Background: an optimization exercise with open tools, aiming at small area and a short achievable clock period. Do not read the settings as production practice.
In this exercise RTL edits were held to simulation tests only and were not proved equivalent to the original.
The series may have gaps, and a smaller design here may also do less where the tests do not look.
No activity file was given, so power comes from the tool's default toggle rates.

===== flow/config.mk =====
export PLATFORM = sky130hd
export DESIGN_NAME = div_pipeline
export DESIGN_NICKNAME = div_pipeline
export VERILOG_FILES = /design/flow/design.v
export SDC_FILE = /design/flow/constraint.sdc
export NUM_CORES = 4
export LEC_CHECK = 0
export CAP_MARGIN = 20
export CORE_MARGIN = 2
export CORE_UTILIZATION = 40
export SLEW_MARGIN = 20

===== flow/constraint.sdc =====
create_clock -name core_clock -period 2.5 [get_ports {clk}]
set_input_delay 0.5000 -clock core_clock [delete_from_list [all_inputs] [get_ports {clk}]]
set_output_delay 0.5000 -clock core_clock [all_outputs]
set_load 0.01 [all_outputs]

===== flow/design.v =====
module div_pipeline (
    input clk,
    input reset,
    input start,
    input [7:0] dividend,
    input [7:0] divisor,
    output reg valid,             
    output reg [7:0] quotient,    
    output reg [7:0] remainder     
);
    reg [7:0] dividend_pipe [0:8];
    reg [7:0] divisor_pipe  [0:8];
    reg [7:0] quotient_pipe [0:8];
    reg [8:0] remainder_pipe [0:8];  
    reg valid_pipe [0:8];
    integer i;
    reg [8:0] temp;  
    always @(posedge clk or posedge reset) begin
        if (reset) begin
            valid <= 0;
            quotient <= 0;
            remainder <= 0;
            for (i = 0; i <= 8; i = i + 1) begin
                valid_pipe[i]    <= 0;
                quotient_pipe[i] <= 0;
                remainder_pipe[i] <= 0;
                dividend_pipe[i] <= 0;
                divisor_pipe[i]  <= 0;
            end
        end else begin
            valid <= 0;
            quotient <= 0;
            remainder <= 0;
            if (valid_pipe[8]) begin
                valid <= 1;
                quotient <= quotient_pipe[8];
                remainder <= remainder_pipe[8][7:0];
            end
            valid_pipe[8] <= valid_pipe[7];
            quotient_pipe[8] <= quotient_pipe[7];
            remainder_pipe[8] <= remainder_pipe[7];
            dividend_pipe[8] <= dividend_pipe[7];
            divisor_pipe[8] <= divisor_pipe[7];
            if (start) begin
                dividend_pipe[0] <= dividend;
                divisor_pipe[0]  <= divisor;
                quotient_pipe[0] <= 0;
                remainder_pipe[0] <= 0;
                valid_pipe[0]    <= 1;
            end else begin
                valid_pipe[0] <= 0;
            end
            for (i = 1; i <= 8; i = i + 1) begin
                dividend_pipe[i] <= dividend_pipe[i-1];
                divisor_pipe[i]  <= divisor_pipe[i-1];
                temp = (remainder_pipe[i-1] << 1) | dividend_pipe[i-1][7 - (i - 1)];
                if (temp >= divisor_pipe[i-1]) begin
                    remainder_pipe[i] <= temp - divisor_pipe[i-1];
                    quotient_pipe[i] <= quotient_pipe[i-1] | (1 << (7 - (i - 1)));
                end else begin
                    remainder_pipe[i] <= temp;
                    quotient_pipe[i] <= quotient_pipe[i-1];
                end
                valid_pipe[i] <= valid_pipe[i-1];
            end
        end
    end
endmodule

===== flow/run.sh =====
#!/bin/bash
# synth_recipe.tcl (not shown) runs the flow's synth.tcl, then flattens the netlist and writes it again
# the make line also repeats each setting of config.mk as NAME=value (left out here)
make -C /OpenROAD-flow-scripts/flow DESIGN_CONFIG=/design/flow/config.mk WORK_HOME=/design/flow/orfs CLKGATE_MAP_FILE= SYNTH_SCRIPT=/design/flow/synth_recipe.tcl finish

**Run 1: local utilization**

The bar under the picture is 50 um long. The die is cut into 16 by 16 equal tiles; dark purple is low, yellow is high, 0 to 100% covered.
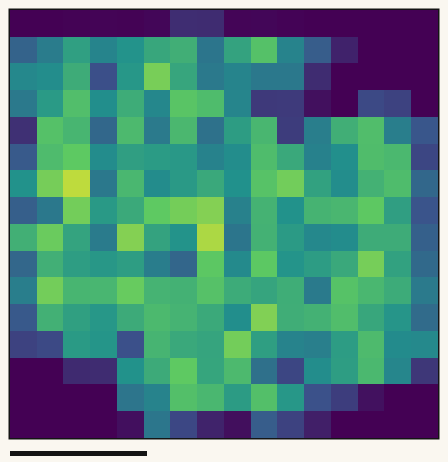
tiles over 75% full: 6.2%
emptiest ninth of the die: top right
nearly empty tiles: 15%
fullest tile: 90%
core box area: 22700 um^2
utilization after layout: 48.1%
Initial Util: 41.0%

**Run 1: cell sizes after repair**

The bar under the picture is 50 um long.
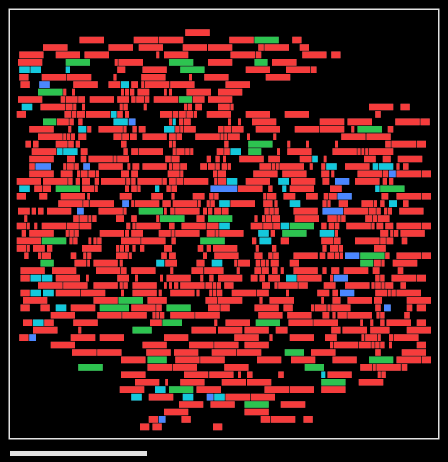
legend:
  x2:
    colour: cyan
    cells: 45
    share: 5.5%
    most_used: mux2_2
  x3 and x4:
    colour: blue
    cells: 18
    share: 2.2%
    most_used: buf_4
  x6 and larger:
    colour: green
    cells: 37
    share: 4.5%
    most_used: clkbuf_16
  x1 and smaller:
    colour: red
    cells: 721
    share: 88%
    most_used: dfrtp_1
synth-to-layout area growth: 17.4%
post-route cell area: 10900 um^2
fin worst setup slack: 0.343 ns
Plain + repair buffers: 48

==> results.py, run 1 <==
metrics = {
    "final_layout": {
        "multi_input_cells": 421,
        "final_nets": 888,
        "final_common_cell": "dfrtp_1",
        "seqCellArea_um2": 5660,
        "drive_gt1_share_pct": 12.2,
        "antennaDiodeCount": 0,
        "multi_input_area_share_pct": 30.2,
        "seq_cell_count": 226,
    },
    "run": {
        "maxCapViolations": 0,
    },
    "worst_setup_path": {
        "path_buf_inv": 0,
        "crit_chain": "ha_1 -> a21oi_1 -> o21ai_0 -> a21oi_1 -> o31ai_4 -> mux2_4",
        "r2r_setup_slack_ns": 0.34,
        "crit_family": "compound AO/OA/AOI/OAI gates",
        "critPathKind": "reg -> reg",
        "r2r_cells": 6,
        "worstSetupStartpoint": "remainder_pipe[6][5]",
        "crit_end": "remainder_pipe[7][5]",
        "worstSetupPathDepth": 6,
        "cp_common_cell": "a21oi_1",
        "arrival_ns": 2.55,
        "max_stage_delay_ns": 0.38,
    },
    "floorplanning": {
        "dieArea_um2": 24500,
        "ioPinCount": 36,
        "die_w_um": 157,
        "rows": 55,
    },
    "clock_network": {
        "clockBufferDepth": 3,
        "numClockSinks": 226,
        "cts_max_level": 1,
        "postCtsSetupBuffers": 0,
        "clk_latency_ns": 0.51,
        "cts-buffers-inserted": 25,
        "clk_pin_slew_ns": 0.06,
        "cts_resized": 0,
    },
    "min_path": {
        "holdPathStages": 0,
        "min_to": "dividend_pipe[2][1]",
    },
    "sta": {
        "timing.hold.ws_ns": 0.340,
        "rsz0062_at_grt": "no",
        "drv_slew": 0,
        "finalHoldViolCount": 0,
        "finalSetupTns_ns": 0,
    },
    "routing": {
        "dr_wl_met3_um": 457,
        "drc": 0,
        "vias_per_cell": 4.92,
        "final_antenna_net_count": 0,
        "vias": 5445,
        "drtIter0Drc": 195,
    },
    "global_routing": {
        "grt_max_degree": 56,
        "grt.busiest_layer": "met2",
        "gr-usage-met1_pct": 14.0,
    },
    "synthesis": {
        "yosys_warnings": 6,
        "synth_top_area_share_pct": 60.8,
        "synthAdderAreaFrac_pct": 9.31,
        "synth_most_common_cell": "dfrtp_1",
        "ys_top_cells_by_count": "dfrtp_1, inv_1, ha_1",
    },
    "power_and_ir_drop": {
        "p_leak_nw": 5.22,
        "powerDensity_nw_per_um2": 1090,
        "pg_seq_mw": 4.69,
        "pwr-share-seq_pct": 39.5,
        "pg_clk_mw": 3.47,
    },
    "status": {
        "run_status": "finished clean",
    },
    "placement": {
        "portBuffers": 35,
    },
}
**Run 1: sequential cells grouped by signal name**

The bar under the picture is 50 um long.
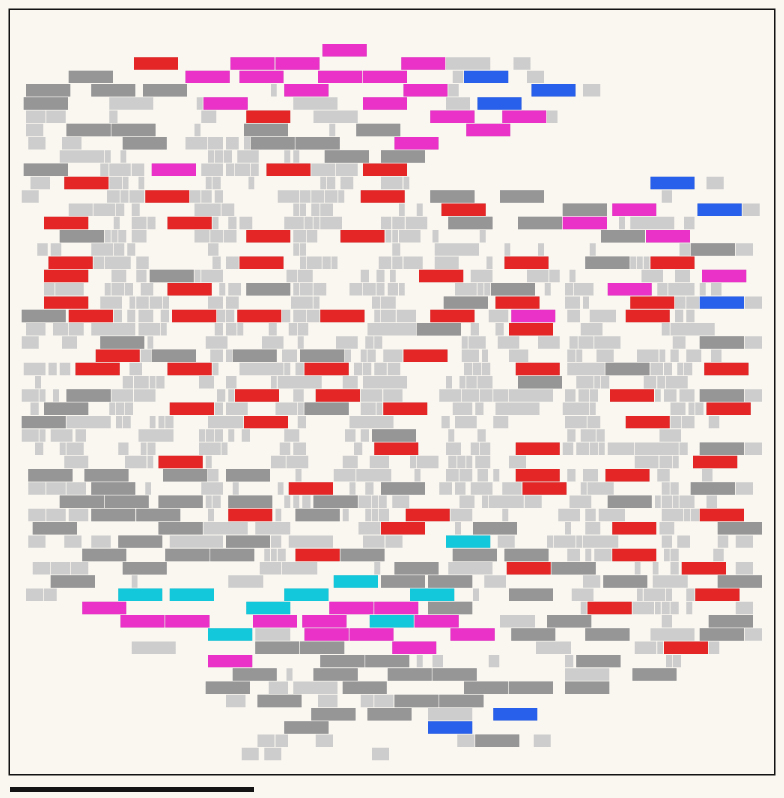
legend:
  quotient:
    colour: blue
    placed_flops: 8
  quotient_pipe:
    colour: magenta
    placed_flops: 36
  remainder_pipe:
    colour: red
    placed_flops: 64
  valid_pipe:
    colour: cyan
    placed_flops: 9

**Run 1: the metal 3 layer**

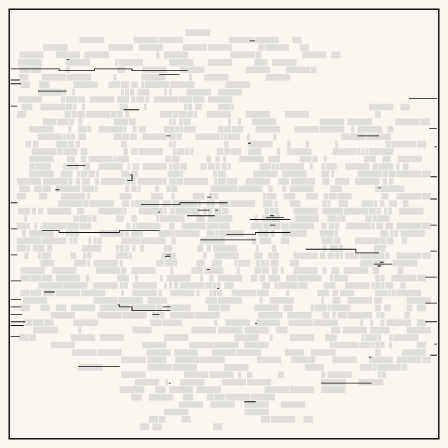

==> run 2: a larger rewrite; changed files in full <==
==> flow/design.v <==
module div_pipeline (
    input clk,
    input reset,
    input start,
    input [7:0] dividend,
    input [7:0] divisor,
    output reg valid,
    output reg [7:0] quotient,
    output reg [7:0] remainder
);
    wire [0:0] s0_t = dividend[7:7];
    wire s0_hz = ~|divisor[7:1];
    wire [0:0] s0_g = ~s0_t & divisor[0:0];
    wire [0:0] s0_p = ~s0_t | divisor[0:0];
    wire s0_qb = s0_hz & ~s0_g[0];
    wire s0_nr0 = s0_t[0] ^ (s0_qb & (divisor[0] ^ 1'b0));
    wire [0:0] s0_nr = {s0_nr0};
    wire [7:0] s0_rd = {s0_nr, dividend[6:0]};
    wire [0:0] s0_q = s0_qb;
    wire [1:0] s1_t = s0_rd[7:6];
    wire s1_hz = ~|divisor[7:2];
    wire [1:0] s1_g = ~s1_t & divisor[1:0];
    wire [1:0] s1_p = ~s1_t | divisor[1:0];
    wire s1_G0_1 = s1_g[1] | (s1_p[1] & s1_g[0]);
    wire s1_P0_1 = s1_p[1] & s1_p[0];
    wire s1_qb = s1_hz & ~s1_G0_1;
    wire s1_nr0 = s1_t[0] ^ (s1_qb & (divisor[0] ^ 1'b0));
    wire s1_nr1 = s1_t[1] ^ (s1_qb & (divisor[1] ^ s1_g[0]));
    wire [1:0] s1_nr = {s1_nr1, s1_nr0};
    wire [7:0] s1_rd = {s1_nr, s0_rd[5:0]};
    wire [1:0] s1_q = {s0_q, s1_qb};
    wire [2:0] s2_t = s1_rd[7:5];
    wire s2_hz = ~|divisor[7:3];
    wire [2:0] s2_g = ~s2_t & divisor[2:0];
    wire [2:0] s2_p = ~s2_t | divisor[2:0];
    wire s2_G0_1 = s2_g[1] | (s2_p[1] & s2_g[0]);
    wire s2_P0_1 = s2_p[1] & s2_p[0];
    wire s2_G1_2 = s2_g[2] | (s2_p[2] & s2_G0_1);
    wire s2_P1_2 = s2_p[2] & s2_P0_1;
    wire s2_qb = s2_hz & ~s2_G1_2;
    wire s2_nr0 = s2_t[0] ^ (s2_qb & (divisor[0] ^ 1'b0));
    wire s2_nr1 = s2_t[1] ^ (s2_qb & (divisor[1] ^ s2_g[0]));
    wire s2_nr2 = s2_t[2] ^ (s2_qb & (divisor[2] ^ s2_G0_1));
    wire [2:0] s2_nr = {s2_nr2, s2_nr1, s2_nr0};
    wire [7:0] s2_rd = {s2_nr, s1_rd[4:0]};
    wire [2:0] s2_q = {s1_q, s2_qb};
    wire [3:0] s3_t = s2_rd[7:4];
    wire s3_hz = ~|divisor[7:4];
    wire [3:0] s3_g = ~s3_t & divisor[3:0];
    wire [3:0] s3_p = ~s3_t | divisor[3:0];
    wire s3_G0_1 = s3_g[1] | (s3_p[1] & s3_g[0]);
    wire s3_P0_1 = s3_p[1] & s3_p[0];
    wire s3_G0_3 = s3_g[3] | (s3_p[3] & s3_g[2]);
    wire s3_P0_3 = s3_p[3] & s3_p[2];
    wire s3_G1_2 = s3_g[2] | (s3_p[2] & s3_G0_1);
    wire s3_P1_2 = s3_p[2] & s3_P0_1;
    wire s3_G1_3 = s3_G0_3 | (s3_P0_3 & s3_G0_1);
    wire s3_P1_3 = s3_P0_3 & s3_P0_1;
    wire s3_qb = s3_hz & ~s3_G1_3;
    wire s3_nr0 = s3_t[0] ^ (s3_qb & (divisor[0] ^ 1'b0));
    wire s3_nr1 = s3_t[1] ^ (s3_qb & (divisor[1] ^ s3_g[0]));
    wire s3_nr2 = s3_t[2] ^ (s3_qb & (divisor[2] ^ s3_G0_1));
    wire s3_nr3 = s3_t[3] ^ (s3_qb & (divisor[3] ^ s3_G1_2));
    wire [3:0] s3_nr = {s3_nr3, s3_nr2, s3_nr1, s3_nr0};
    wire [7:0] s3_rd = {s3_nr, s2_rd[3:0]};
    wire [3:0] s3_q = {s2_q, s3_qb};
    reg [7:0] r4_rd, r4_d;
    reg [3:0] r4_q;
    reg r4_v;
    always @(posedge clk) begin
        r4_rd <= s3_rd;
        r4_d <= divisor;
        r4_q <= s3_q;
    end
    always @(posedge clk or posedge reset) begin
        if (reset) r4_v <= 1'b0;
        else r4_v <= start;
    end
    wire [4:0] s4_t = r4_rd[7:3];
    wire s4_hz = ~|r4_d[7:5];
    wire [4:0] s4_g = ~s4_t & r4_d[4:0];
    wire [4:0] s4_p = ~s4_t | r4_d[4:0];
    wire s4_G0_1 = s4_g[1] | (s4_p[1] & s4_g[0]);
    wire s4_P0_1 = s4_p[1] & s4_p[0];
    wire s4_G0_3 = s4_g[3] | (s4_p[3] & s4_g[2]);
    wire s4_P0_3 = s4_p[3] & s4_p[2];
    wire s4_G1_2 = s4_g[2] | (s4_p[2] & s4_G0_1);
    wire s4_P1_2 = s4_p[2] & s4_P0_1;
    wire s4_G1_3 = s4_G0_3 | (s4_P0_3 & s4_G0_1);
    wire s4_P1_3 = s4_P0_3 & s4_P0_1;
    wire s4_G2_4 = s4_g[4] | (s4_p[4] & s4_G1_3);
    wire s4_P2_4 = s4_p[4] & s4_P1_3;
    wire s4_qb = s4_hz & ~s4_G2_4;
    wire s4_nr0 = s4_t[0] ^ (s4_qb & (r4_d[0] ^ 1'b0));
    wire s4_nr1 = s4_t[1] ^ (s4_qb & (r4_d[1] ^ s4_g[0]));
    wire s4_nr2 = s4_t[2] ^ (s4_qb & (r4_d[2] ^ s4_G0_1));
    wire s4_nr3 = s4_t[3] ^ (s4_qb & (r4_d[3] ^ s4_G1_2));
    wire s4_nr4 = s4_t[4] ^ (s4_qb & (r4_d[4] ^ s4_G1_3));
    wire [4:0] s4_nr = {s4_nr4, s4_nr3, s4_nr2, s4_nr1, s4_nr0};
    wire [7:0] s4_rd = {s4_nr, r4_rd[2:0]};
    wire [4:0] s4_q = {r4_q, s4_qb};
    wire [5:0] s5_t = s4_rd[7:2];
    wire s5_hz = ~|r4_d[7:6];
    wire [5:0] s5_g = ~s5_t & r4_d[5:0];
    wire [5:0] s5_p = ~s5_t | r4_d[5:0];
    wire s5_G0_1 = s5_g[1] | (s5_p[1] & s5_g[0]);
    wire s5_P0_1 = s5_p[1] & s5_p[0];
    wire s5_G0_3 = s5_g[3] | (s5_p[3] & s5_g[2]);
    wire s5_P0_3 = s5_p[3] & s5_p[2];
    wire s5_G0_5 = s5_g[5] | (s5_p[5] & s5_g[4]);
    wire s5_P0_5 = s5_p[5] & s5_p[4];
    wire s5_G1_2 = s5_g[2] | (s5_p[2] & s5_G0_1);
    wire s5_P1_2 = s5_p[2] & s5_P0_1;
    wire s5_G1_3 = s5_G0_3 | (s5_P0_3 & s5_G0_1);
    wire s5_P1_3 = s5_P0_3 & s5_P0_1;
    wire s5_G2_4 = s5_g[4] | (s5_p[4] & s5_G1_3);
    wire s5_P2_4 = s5_p[4] & s5_P1_3;
    wire s5_G2_5 = s5_G0_5 | (s5_P0_5 & s5_G1_3);
    wire s5_P2_5 = s5_P0_5 & s5_P1_3;
    wire s5_qb = s5_hz & ~s5_G2_5;
    wire s5_nr0 = s5_t[0] ^ (s5_qb & (r4_d[0] ^ 1'b0));
    wire s5_nr1 = s5_t[1] ^ (s5_qb & (r4_d[1] ^ s5_g[0]));
    wire s5_nr2 = s5_t[2] ^ (s5_qb & (r4_d[2] ^ s5_G0_1));
    wire s5_nr3 = s5_t[3] ^ (s5_qb & (r4_d[3] ^ s5_G1_2));
    wire s5_nr4 = s5_t[4] ^ (s5_qb & (r4_d[4] ^ s5_G1_3));
    wire s5_nr5 = s5_t[5] ^ (s5_qb & (r4_d[5] ^ s5_G2_4));
    wire [5:0] s5_nr = {s5_nr5, s5_nr4, s5_nr3, s5_nr2, s5_nr1, s5_nr0};
    wire [7:0] s5_rd = {s5_nr, s4_rd[1:0]};
    wire [5:0] s5_q = {s4_q, s5_qb};
    reg [7:0] r6_rd, r6_d;
    reg [5:0] r6_q;
    reg r6_v;
    always @(posedge clk) begin
        r6_rd <= s5_rd;
        r6_d <= r4_d;
        r6_q <= s5_q;
    end
    always @(posedge clk or posedge reset) begin
        if (reset) r6_v <= 1'b0;
        else r6_v <= r4_v;
    end
    wire [6:0] s6_t = r6_rd[7:1];
    wire s6_hz = ~|r6_d[7:7];
    wire [6:0] s6_g = ~s6_t & r6_d[6:0];
    wire [6:0] s6_p = ~s6_t | r6_d[6:0];
    wire s6_G0_1 = s6_g[1] | (s6_p[1] & s6_g[0]);
    wire s6_P0_1 = s6_p[1] & s6_p[0];
    wire s6_G0_3 = s6_g[3] | (s6_p[3] & s6_g[2]);
    wire s6_P0_3 = s6_p[3] & s6_p[2];
    wire s6_G0_5 = s6_g[5] | (s6_p[5] & s6_g[4]);
    wire s6_P0_5 = s6_p[5] & s6_p[4];
    wire s6_G1_2 = s6_g[2] | (s6_p[2] & s6_G0_1);
    wire s6_P1_2 = s6_p[2] & s6_P0_1;
    wire s6_G1_3 = s6_G0_3 | (s6_P0_3 & s6_G0_1);
    wire s6_P1_3 = s6_P0_3 & s6_P0_1;
    wire s6_G1_6 = s6_g[6] | (s6_p[6] & s6_G0_5);
    wire s6_P1_6 = s6_p[6] & s6_P0_5;
    wire s6_G2_4 = s6_g[4] | (s6_p[4] & s6_G1_3);
    wire s6_P2_4 = s6_p[4] & s6_P1_3;
    wire s6_G2_5 = s6_G0_5 | (s6_P0_5 & s6_G1_3);
    wire s6_P2_5 = s6_P0_5 & s6_P1_3;
    wire s6_G2_6 = s6_G1_6 | (s6_P1_6 & s6_G1_3);
    wire s6_P2_6 = s6_P1_6 & s6_P1_3;
    wire s6_qb = s6_hz & ~s6_G2_6;
    wire s6_nr0 = s6_t[0] ^ (s6_qb & (r6_d[0] ^ 1'b0));
    wire s6_nr1 = s6_t[1] ^ (s6_qb & (r6_d[1] ^ s6_g[0]));
    wire s6_nr2 = s6_t[2] ^ (s6_qb & (r6_d[2] ^ s6_G0_1));
    wire s6_nr3 = s6_t[3] ^ (s6_qb & (r6_d[3] ^ s6_G1_2));
    wire s6_nr4 = s6_t[4] ^ (s6_qb & (r6_d[4] ^ s6_G1_3));
    wire s6_nr5 = s6_t[5] ^ (s6_qb & (r6_d[5] ^ s6_G2_4));
    wire s6_nr6 = s6_t[6] ^ (s6_qb & (r6_d[6] ^ s6_G2_5));
    wire [6:0] s6_nr = {s6_nr6, s6_nr5, s6_nr4, s6_nr3, s6_nr2, s6_nr1, s6_nr0};
    wire [7:0] s6_rd = {s6_nr, r6_rd[0:0]};
    wire [6:0] s6_q = {r6_q, s6_qb};
    wire [7:0] s7_t = s6_rd[7:0];
    wire s7_hz = 1'b1;
    wire [7:0] s7_g = ~s7_t & r6_d[7:0];
    wire [7:0] s7_p = ~s7_t | r6_d[7:0];
    wire s7_G0_1 = s7_g[1] | (s7_p[1] & s7_g[0]);
    wire s7_P0_1 = s7_p[1] & s7_p[0];
    wire s7_G0_3 = s7_g[3] | (s7_p[3] & s7_g[2]);
    wire s7_P0_3 = s7_p[3] & s7_p[2];
    wire s7_G0_5 = s7_g[5] | (s7_p[5] & s7_g[4]);
    wire s7_P0_5 = s7_p[5] & s7_p[4];
    wire s7_G0_7 = s7_g[7] | (s7_p[7] & s7_g[6]);
    wire s7_P0_7 = s7_p[7] & s7_p[6];
    wire s7_G1_2 = s7_g[2] | (s7_p[2] & s7_G0_1);
    wire s7_P1_2 = s7_p[2] & s7_P0_1;
    wire s7_G1_3 = s7_G0_3 | (s7_P0_3 & s7_G0_1);
    wire s7_P1_3 = s7_P0_3 & s7_P0_1;
    wire s7_G1_6 = s7_g[6] | (s7_p[6] & s7_G0_5);
    wire s7_P1_6 = s7_p[6] & s7_P0_5;
    wire s7_G1_7 = s7_G0_7 | (s7_P0_7 & s7_G0_5);
    wire s7_P1_7 = s7_P0_7 & s7_P0_5;
    wire s7_G2_4 = s7_g[4] | (s7_p[4] & s7_G1_3);
    wire s7_P2_4 = s7_p[4] & s7_P1_3;
    wire s7_G2_5 = s7_G0_5 | (s7_P0_5 & s7_G1_3);
    wire s7_P2_5 = s7_P0_5 & s7_P1_3;
    wire s7_G2_6 = s7_G1_6 | (s7_P1_6 & s7_G1_3);
    wire s7_P2_6 = s7_P1_6 & s7_P1_3;
    wire s7_G2_7 = s7_G1_7 | (s7_P1_7 & s7_G1_3);
    wire s7_P2_7 = s7_P1_7 & s7_P1_3;
    wire s7_qb = s7_hz & ~s7_G2_7;
    wire s7_nr0 = s7_t[0] ^ (s7_qb & (r6_d[0] ^ 1'b0));
    wire s7_nr1 = s7_t[1] ^ (s7_qb & (r6_d[1] ^ s7_g[0]));
    wire s7_nr2 = s7_t[2] ^ (s7_qb & (r6_d[2] ^ s7_G0_1));
    wire s7_nr3 = s7_t[3] ^ (s7_qb & (r6_d[3] ^ s7_G1_2));
    wire s7_nr4 = s7_t[4] ^ (s7_qb & (r6_d[4] ^ s7_G1_3));
    wire s7_nr5 = s7_t[5] ^ (s7_qb & (r6_d[5] ^ s7_G2_4));
    wire s7_nr6 = s7_t[6] ^ (s7_qb & (r6_d[6] ^ s7_G2_5));
    wire s7_nr7 = s7_t[7] ^ (s7_qb & (r6_d[7] ^ s7_G2_6));
    wire [7:0] s7_nr = {s7_nr7, s7_nr6, s7_nr5, s7_nr4, s7_nr3, s7_nr2, s7_nr1, s7_nr0};
    wire [7:0] s7_rd = s7_nr;
    wire [7:0] s7_q = {s6_q, s7_qb};
    always @(posedge clk) begin
        quotient <= s7_q;
        remainder <= s7_rd;
    end
    always @(posedge clk or posedge reset) begin
        if (reset) valid <= 1'b0;
        else valid <= r6_v;
    end
endmodule
==> flow/config.mk <==
export PLATFORM = sky130hd
export DESIGN_NAME = div_pipeline
export DESIGN_NICKNAME = div_pipeline
export VERILOG_FILES = /design/flow/design.v
export SDC_FILE = /design/flow/constraint.sdc
export NUM_CORES = 4
export LEC_CHECK = 0
export ABC_AREA = 1
export CAP_MARGIN = 20
export CORE_MARGIN = 2
export CORE_UTILIZATION = 40
export SLEW_MARGIN = 20
**Run 2: the metal 3 layer**

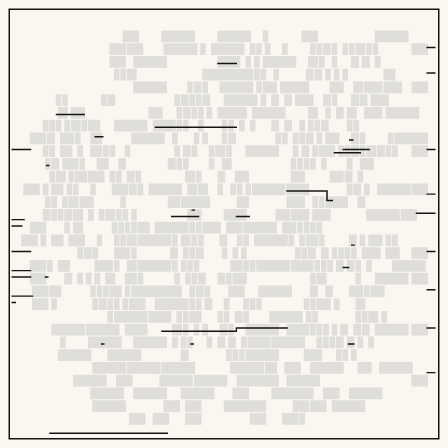
main direction: horizontal
longest straight run: 25.1 um
nets with wire on the layer: 27
routed wire length: 6140 um
via count: 2868
met3 Use GR: 3.82%

**Run 2: sequential cells grouped by signal name**

The bar under the picture is 20 um long.
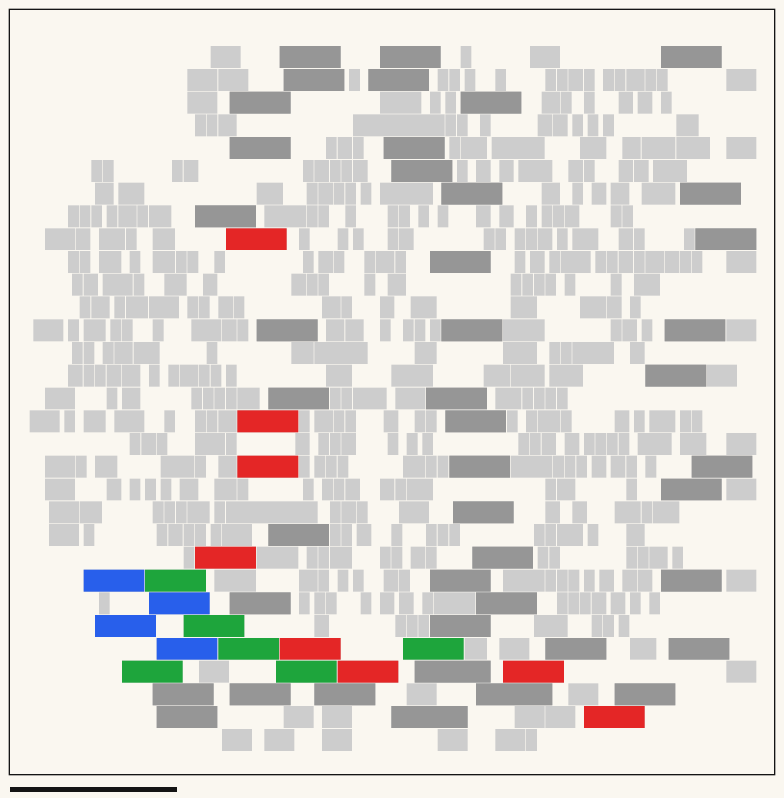
legend:
  r4_rd:
    colour: red
    placed_flops: 8
  r6_q:
    colour: green
    placed_flops: 6
  r4_q:
    colour: blue
    placed_flops: 4
    where: bottom left
not coloured: 43

==> results.py, run 2 <==
metrics = {
    "status": {
        "run_status": "finished clean",
    },
    "power_and_ir_drop": {
        "power_frac_clock_pct": 36.8,
        "powerDensity_nw_per_um2": 685,
        "pwr-share-comb_pct": 22.8,
        "pwr-share-seq_pct": 40.3,
        "internal-power_mw": 1.92,
        "vdd_drop_max_mv": 0.314,
        "pg_clk_uw": 999,
        "pg_seq_mw": 1.09,
        "swShare_pct": 29.1,
        "p_leak_nw": 2.04,
        "switching_power_uw": 789,
        "power.total_mw": 2.71,
        "top_power_group": "sequential cells",
        "pg_comb_uw": 619,
    },
    "worst_setup_path": {
        "r2r_setup_slack_ns": 0.24,
        "crit_end": "r4_rd[4]",
        "end_kind": "flip-flop",
        "crit_family": "simple AND/OR/NAND/NOR gates",
        "max_stage_delay_ns": 0.43,
        "crit_chain": "clkdlybuf4s50_1 -> nor2_2 -> nand2_1 -> nor2_2 -> o2111ai_1 -> nand2_1 -> nand2_1 -> nand2_2 -> nand2_1 -> nand4_1 -> nand2_1 -> nand2_1 -> nand2_1 -> nand3_2 -> nand3_2 -> o21bai_1 -> nand2_1",
        "worst_path_max_delay_cell": "clkdlybuf4s50_1",
        "path_buf_inv": 1,
        "r2r-start": "r6_rd[1]",
        "critPathLaunchType": "primary input",
        "worstSetupPathDepth": 17,
        "cp_common_cell": "nand2_1",
        "cp.required_ns": 2.72,
        "cp_max_fo": 3,
        "worstSetupStartpoint": "divisor[5]",
        "critPathKind": "in -> reg",
        "timing.rr.end": "remainder[3]",
        "r2r_cells": 21,
        "arrival_ns": 2.56,
    },
    "clock_network": {
        "cts_root_buffer": "clkbuf_8",
        "clk_latency_ns": 0.34,
        "cts_tree": "done",
        "clk_pin_slew_ns": 0.07,
        "numClockSinks": 61,
        "cts_resized": 0,
        "postCtsSetupBuffers": 0,
        "cts_max_level": 3,
        "hold_buffers": 0,
        "clockBufferDepth": 2,
        "cts-buffers-inserted": 9,
    },
    "synthesis": {
        "yosys_register_bits": 61,
        "synthSimpleGateAreaFrac_pct": 39.6,
        "synthAdderAreaFrac_pct": 0,
        "postSynthAreaPerCell_um2": 6.75,
        "synth_edf_count": 0,
        "ys_top_cells_by_count": "nand2_1, inv_1, dfxtp_1",
        "synthCells": 452,
        "synthMuxAreaShare_pct": 0,
        "yosysSeqAreaShare_pct": 40.5,
        "yosysUniqueCellTypes": 31,
        "async_reset_ff_share_pct": 4.92,
        "synth_most_common_cell": "nand2_1",
        "ys_top_cells_by_area": "dfxtp_1, nand2_1, nand3_1",
        "yosys_warnings": 1,
        "syn_area_um2": 3050,
        "synth_top_area_share_pct": 38.1,
        "synth_area_leader_cell": "dfxtp_1",
        "synth-xor-area-share_pct": 2.87,
        "syn-num-nets": 471,
        "synth_flop_cell": "dfxtp_1",
        "synth_compound_area_share_pct": 7.10,
        "synth_top_family_by_area": "simple AND/OR/NAND/NOR gates",
    },
    "final_layout": {
        "seqCellArea_um2": 1240,
        "inverters": 75,
        "stdcell_area_um2": 3960,
        "multi_input_area_share_pct": 40.7,
        "final_common_cell": "nand2_1",
        "seq_share_pct": 31.2,
        "mostFrequentLayoutCells": "nand2_1, inv_1, dfxtp_1, nand3_1, clkdlybuf4s50_1",
        "multiInputGateArea_um2": 1610,
        "n_fill_cell": 712,
        "layout.nonclk_buf_share_pct": 11.8,
        "final_nets": 530,
        "seq_cell_count": 61,
        "area_growth_syn_to_layout_pct": 29.7,
        "stdcell_count": 615,
        "clkbuf_count": 10,
        "clkCellAreaFrac_pct": 5.85,
        "drive_gt1_share_pct": 15.5,
        "post-route-util_pct": 54.0,
        "n_all_buffers": 50,
        "largestClassByArea": "multi-input gates",
        "antennaDiodeCount": 0,
        "multi_input_cells": 314,
    },
    "sta": {
        "drv_slew": 0,
        "finalSetupTns_ns": 0,
        "finalHoldViolCount": 0,
        "setup_slack_ns": 0.168,
        "setup_viol": 0,
        "min_period_over_period_pct": 93.3,
        "fin_skew_ns": 0.00813,
        "tightest_slew_ns": 0.384,
        "max_freq_mhz": 429,
        "timing.hold.ws_ns": 0.321,
        "min_period_ns": 2.33,
        "slew_headroom_pct": 73.8,
    },
    "placement": {
        "gp_congestion": 0.900,
        "dp_hpwl_um": 4820,
        "dp.cells": 595,
        "dpl_cell_area_um2": 3590,
        "portBuffers": 35,
        "dp_worst_setup_slack_ns": -0.222,
    },
    "global_routing": {
        "gr-usage-met1_pct": 14.7,
        "grtUsageTotal_pct": 15.3,
        "grt_overflow": 0,
        "grtUsageMet2_pct": 29.3,
        "antenna_found_initial": 0,
        "grt_pass1_wl_um": 10300,
        "grt_max_degree": 14,
        "first_global_vias": 2564,
    },
    "floorplanning": {
        "start_util_pct": 41.6,
        "rows": 31,
        "dieArea_um2": 8340,
        "die_w_um": 91.3,
        "ioPinCount": 36,
        "fp.coreArea_um2": 7330,
        "well_tap_count": 99,
        "die_h_um": 91.3,
    },
    "routing": {
        "drc": 0,
        "wl_met2_um": 3170,
        "wl_met1_um": 2570,
        "dr_wl_met3_um": 158,
        "vias_per_cell": 4.66,
        "final_antenna_net_count": 0,
        "routed.top_layer": "met4",
        "dr.pass1.iters": 4,
        "drtIter0Drc": 64,
    },
    "min_path": {
        "hold_path_startpoint": "r4_rd[1]",
        "holdPathStages": 0,
        "holdCritPathClass": "reg -> reg",
        "min_to": "r6_rd[1]",
    },
    "run": {
        "maxCapViolations": 0,
    },
}
**Run 2: track usage over the die**

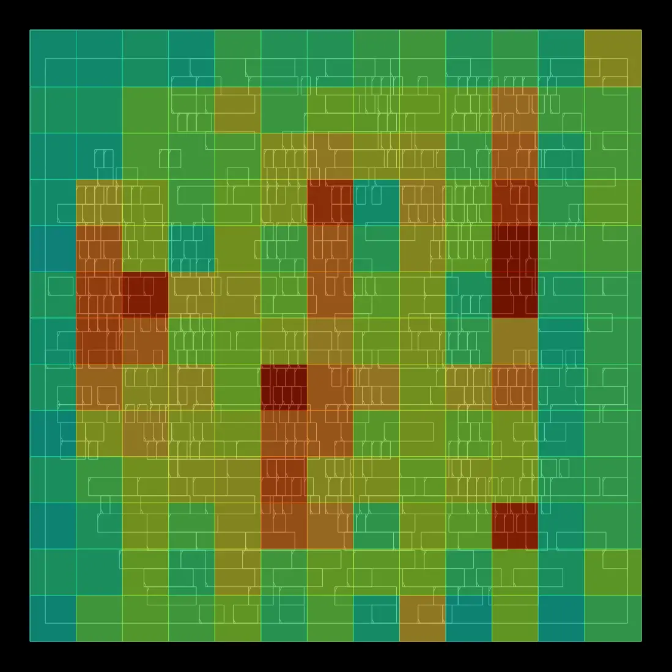
gr busiest metal: met2
post-DR wirelength/cell: 9.98 um

**Run 2: the clock network**

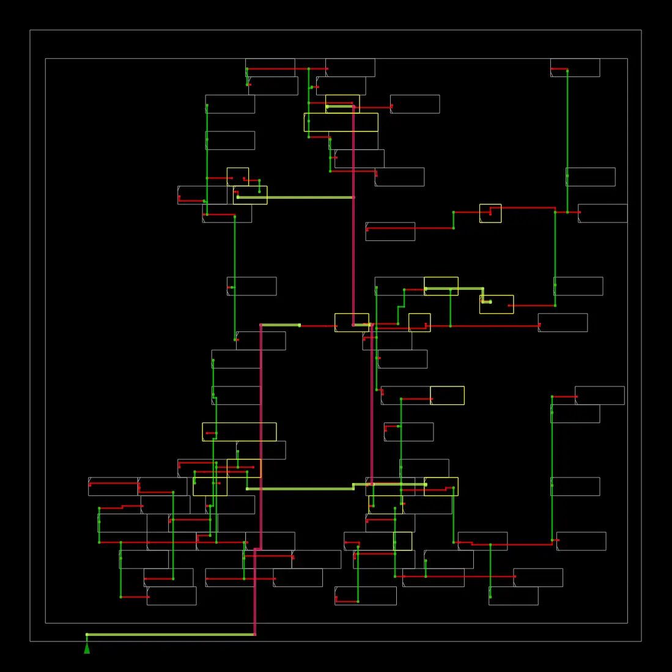

--- run 3 (diff from run 2) ---
==> flow/flow/run.sh (new file) <==
#!/bin/bash
# Standard ORFS layout (standard.sh, unchanged synthesis) with two
# changes: ports are buffered with buf_1 instead of the tool's default pick,
# and CTS does not add dummy loads. Output of the run goes to flow_make.log.
set -euo pipefail
bash standard.sh \
  "BUFFER_PORTS_ARGS=-buffer_cell sky130_fd_sc_hd__buf_1" \
  "CTS_ARGS=-sink_clustering_enable -repair_clock_nets -dont_use_dummy_load" \
  finish > flow_make.log 2>&1
==> flow/standard.sh (new file) <==
#!/bin/bash
# synth_recipe.tcl (not shown) runs the flow's synth.tcl, then flattens the netlist and writes it again
# the make line also repeats each setting of config.mk as NAME=value (left out here)
make -C /OpenROAD-flow-scripts/flow DESIGN_CONFIG=/design/flow/config.mk WORK_HOME=/design/flow/orfs CLKGATE_MAP_FILE= SYNTH_SCRIPT=/design/flow/synth_recipe.tcl "${@:-finish}"
removed: flow/run.sh
**Run 3: the clock network**

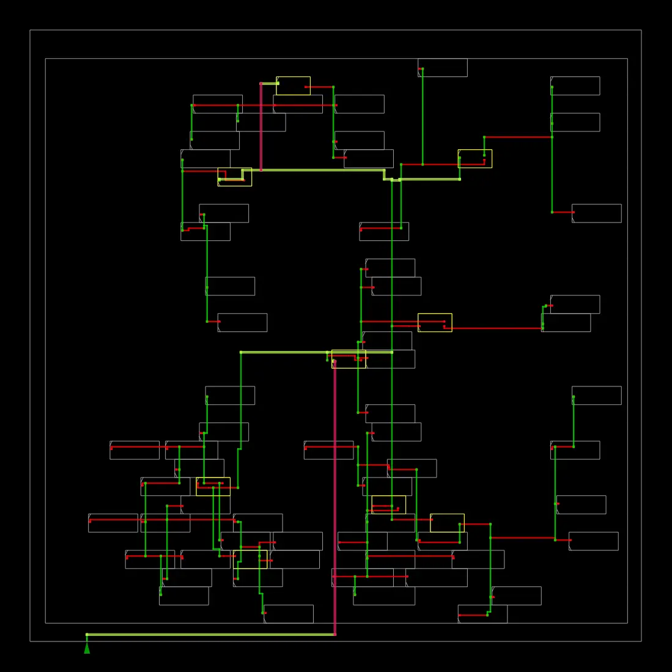
Num CTS Buffers: 9
Layout clock buffers: 9
Worst Skew: 0.0231 ns

**Run 3: sequential cells grouped by signal name**

The bar under the picture is 20 um long.
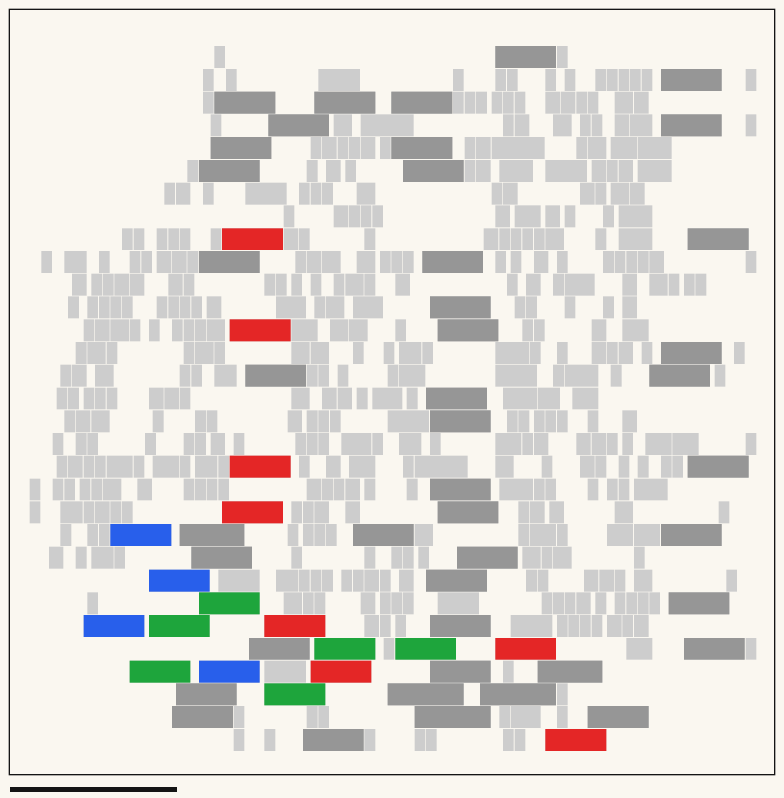
legend:
  r4_q:
    colour: blue
    placed_flops: 4
    where: bottom left
  r6_q:
    colour: green
    placed_flops: 6
  r4_rd:
    colour: red
    placed_flops: 8
not coloured: 43
Reg area: 1240 um^2
sequential power: 1.09 mW

==> results.py, run 3 <==
metrics = {
    "status": {
        "run_status": "finished clean",
    },
    "power_and_ir_drop": {
        "power_frac_clock_pct": 28.0,
        "powerDensity_nw_per_um2": 640,
        "p_leak_nw": 1.86,
        "vdd_drop_max_mv": 0.235,
        "pwr-share-comb_pct": 23.7,
        "power.total_mw": 2.27,
        "internal-power_mw": 1.57,
        "pwr-share-seq_pct": 48.3,
        "pg_clk_uw": 636,
    },
    "final_layout": {
        "layout.nonclk_buf_share_pct": 5.36,
        "largestClassByArea": "multi-input gates",
        "clkCellAreaFrac_pct": 3.49,
        "drive_gt1_share_pct": 12.4,
        "mostFrequentLayoutCells": "nand2_1, inv_1, dfxtp_1, nand3_1, buf_1",
        "seq_share_pct": 34.9,
        "stdcell_count": 601,
        "inverters": 75,
        "n_fill_cell": 750,
        "multi_input_area_share_pct": 44.7,
        "multi_input_cells": 315,
        "final_common_cell": "nand2_1",
    },
    "min_path": {
        "hold_path_startpoint": "dividend[0]",
        "holdCritPathClass": "in -> reg",
        "min_to": "r4_rd[0]",
        "holdPathStages": 1,
    },
    "global_routing": {
        "grt_pass1_wl_um": 10400,
        "grt_max_degree": 14,
        "antenna_found_initial": 0,
        "grtUsageTotal_pct": 15.4,
        "grt_overflow": 0,
        "grt.busiest_layer": "met2",
    },
    "synthesis": {
        "synth_flop_cell": "dfxtp_1",
        "synth_most_common_cell": "nand2_1",
        "syn-num-nets": 471,
        "synth_top_area_share_pct": 38.1,
        "yosys_register_bits": 61,
        "synthCells": 452,
        "synth_edf_count": 0,
        "synth_top_family_by_area": "simple AND/OR/NAND/NOR gates",
        "async_reset_ff_share_pct": 4.92,
        "synth_area_leader_cell": "dfxtp_1",
        "synthSimpleGateAreaFrac_pct": 39.6,
        "yosys_warnings": 1,
        "ys_top_cells_by_area": "dfxtp_1, nand2_1, nand3_1",
        "synth-xor-area-share_pct": 2.87,
        "ys_top_cells_by_count": "nand2_1, inv_1, dfxtp_1",
        "postSynthAreaPerCell_um2": 6.75,
        "synth_compound_area_share_pct": 7.10,
        "yosysSeqAreaShare_pct": 40.5,
    },
    "floorplanning": {
        "well_tap_count": 99,
        "rows": 31,
        "ioPinCount": 36,
        "fp.coreArea_um2": 7330,
        "die_w_um": 91.3,
        "start_util_pct": 41.6,
        "dieArea_um2": 8340,
        "die_h_um": 91.3,
    },
    "worst_setup_path": {
        "worst_path_max_delay_cell": "dfxtp_1",
        "max_stage_delay_ns": 0.36,
        "cp_max_fo": 9,
        "critPathKind": "reg -> reg",
        "timing.rr.end": "remainder[3]",
        "path_buf_inv": 3,
        "crit_family": "simple AND/OR/NAND/NOR gates",
        "cp_common_cell": "nand2_1",
        "arrival_ns": 2.46,
        "r2r-start": "r6_rd[5]",
        "worstSetupStartpoint": "r6_rd[5]",
        "r2r_cells": 17,
        "worstSetupPathDepth": 17,
        "crit_end": "remainder[3]",
        "r2r_setup_slack_ns": 0.27,
    },
    "sta": {
        "slew_headroom_pct": 75.2,
        "timing.hold.ws_ns": 0.252,
        "min_period_ns": 2.23,
        "setup_viol": 0,
        "tightest_slew_ns": 0.363,
        "min_period_over_period_pct": 89.2,
        "finalHoldViolCount": 0,
        "finalSetupTns_ns": 0,
        "setup_slack_ns": 0.271,
        "drv_slew": 0,
    },
    "clock_network": {
        "cts_max_level": 3,
        "cts_root_buffer": "clkbuf_8",
        "postCtsSetupBuffers": 0,
        "numClockSinks": 61,
        "clockBufferDepth": 2,
        "clk_latency_ns": 0.34,
        "hold_buffers": 1,
    },
    "placement": {
        "dp_worst_setup_slack_ns": -0.0127,
        "gp_congestion": 0.812,
        "dp.cells": 588,
        "dp_hpwl_um": 4590,
    },
    "run": {
        "maxCapViolations": 0,
    },
    "routing": {
        "vias": 2778,
        "wl_met2_um": 3200,
        "drc": 0,
        "dr_wl_met3_um": 173,
        "drt-total-wl_um": 5970,
        "wl_per_cell_um": 9.94,
        "final_antenna_net_count": 0,
        "routed.top_layer": "met4",
        "vias_per_cell": 4.62,
        "wl_met1_um": 2550,
    },
}
**Run 3: track usage over the die**

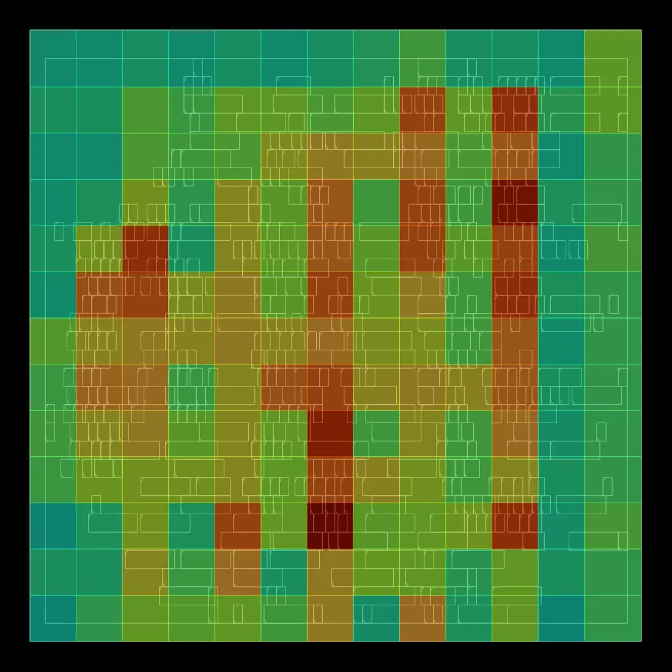
GR Util met1: 15.7%
met2 Resource Use GR: 28.5%
met3 Use GR: 4.07%
utilization after layout: 48.4%

**Run 3: cell sizes after repair**

The bar under the picture is 20 um long.
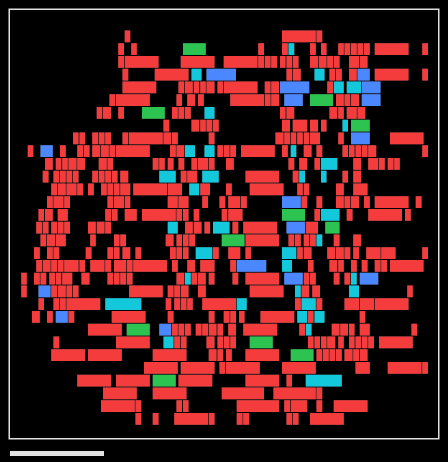

--- run 4 (diff from run 3) ---
--- a/flow/design.v
+++ b/flow/design.v
@@ -45,8 +45,20 @@
     wire [7:0] s2_rd = {s2_nr, s1_rd[4:0]};
     wire [2:0] s2_q = {s1_q, s2_qb};
-    wire [3:0] s3_t = s2_rd[7:4];
-    wire s3_hz = ~|divisor[7:4];
-    wire [3:0] s3_g = ~s3_t & divisor[3:0];
-    wire [3:0] s3_p = ~s3_t | divisor[3:0];
+    reg [7:0] r3_rd, r3_d;
+    reg [2:0] r3_q;
+    reg r3_v;
+    always @(posedge clk) begin
+        r3_rd <= s2_rd;
+        r3_d <= divisor;
+        r3_q <= s2_q;
+    end
+    always @(posedge clk or posedge reset) begin
+        if (reset) r3_v <= 1'b0;
+        else r3_v <= start;
+    end
+    wire [3:0] s3_t = r3_rd[7:4];
+    wire s3_hz = ~|r3_d[7:4];
+    wire [3:0] s3_g = ~s3_t & r3_d[3:0];
+    wire [3:0] s3_p = ~s3_t | r3_d[3:0];
     wire s3_G0_1 = s3_g[1] | (s3_p[1] & s3_g[0]);
     wire s3_P0_1 = s3_p[1] & s3_p[0];
@@ -58,11 +70,11 @@
     wire s3_P1_3 = s3_P0_3 & s3_P0_1;
     wire s3_qb = s3_hz & ~s3_G1_3;
-    wire s3_nr0 = s3_t[0] ^ (s3_qb & (divisor[0] ^ 1'b0));
-    wire s3_nr1 = s3_t[1] ^ (s3_qb & (divisor[1] ^ s3_g[0]));
-    wire s3_nr2 = s3_t[2] ^ (s3_qb & (divisor[2] ^ s3_G0_1));
-    wire s3_nr3 = s3_t[3] ^ (s3_qb & (divisor[3] ^ s3_G1_2));
+    wire s3_nr0 = s3_t[0] ^ (s3_qb & (r3_d[0] ^ 1'b0));
+    wire s3_nr1 = s3_t[1] ^ (s3_qb & (r3_d[1] ^ s3_g[0]));
+    wire s3_nr2 = s3_t[2] ^ (s3_qb & (r3_d[2] ^ s3_G0_1));
+    wire s3_nr3 = s3_t[3] ^ (s3_qb & (r3_d[3] ^ s3_G1_2));
     wire [3:0] s3_nr = {s3_nr3, s3_nr2, s3_nr1, s3_nr0};
-    wire [7:0] s3_rd = {s3_nr, s2_rd[3:0]};
-    wire [3:0] s3_q = {s2_q, s3_qb};
+    wire [7:0] s3_rd = {s3_nr, r3_rd[3:0]};
+    wire [3:0] s3_q = {r3_q, s3_qb};
     reg [7:0] r4_rd, r4_d;
     reg [3:0] r4_q;
@@ -70,10 +82,10 @@
     always @(posedge clk) begin
         r4_rd <= s3_rd;
-        r4_d <= divisor;
+        r4_d <= r3_d;
         r4_q <= s3_q;
     end
     always @(posedge clk or posedge reset) begin
         if (reset) r4_v <= 1'b0;
-        else r4_v <= start;
+        else r4_v <= r3_v;
     end
     wire [4:0] s4_t = r4_rd[7:3];
@@ -100,8 +112,20 @@
     wire [7:0] s4_rd = {s4_nr, r4_rd[2:0]};
     wire [4:0] s4_q = {r4_q, s4_qb};
-    wire [5:0] s5_t = s4_rd[7:2];
-    wire s5_hz = ~|r4_d[7:6];
-    wire [5:0] s5_g = ~s5_t & r4_d[5:0];
-    wire [5:0] s5_p = ~s5_t | r4_d[5:0];
+    reg [7:0] r5_rd, r5_d;
+    reg [4:0] r5_q;
+    reg r5_v;
+    always @(posedge clk) begin
+        r5_rd <= s4_rd;
+        r5_d <= r4_d;
+        r5_q <= s4_q;
+    end
+    always @(posedge clk or posedge reset) begin
+        if (reset) r5_v <= 1'b0;
+        else r5_v <= r4_v;
+    end
+    wire [5:0] s5_t = r5_rd[7:2];
+    wire s5_hz = ~|r5_d[7:6];
+    wire [5:0] s5_g = ~s5_t & r5_d[5:0];
+    wire [5:0] s5_p = ~s5_t | r5_d[5:0];
     wire s5_G0_1 = s5_g[1] | (s5_p[1] & s5_g[0]);
     wire s5_P0_1 = s5_p[1] & s5_p[0];
@@ -119,13 +143,13 @@
     wire s5_P2_5 = s5_P0_5 & s5_P1_3;
     wire s5_qb = s5_hz & ~s5_G2_5;
-    wire s5_nr0 = s5_t[0] ^ (s5_qb & (r4_d[0] ^ 1'b0));
-    wire s5_nr1 = s5_t[1] ^ (s5_qb & (r4_d[1] ^ s5_g[0]));
-    wire s5_nr2 = s5_t[2] ^ (s5_qb & (r4_d[2] ^ s5_G0_1));
-    wire s5_nr3 = s5_t[3] ^ (s5_qb & (r4_d[3] ^ s5_G1_2));
-    wire s5_nr4 = s5_t[4] ^ (s5_qb & (r4_d[4] ^ s5_G1_3));
-    wire s5_nr5 = s5_t[5] ^ (s5_qb & (r4_d[5] ^ s5_G2_4));
+    wire s5_nr0 = s5_t[0] ^ (s5_qb & (r5_d[0] ^ 1'b0));
+    wire s5_nr1 = s5_t[1] ^ (s5_qb & (r5_d[1] ^ s5_g[0]));
+    wire s5_nr2 = s5_t[2] ^ (s5_qb & (r5_d[2] ^ s5_G0_1));
+    wire s5_nr3 = s5_t[3] ^ (s5_qb & (r5_d[3] ^ s5_G1_2));
+    wire s5_nr4 = s5_t[4] ^ (s5_qb & (r5_d[4] ^ s5_G1_3));
+    wire s5_nr5 = s5_t[5] ^ (s5_qb & (r5_d[5] ^ s5_G2_4));
     wire [5:0] s5_nr = {s5_nr5, s5_nr4, s5_nr3, s5_nr2, s5_nr1, s5_nr0};
-    wire [7:0] s5_rd = {s5_nr, s4_rd[1:0]};
-    wire [5:0] s5_q = {s4_q, s5_qb};
+    wire [7:0] s5_rd = {s5_nr, r5_rd[1:0]};
+    wire [5:0] s5_q = {r5_q, s5_qb};
     reg [7:0] r6_rd, r6_d;
     reg [5:0] r6_q;
@@ -133,10 +157,10 @@
     always @(posedge clk) begin
         r6_rd <= s5_rd;
-        r6_d <= r4_d;
+        r6_d <= r5_d;
         r6_q <= s5_q;
     end
     always @(posedge clk or posedge reset) begin
         if (reset) r6_v <= 1'b0;
-        else r6_v <= r4_v;
+        else r6_v <= r5_v;
     end
     wire [6:0] s6_t = r6_rd[7:1];
@@ -173,8 +197,20 @@
     wire [7:0] s6_rd = {s6_nr, r6_rd[0:0]};
     wire [6:0] s6_q = {r6_q, s6_qb};
-    wire [7:0] s7_t = s6_rd[7:0];
+    reg [7:0] r7_rd, r7_d;
+    reg [6:0] r7_q;
+    reg r7_v;
+    always @(posedge clk) begin
+        r7_rd <= s6_rd;
+        r7_d <= r6_d;
+        r7_q <= s6_q;
+    end
+    always @(posedge clk or posedge reset) begin
+        if (reset) r7_v <= 1'b0;
+        else r7_v <= r6_v;
+    end
+    wire [7:0] s7_t = r7_rd[7:0];
     wire s7_hz = 1'b1;
-    wire [7:0] s7_g = ~s7_t & r6_d[7:0];
-    wire [7:0] s7_p = ~s7_t | r6_d[7:0];
+    wire [7:0] s7_g = ~s7_t & r7_d[7:0];
+    wire [7:0] s7_p = ~s7_t | r7_d[7:0];
     wire s7_G0_1 = s7_g[1] | (s7_p[1] & s7_g[0]);
     wire s7_P0_1 = s7_p[1] & s7_p[0];
@@ -202,15 +238,15 @@
     wire s7_P2_7 = s7_P1_7 & s7_P1_3;
     wire s7_qb = s7_hz & ~s7_G2_7;
-    wire s7_nr0 = s7_t[0] ^ (s7_qb & (r6_d[0] ^ 1'b0));
-    wire s7_nr1 = s7_t[1] ^ (s7_qb & (r6_d[1] ^ s7_g[0]));
-    wire s7_nr2 = s7_t[2] ^ (s7_qb & (r6_d[2] ^ s7_G0_1));
-    wire s7_nr3 = s7_t[3] ^ (s7_qb & (r6_d[3] ^ s7_G1_2));
-    wire s7_nr4 = s7_t[4] ^ (s7_qb & (r6_d[4] ^ s7_G1_3));
-    wire s7_nr5 = s7_t[5] ^ (s7_qb & (r6_d[5] ^ s7_G2_4));
-    wire s7_nr6 = s7_t[6] ^ (s7_qb & (r6_d[6] ^ s7_G2_5));
-    wire s7_nr7 = s7_t[7] ^ (s7_qb & (r6_d[7] ^ s7_G2_6));
+    wire s7_nr0 = s7_t[0] ^ (s7_qb & (r7_d[0] ^ 1'b0));
+    wire s7_nr1 = s7_t[1] ^ (s7_qb & (r7_d[1] ^ s7_g[0]));
+    wire s7_nr2 = s7_t[2] ^ (s7_qb & (r7_d[2] ^ s7_G0_1));
+    wire s7_nr3 = s7_t[3] ^ (s7_qb & (r7_d[3] ^ s7_G1_2));
+    wire s7_nr4 = s7_t[4] ^ (s7_qb & (r7_d[4] ^ s7_G1_3));
+    wire s7_nr5 = s7_t[5] ^ (s7_qb & (r7_d[5] ^ s7_G2_4));
+    wire s7_nr6 = s7_t[6] ^ (s7_qb & (r7_d[6] ^ s7_G2_5));
+    wire s7_nr7 = s7_t[7] ^ (s7_qb & (r7_d[7] ^ s7_G2_6));
     wire [7:0] s7_nr = {s7_nr7, s7_nr6, s7_nr5, s7_nr4, s7_nr3, s7_nr2, s7_nr1, s7_nr0};
     wire [7:0] s7_rd = s7_nr;
-    wire [7:0] s7_q = {s6_q, s7_qb};
+    wire [7:0] s7_q = {r7_q, s7_qb};
     always @(posedge clk) begin
         quotient <= s7_q;
@@ -219,5 +255,5 @@
     always @(posedge clk or posedge reset) begin
         if (reset) valid <= 1'b0;
-        else valid <= r6_v;
+        else valid <= r7_v;
     end
 endmodule
==> flow/flow/run.sh (replaced) <==
#!/bin/bash
# Standard ORFS layout (standard.sh, unchanged synthesis) with these
# changes: ports are buffered with buf_1 instead of the tool's default pick,
# and CTS builds the tree from clkbuf_4 without dummy loads.
# The make output goes to flow_make.log; ORFS keeps per-step logs in orfs/logs.
set -euo pipefail
bash standard.sh \
  "BUFFER_PORTS_ARGS=-buffer_cell sky130_fd_sc_hd__buf_1" \
  "CTS_ARGS=-sink_clustering_enable -repair_clock_nets -dont_use_dummy_load -buf_list sky130_fd_sc_hd__clkbuf_4 -root_buf sky130_fd_sc_hd__clkbuf_4" \
  finish > flow_make.log 2>&1
--- a/flow/config.mk
+++ b/flow/config.mk
@@ -10,3 +10,4 @@
 export CORE_MARGIN = 2
 export CORE_UTILIZATION = 40
+export SETUP_SLACK_MARGIN = 0.9
 export SLEW_MARGIN = 20
**Run 4: cell sizes after repair**

The bar under the picture is 20 um long.
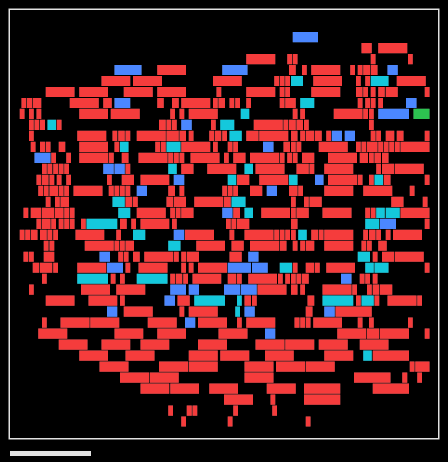
legend:
  x3 and x4:
    colour: blue
    cells: 37
    share: 7.2%
    most_used: clkbuf_4
  x6 and larger:
    colour: green
    cells: 1
    share: 0.20%
    most_used: buf_6
  x2:
    colour: cyan
    cells: 37
    share: 7.2%
    most_used: o21ai_2
  x1 and smaller:
    colour: red
    cells: 436
    share: 85%
    most_used: dfxtp_1
Plain + repair buffers: 43
fin worst setup slack: 1.00 ns

**Run 4: local utilization**

The bar under the picture is 20 um long. The die is cut into 11 by 11 equal tiles; dark purple is low, yellow is high, 0 to 100% covered.
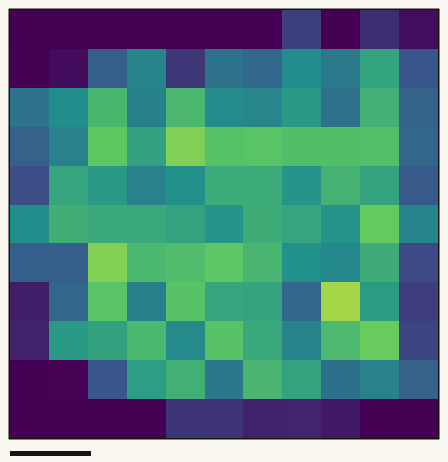
emptiest ninth of the die: bottom left
fullest tile: 86%
mean over tiles: 41%
nearly empty tiles: 14%
densest ninth of the die: middle
core box area: 10200 um^2
utilization after layout: 46.9%
Initial Util: 40.7%

==> results.py, run 4 <==
metrics = {
    "sta": {
        "drv_slew": 0,
        "finalHoldViolCount": 0,
        "min_period_ns": 1.50,
        "finalSetupTns_ns": 0,
        "min_period_over_period_pct": 59.9,
        "fin_skew_ns": 0.0346,
        "setup_viol": 0,
        "timing.hold.ws_ns": 0.114,
        "slew_headroom_pct": 77.3,
        "tightest_slew_ns": 0.337,
        "rsz0062_at_grt": "yes",
    },
    "synthesis": {
        "async_reset_ff_share_pct": 4.72,
        "synthCells": 451,
        "synth_edf_count": 0,
        "synthSimpleGateAreaFrac_pct": 18.9,
        "synth_top_area_share_pct": 58.2,
        "synth_most_common_cell": "dfxtp_1",
        "synth_area_leader_cell": "dfxtp_1",
        "yosys_register_bits": 127,
        "yosys_warnings": 1,
        "ys_top_cells_by_area": "dfxtp_1, nand2_1, inv_1",
        "synth-xor-area-share_pct": 5.05,
        "syn-num-nets": 470,
        "synth_flop_cell": "dfxtp_1",
        "synth_compound_area_share_pct": 8.09,
        "ys_top_cells_by_count": "dfxtp_1, nand2_1, inv_1",
        "synth_top_family_by_area": "simple AND/OR/NAND/NOR gates",
        "yosysSeqAreaShare_pct": 61.8,
        "postSynthAreaPerCell_um2": 9.22,
    },
    "worst_setup_path": {
        "worst_path_max_delay_cell": "dfxtp_2",
        "worstSetupPathDepth": 12,
        "r2r_cells": 12,
        "cp_common_cell": "nand2_1",
        "timing.rr.end": "r4_rd[6]",
        "max_stage_delay_ns": 0.34,
        "worstSetupStartpoint": "r3_d[0]",
        "cp_max_fo": 4,
        "arrival_ns": 1.83,
        "r2r-start": "r3_d[0]",
        "crit_family": "simple AND/OR/NAND/NOR gates",
        "path_buf_inv": 1,
        "crit_end": "r4_rd[6]",
        "critPathKind": "reg -> reg",
    },
    "placement": {
        "dp.cells": 622,
        "dp_worst_setup_slack_ns": 0.674,
        "dp_hpwl_um": 4250,
        "gp_congestion": 0.796,
    },
    "power_and_ir_drop": {
        "switching_power_uw": 928,
        "pg_seq_mw": 2.25,
        "vdd_drop_max_mv": 0.229,
        "internal-power_mw": 2.69,
        "powerDensity_nw_per_um2": 754,
        "top_power_group": "sequential cells",
        "power_frac_clock_pct": 24.0,
        "pwr-share-seq_pct": 62.3,
        "p_leak_nw": 2.19,
        "pwr-share-comb_pct": 13.7,
        "power.total_mw": 3.62,
        "pg_clk_uw": 867,
    },
    "final_layout": {
        "clkCellAreaFrac_pct": 2.66,
        "mostFrequentLayoutCells": "dfxtp_1, nand2_1, inv_1, buf_1, nor2_1",
        "seq_share_pct": 53.7,
        "stdcell_count": 647,
        "multi_input_area_share_pct": 30.6,
        "multi_input_cells": 256,
        "seqCellArea_um2": 2580,
        "largestClassByArea": "registers",
        "final_common_cell": "dfxtp_1",
        "n_fill_cell": 996,
        "inverters": 68,
        "layout.nonclk_buf_share_pct": 4.12,
        "drive_gt1_share_pct": 14.7,
    },
    "global_routing": {
        "grtUsageTotal_pct": 11.4,
        "grt_pass1_wl_um": 10300,
        "grtUsageMet2_pct": 20.5,
        "gr-usage-met3_pct": 4.54,
        "antenna_found_initial": 0,
        "grt.busiest_layer": "met2",
        "first_global_vias": 2691,
        "grt_max_degree": 17,
        "grt_overflow": 0,
        "gr-usage-met1_pct": 11.3,
    },
    "clock_network": {
        "cts_max_level": 4,
        "cts_root_buffer": "clkbuf_4",
        "hold_buffers": 1,
        "postCtsSetupBuffers": 1,
        "cts-buffers-inserted": 17,
        "clockBufferDepth": 2,
        "numClockSinks": 127,
    },
    "floorplanning": {
        "die_h_um": 106,
        "rows": 37,
        "die_w_um": 106,
        "well_tap_count": 136,
        "ioPinCount": 36,
        "dieArea_um2": 11200,
    },
    "min_path": {
        "holdPathStages": 1,
        "min_to": "r3_rd[4]",
        "holdCritPathClass": "in -> reg",
        "hold_path_startpoint": "dividend[4]",
    },
    "routing": {
        "wl_per_cell_um": 9.44,
        "routed.top_layer": "met4",
        "vias": 2811,
        "vias_per_cell": 4.34,
        "drc": 0,
        "wl_met1_um": 2540,
        "wl_met2_um": 3220,
        "dr_wl_met3_um": 292,
        "drt-total-wl_um": 6110,
    },
    "run": {
        "maxCapViolations": 0,
    },
    "status": {
        "run_status": "finished clean",
    },
}
**Run 4: the clock network**

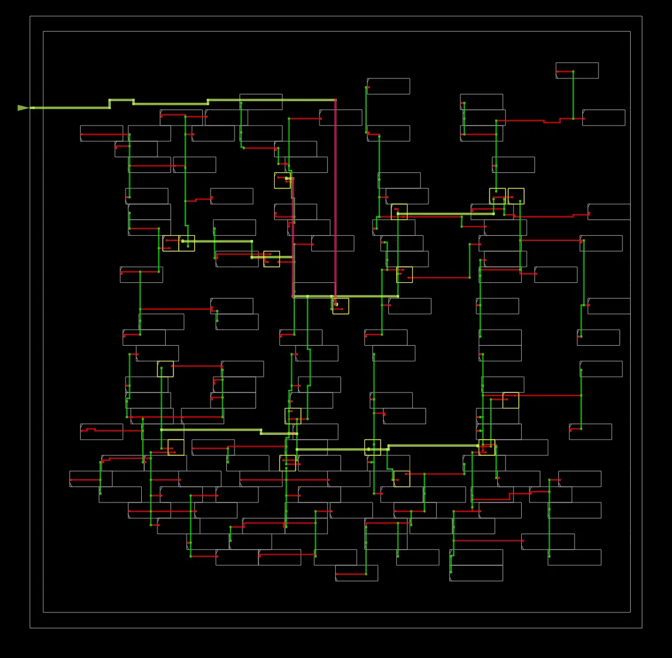
clock latency on the worst-skew pair: 0.47 ns
Layout clock buffers: 17

**Run 4: the metal 3 layer**

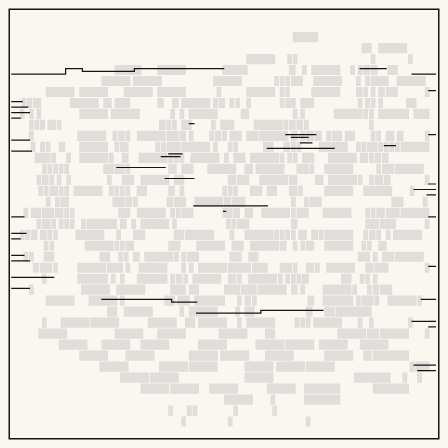

--- run 5 (diff from run 4) ---
--- a/flow/design.v
+++ b/flow/design.v
@@ -45,10 +45,11 @@
     wire [7:0] s2_rd = {s2_nr, s1_rd[4:0]};
     wire [2:0] s2_q = {s1_q, s2_qb};
-    reg [7:0] r3_rd, r3_d;
+    reg [7:0] r3_rd, r3_dn;
+    wire [7:0] r3_d = ~r3_dn;
     reg [2:0] r3_q;
     reg r3_v;
     always @(posedge clk) begin
         r3_rd <= s2_rd;
-        r3_d <= divisor;
+        r3_dn <= ~divisor;
         r3_q <= s2_q;
     end
@@ -77,10 +78,11 @@
     wire [7:0] s3_rd = {s3_nr, r3_rd[3:0]};
     wire [3:0] s3_q = {r3_q, s3_qb};
-    reg [7:0] r4_rd, r4_d;
+    reg [7:0] r4_rd, r4_dn;
+    wire [7:0] r4_d = ~r4_dn;
     reg [3:0] r4_q;
     reg r4_v;
     always @(posedge clk) begin
         r4_rd <= s3_rd;
-        r4_d <= r3_d;
+        r4_dn <= ~r3_d;
         r4_q <= s3_q;
     end
@@ -112,10 +114,11 @@
     wire [7:0] s4_rd = {s4_nr, r4_rd[2:0]};
     wire [4:0] s4_q = {r4_q, s4_qb};
-    reg [7:0] r5_rd, r5_d;
+    reg [7:0] r5_rd, r5_dn;
+    wire [7:0] r5_d = ~r5_dn;
     reg [4:0] r5_q;
     reg r5_v;
     always @(posedge clk) begin
         r5_rd <= s4_rd;
-        r5_d <= r4_d;
+        r5_dn <= ~r4_d;
         r5_q <= s4_q;
     end
@@ -152,10 +155,11 @@
     wire [7:0] s5_rd = {s5_nr, r5_rd[1:0]};
     wire [5:0] s5_q = {r5_q, s5_qb};
-    reg [7:0] r6_rd, r6_d;
+    reg [7:0] r6_rd, r6_dn;
+    wire [7:0] r6_d = ~r6_dn;
     reg [5:0] r6_q;
     reg r6_v;
     always @(posedge clk) begin
         r6_rd <= s5_rd;
-        r6_d <= r5_d;
+        r6_dn <= ~r5_d;
         r6_q <= s5_q;
     end
@@ -197,10 +201,11 @@
     wire [7:0] s6_rd = {s6_nr, r6_rd[0:0]};
     wire [6:0] s6_q = {r6_q, s6_qb};
-    reg [7:0] r7_rd, r7_d;
+    reg [7:0] r7_rd, r7_dn;
+    wire [7:0] r7_d = ~r7_dn;
     reg [6:0] r7_q;
     reg r7_v;
     always @(posedge clk) begin
         r7_rd <= s6_rd;
-        r7_d <= r6_d;
+        r7_dn <= ~r6_d;
         r7_q <= s6_q;
     end
**Run 5: the metal 3 layer**

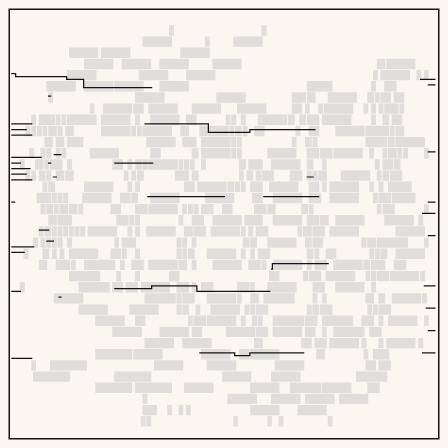
longest straight run: 18.6 um
share of all routed wire: 5.1%
nets with wire on the layer: 30
main direction: horizontal
wire length on this layer: 286 um
via count: 2611
routed wire length: 5650 um
met3 Use GR: 6.83%

**Run 5: local utilization**

The bar under the picture is 20 um long. The die is cut into 10 by 10 equal tiles; dark purple is low, yellow is high, 0 to 100% covered.
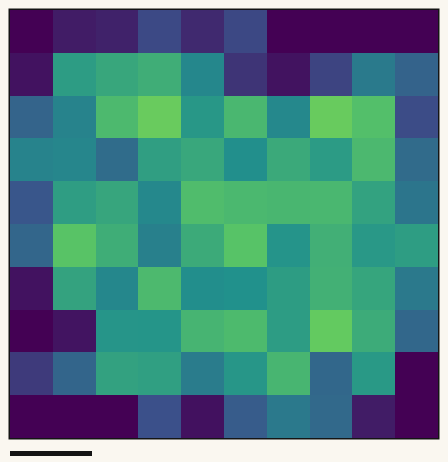
nearly empty tiles: 11%
tiles over 75% full: 3.0%
fullest tile: 77%
emptiest ninth of the die: bottom left
mean over tiles: 41%
Initial Util: 41.1%
core box area: 9770 um^2

==> results.py, run 5 <==
metrics = {
    "status": {
        "run_status": "finished clean",
    },
    "power_and_ir_drop": {
        "vdd_drop_max_mv": 0.213,
        "pg_comb_uw": 497,
        "top_power_group": "sequential cells",
        "power_frac_clock_pct": 23.8,
        "p_leak_nw": 2.07,
        "pg_seq_mw": 2.28,
        "pwr-share-comb_pct": 13.6,
        "powerDensity_nw_per_um2": 784,
        "internal-power_mw": 2.70,
        "power.total_mw": 3.64,
        "switching_power_uw": 937,
        "pg_clk_uw": 866,
        "pwr-share-seq_pct": 62.6,
        "swShare_pct": 25.7,
    },
    "routing": {
        "wl_per_cell_um": 9.45,
        "vias_per_cell": 4.37,
        "wl_met2_um": 2980,
        "wl_met1_um": 2290,
        "drc": 0,
        "dr_wl_met3_um": 285,
        "dr.pass1.iters": 4,
        "routed.top_layer": "met4",
        "final_antenna_net_count": 0,
        "drtIter0Drc": 56,
    },
    "worst_setup_path": {
        "cp.required_ns": 2.84,
        "path_buf_inv": 0,
        "worst_path_max_delay_cell": "dfxtp_2",
        "max_stage_delay_ns": 0.35,
        "worstSetupStartpoint": "r6_rd[1]",
        "r2r_cells": 9,
        "crit_end": "r7_rd[5]",
        "cp_max_fo": 5,
        "r2r_setup_slack_ns": 1.0,
        "critPathLaunchType": "flip-flop",
        "cp_common_cell": "nor2_2",
        "end_kind": "flip-flop",
        "crit_family": "simple AND/OR/NAND/NOR gates",
        "worstSetupPathDepth": 9,
        "r2r-start": "r6_rd[1]",
        "critPathKind": "reg -> reg",
        "arrival_ns": 1.84,
        "crit_chain": "nor2_2 -> o21ai_1 -> o21ai_2 -> nand3_1 -> nand2_2 -> nand4_1 -> nand3_4 -> nor2_2 -> xor2_1",
        "timing.rr.end": "r7_rd[5]",
    },
    "global_routing": {
        "first_global_vias": 2479,
        "grt_max_degree": 17,
        "grt_overflow": 0,
        "grtUsageMet2_pct": 19.1,
        "grtUsageTotal_pct": 11.1,
        "antenna_found_initial": 0,
        "grt_pass1_wl_um": 9420,
        "grt.busiest_layer": "met2",
        "gr-usage-met1_pct": 10.1,
    },
    "synthesis": {
        "synth-xor-area-share_pct": 8.06,
        "yosysSeqAreaShare_pct": 64.0,
        "ys_top_cells_by_area": "dfxtp_1, nand2_1, xor2_1",
        "yosysUniqueCellTypes": 34,
        "synth_edf_count": 0,
        "synth_most_common_cell": "dfxtp_1",
        "postSynthAreaPerCell_um2": 9.90,
        "synthCells": 406,
        "syn_area_um2": 4020,
        "synth_area_leader_cell": "dfxtp_1",
        "ys_top_cells_by_count": "dfxtp_1, nand2_1, nor2_1",
        "yosys_warnings": 1,
        "synth_compound_area_share_pct": 5.91,
        "yosys_register_bits": 127,
        "synth_top_area_share_pct": 60.2,
        "synthAdderAreaFrac_pct": 0.249,
        "synthSimpleGateAreaFrac_pct": 17.3,
        "synth_flop_cell": "dfxtp_1",
        "synth_top_family_by_area": "simple AND/OR/NAND/NOR gates",
        "syn-num-nets": 425,
        "async_reset_ff_share_pct": 4.72,
        "synthMuxAreaShare_pct": 0,
    },
    "clock_network": {
        "cts_resized": 3,
        "clk_latency_ns": 0.49,
        "cts_max_level": 4,
        "numClockSinks": 127,
        "postCtsSetupBuffers": 0,
        "cts_root_buffer": "clkbuf_4",
        "cts-buffers-inserted": 17,
        "cts_tree": "done",
        "clk_pin_slew_ns": 0.11,
        "hold_buffers": 1,
        "clockBufferDepth": 2,
    },
    "placement": {
        "portBuffers": 35,
        "dp_hpwl_um": 3920,
        "dp_worst_setup_slack_ns": 0.625,
        "dpl_cell_area_um2": 4330,
        "dp.cells": 574,
        "gp_congestion": 0.728,
    },
    "floorplanning": {
        "dieArea_um2": 10900,
        "well_tap_count": 133,
        "die_h_um": 104,
        "rows": 36,
        "die_w_um": 104,
        "ioPinCount": 36,
    },
    "final_layout": {
        "drive_gt1_share_pct": 18.3,
        "n_all_buffers": 41,
        "inverters": 48,
        "multi_input_area_share_pct": 30.3,
        "largestClassByArea": "registers",
        "final_nets": 486,
        "antennaDiodeCount": 0,
        "mostFrequentLayoutCells": "dfxtp_1, nand2_1, inv_1, buf_1, nor2_1",
        "multi_input_cells": 232,
        "post-route-util_pct": 47.5,
        "seq_share_pct": 55.7,
        "stdcell_count": 598,
        "final_common_cell": "dfxtp_1",
        "clkbuf_count": 17,
        "clkCellAreaFrac_pct": 2.75,
        "stdcell_area_um2": 4640,
        "seqCellArea_um2": 2580,
        "multiInputGateArea_um2": 1410,
        "layout.nonclk_buf_share_pct": 3.85,
        "n_fill_cell": 963,
        "seq_cell_count": 127,
    },
    "min_path": {
        "hold_path_startpoint": "start",
        "holdCritPathClass": "in -> reg",
        "min_to": "r3_v",
        "holdPathStages": 1,
    },
    "sta": {
        "fin_skew_ns": 0.0462,
        "max_freq_mhz": 666,
        "finalHoldViolCount": 0,
        "slew_headroom_pct": 67.1,
        "tightest_slew_ns": 0.489,
        "rsz0062_at_grt": "yes",
        "drv_slew": 0,
        "timing.hold.ws_ns": 0.111,
        "min_period_ns": 1.50,
        "min_period_over_period_pct": 60.1,
        "finalSetupTns_ns": 0,
        "setup_viol": 0,
    },
    "run": {
        "maxCapViolations": 0,
    },
}
**Run 5: cell sizes after repair**

The bar under the picture is 20 um long.
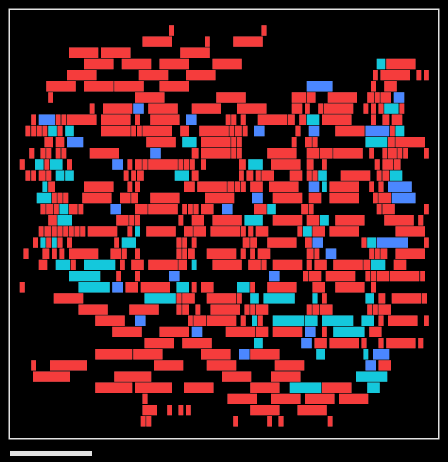
legend:
  x2:
    colour: cyan
    cells: 55
    share: 12%
    most_used: dfxtp_2
  x3 and x4:
    colour: blue
    cells: 30
    share: 6.5%
    most_used: clkbuf_4
  x1 and smaller:
    colour: red
    cells: 380
    share: 82%
    most_used: dfxtp_1
synth-to-layout area growth: 15.5%
fin worst setup slack: 0.999 ns


==> layout pictures side by side <==
Track usage over the die.
panel A
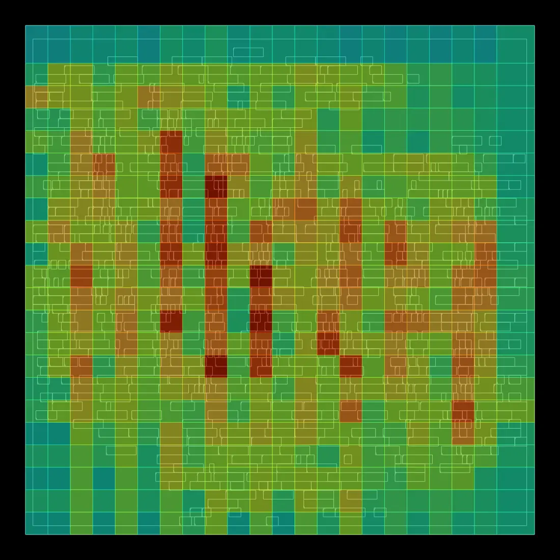
panel B
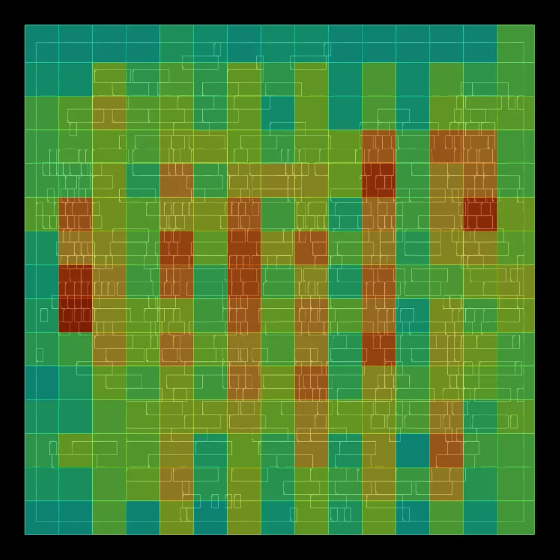
panel C
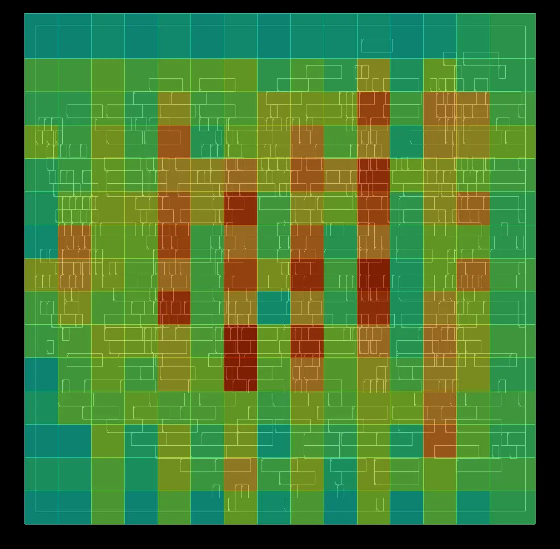
For run 4, see panel C.
For run 1, see panel A.
For run 5, see panel B.
Of these, most wire per cell: panel A
Of these, highest track usage: panel A

afterwards: timing with drivers on the ports:
The flow's constraints put no driver on any port. The routed layouts listed below were extracted and timed again, unchanged, in two steps. Step 1 assumes that a clkbuf_16 drives the clock port and a buf_2 every other input. Step 2 adds t to the input delays and takes it off the output delays; t is the mean of the earliest and latest rising clock arrival at the registers after step 1. Input paths then give back, and output paths get back, about the clock's delay inside the block. a / b / c = ideal / step 1 / step 2; a / b = the first two.
run | t, ns | slack for setup (ns) | latest minus earliest clock arrival (ns) | worst register clock-pin slew, ns | cell pins on the clock port's net
run 1 | 0.549 | 0.343 / 0.343 / 0.343 | 0.011 / 0.012 | 0.06 / 0.06 | 1
run 2 | 0.361 | 0.168 / 0.173 / -0.189 | 0.008 / 0.009 | 0.07 / 0.07 | 1
run 3 | 0.354 | 0.271 / 0.271 / 0.018 | 0.023 / 0.023 | 0.07 / 0.07 | 1
run 4 | 0.483 | 1.003 / 1.003 / 0.667 | 0.036 / 0.037 | 0.10 / 0.10 | 1
run 5 | 0.498 | 0.999 / 0.999 / 0.589 | 0.047 / 0.048 | 0.12 / 0.12 | 1
Met with ideal ports but missed after step 2: setup timing in run 2. The setup slack of run 5, which loses most, moves by 0.000 ns with the drivers and by -0.410 ns with both steps.
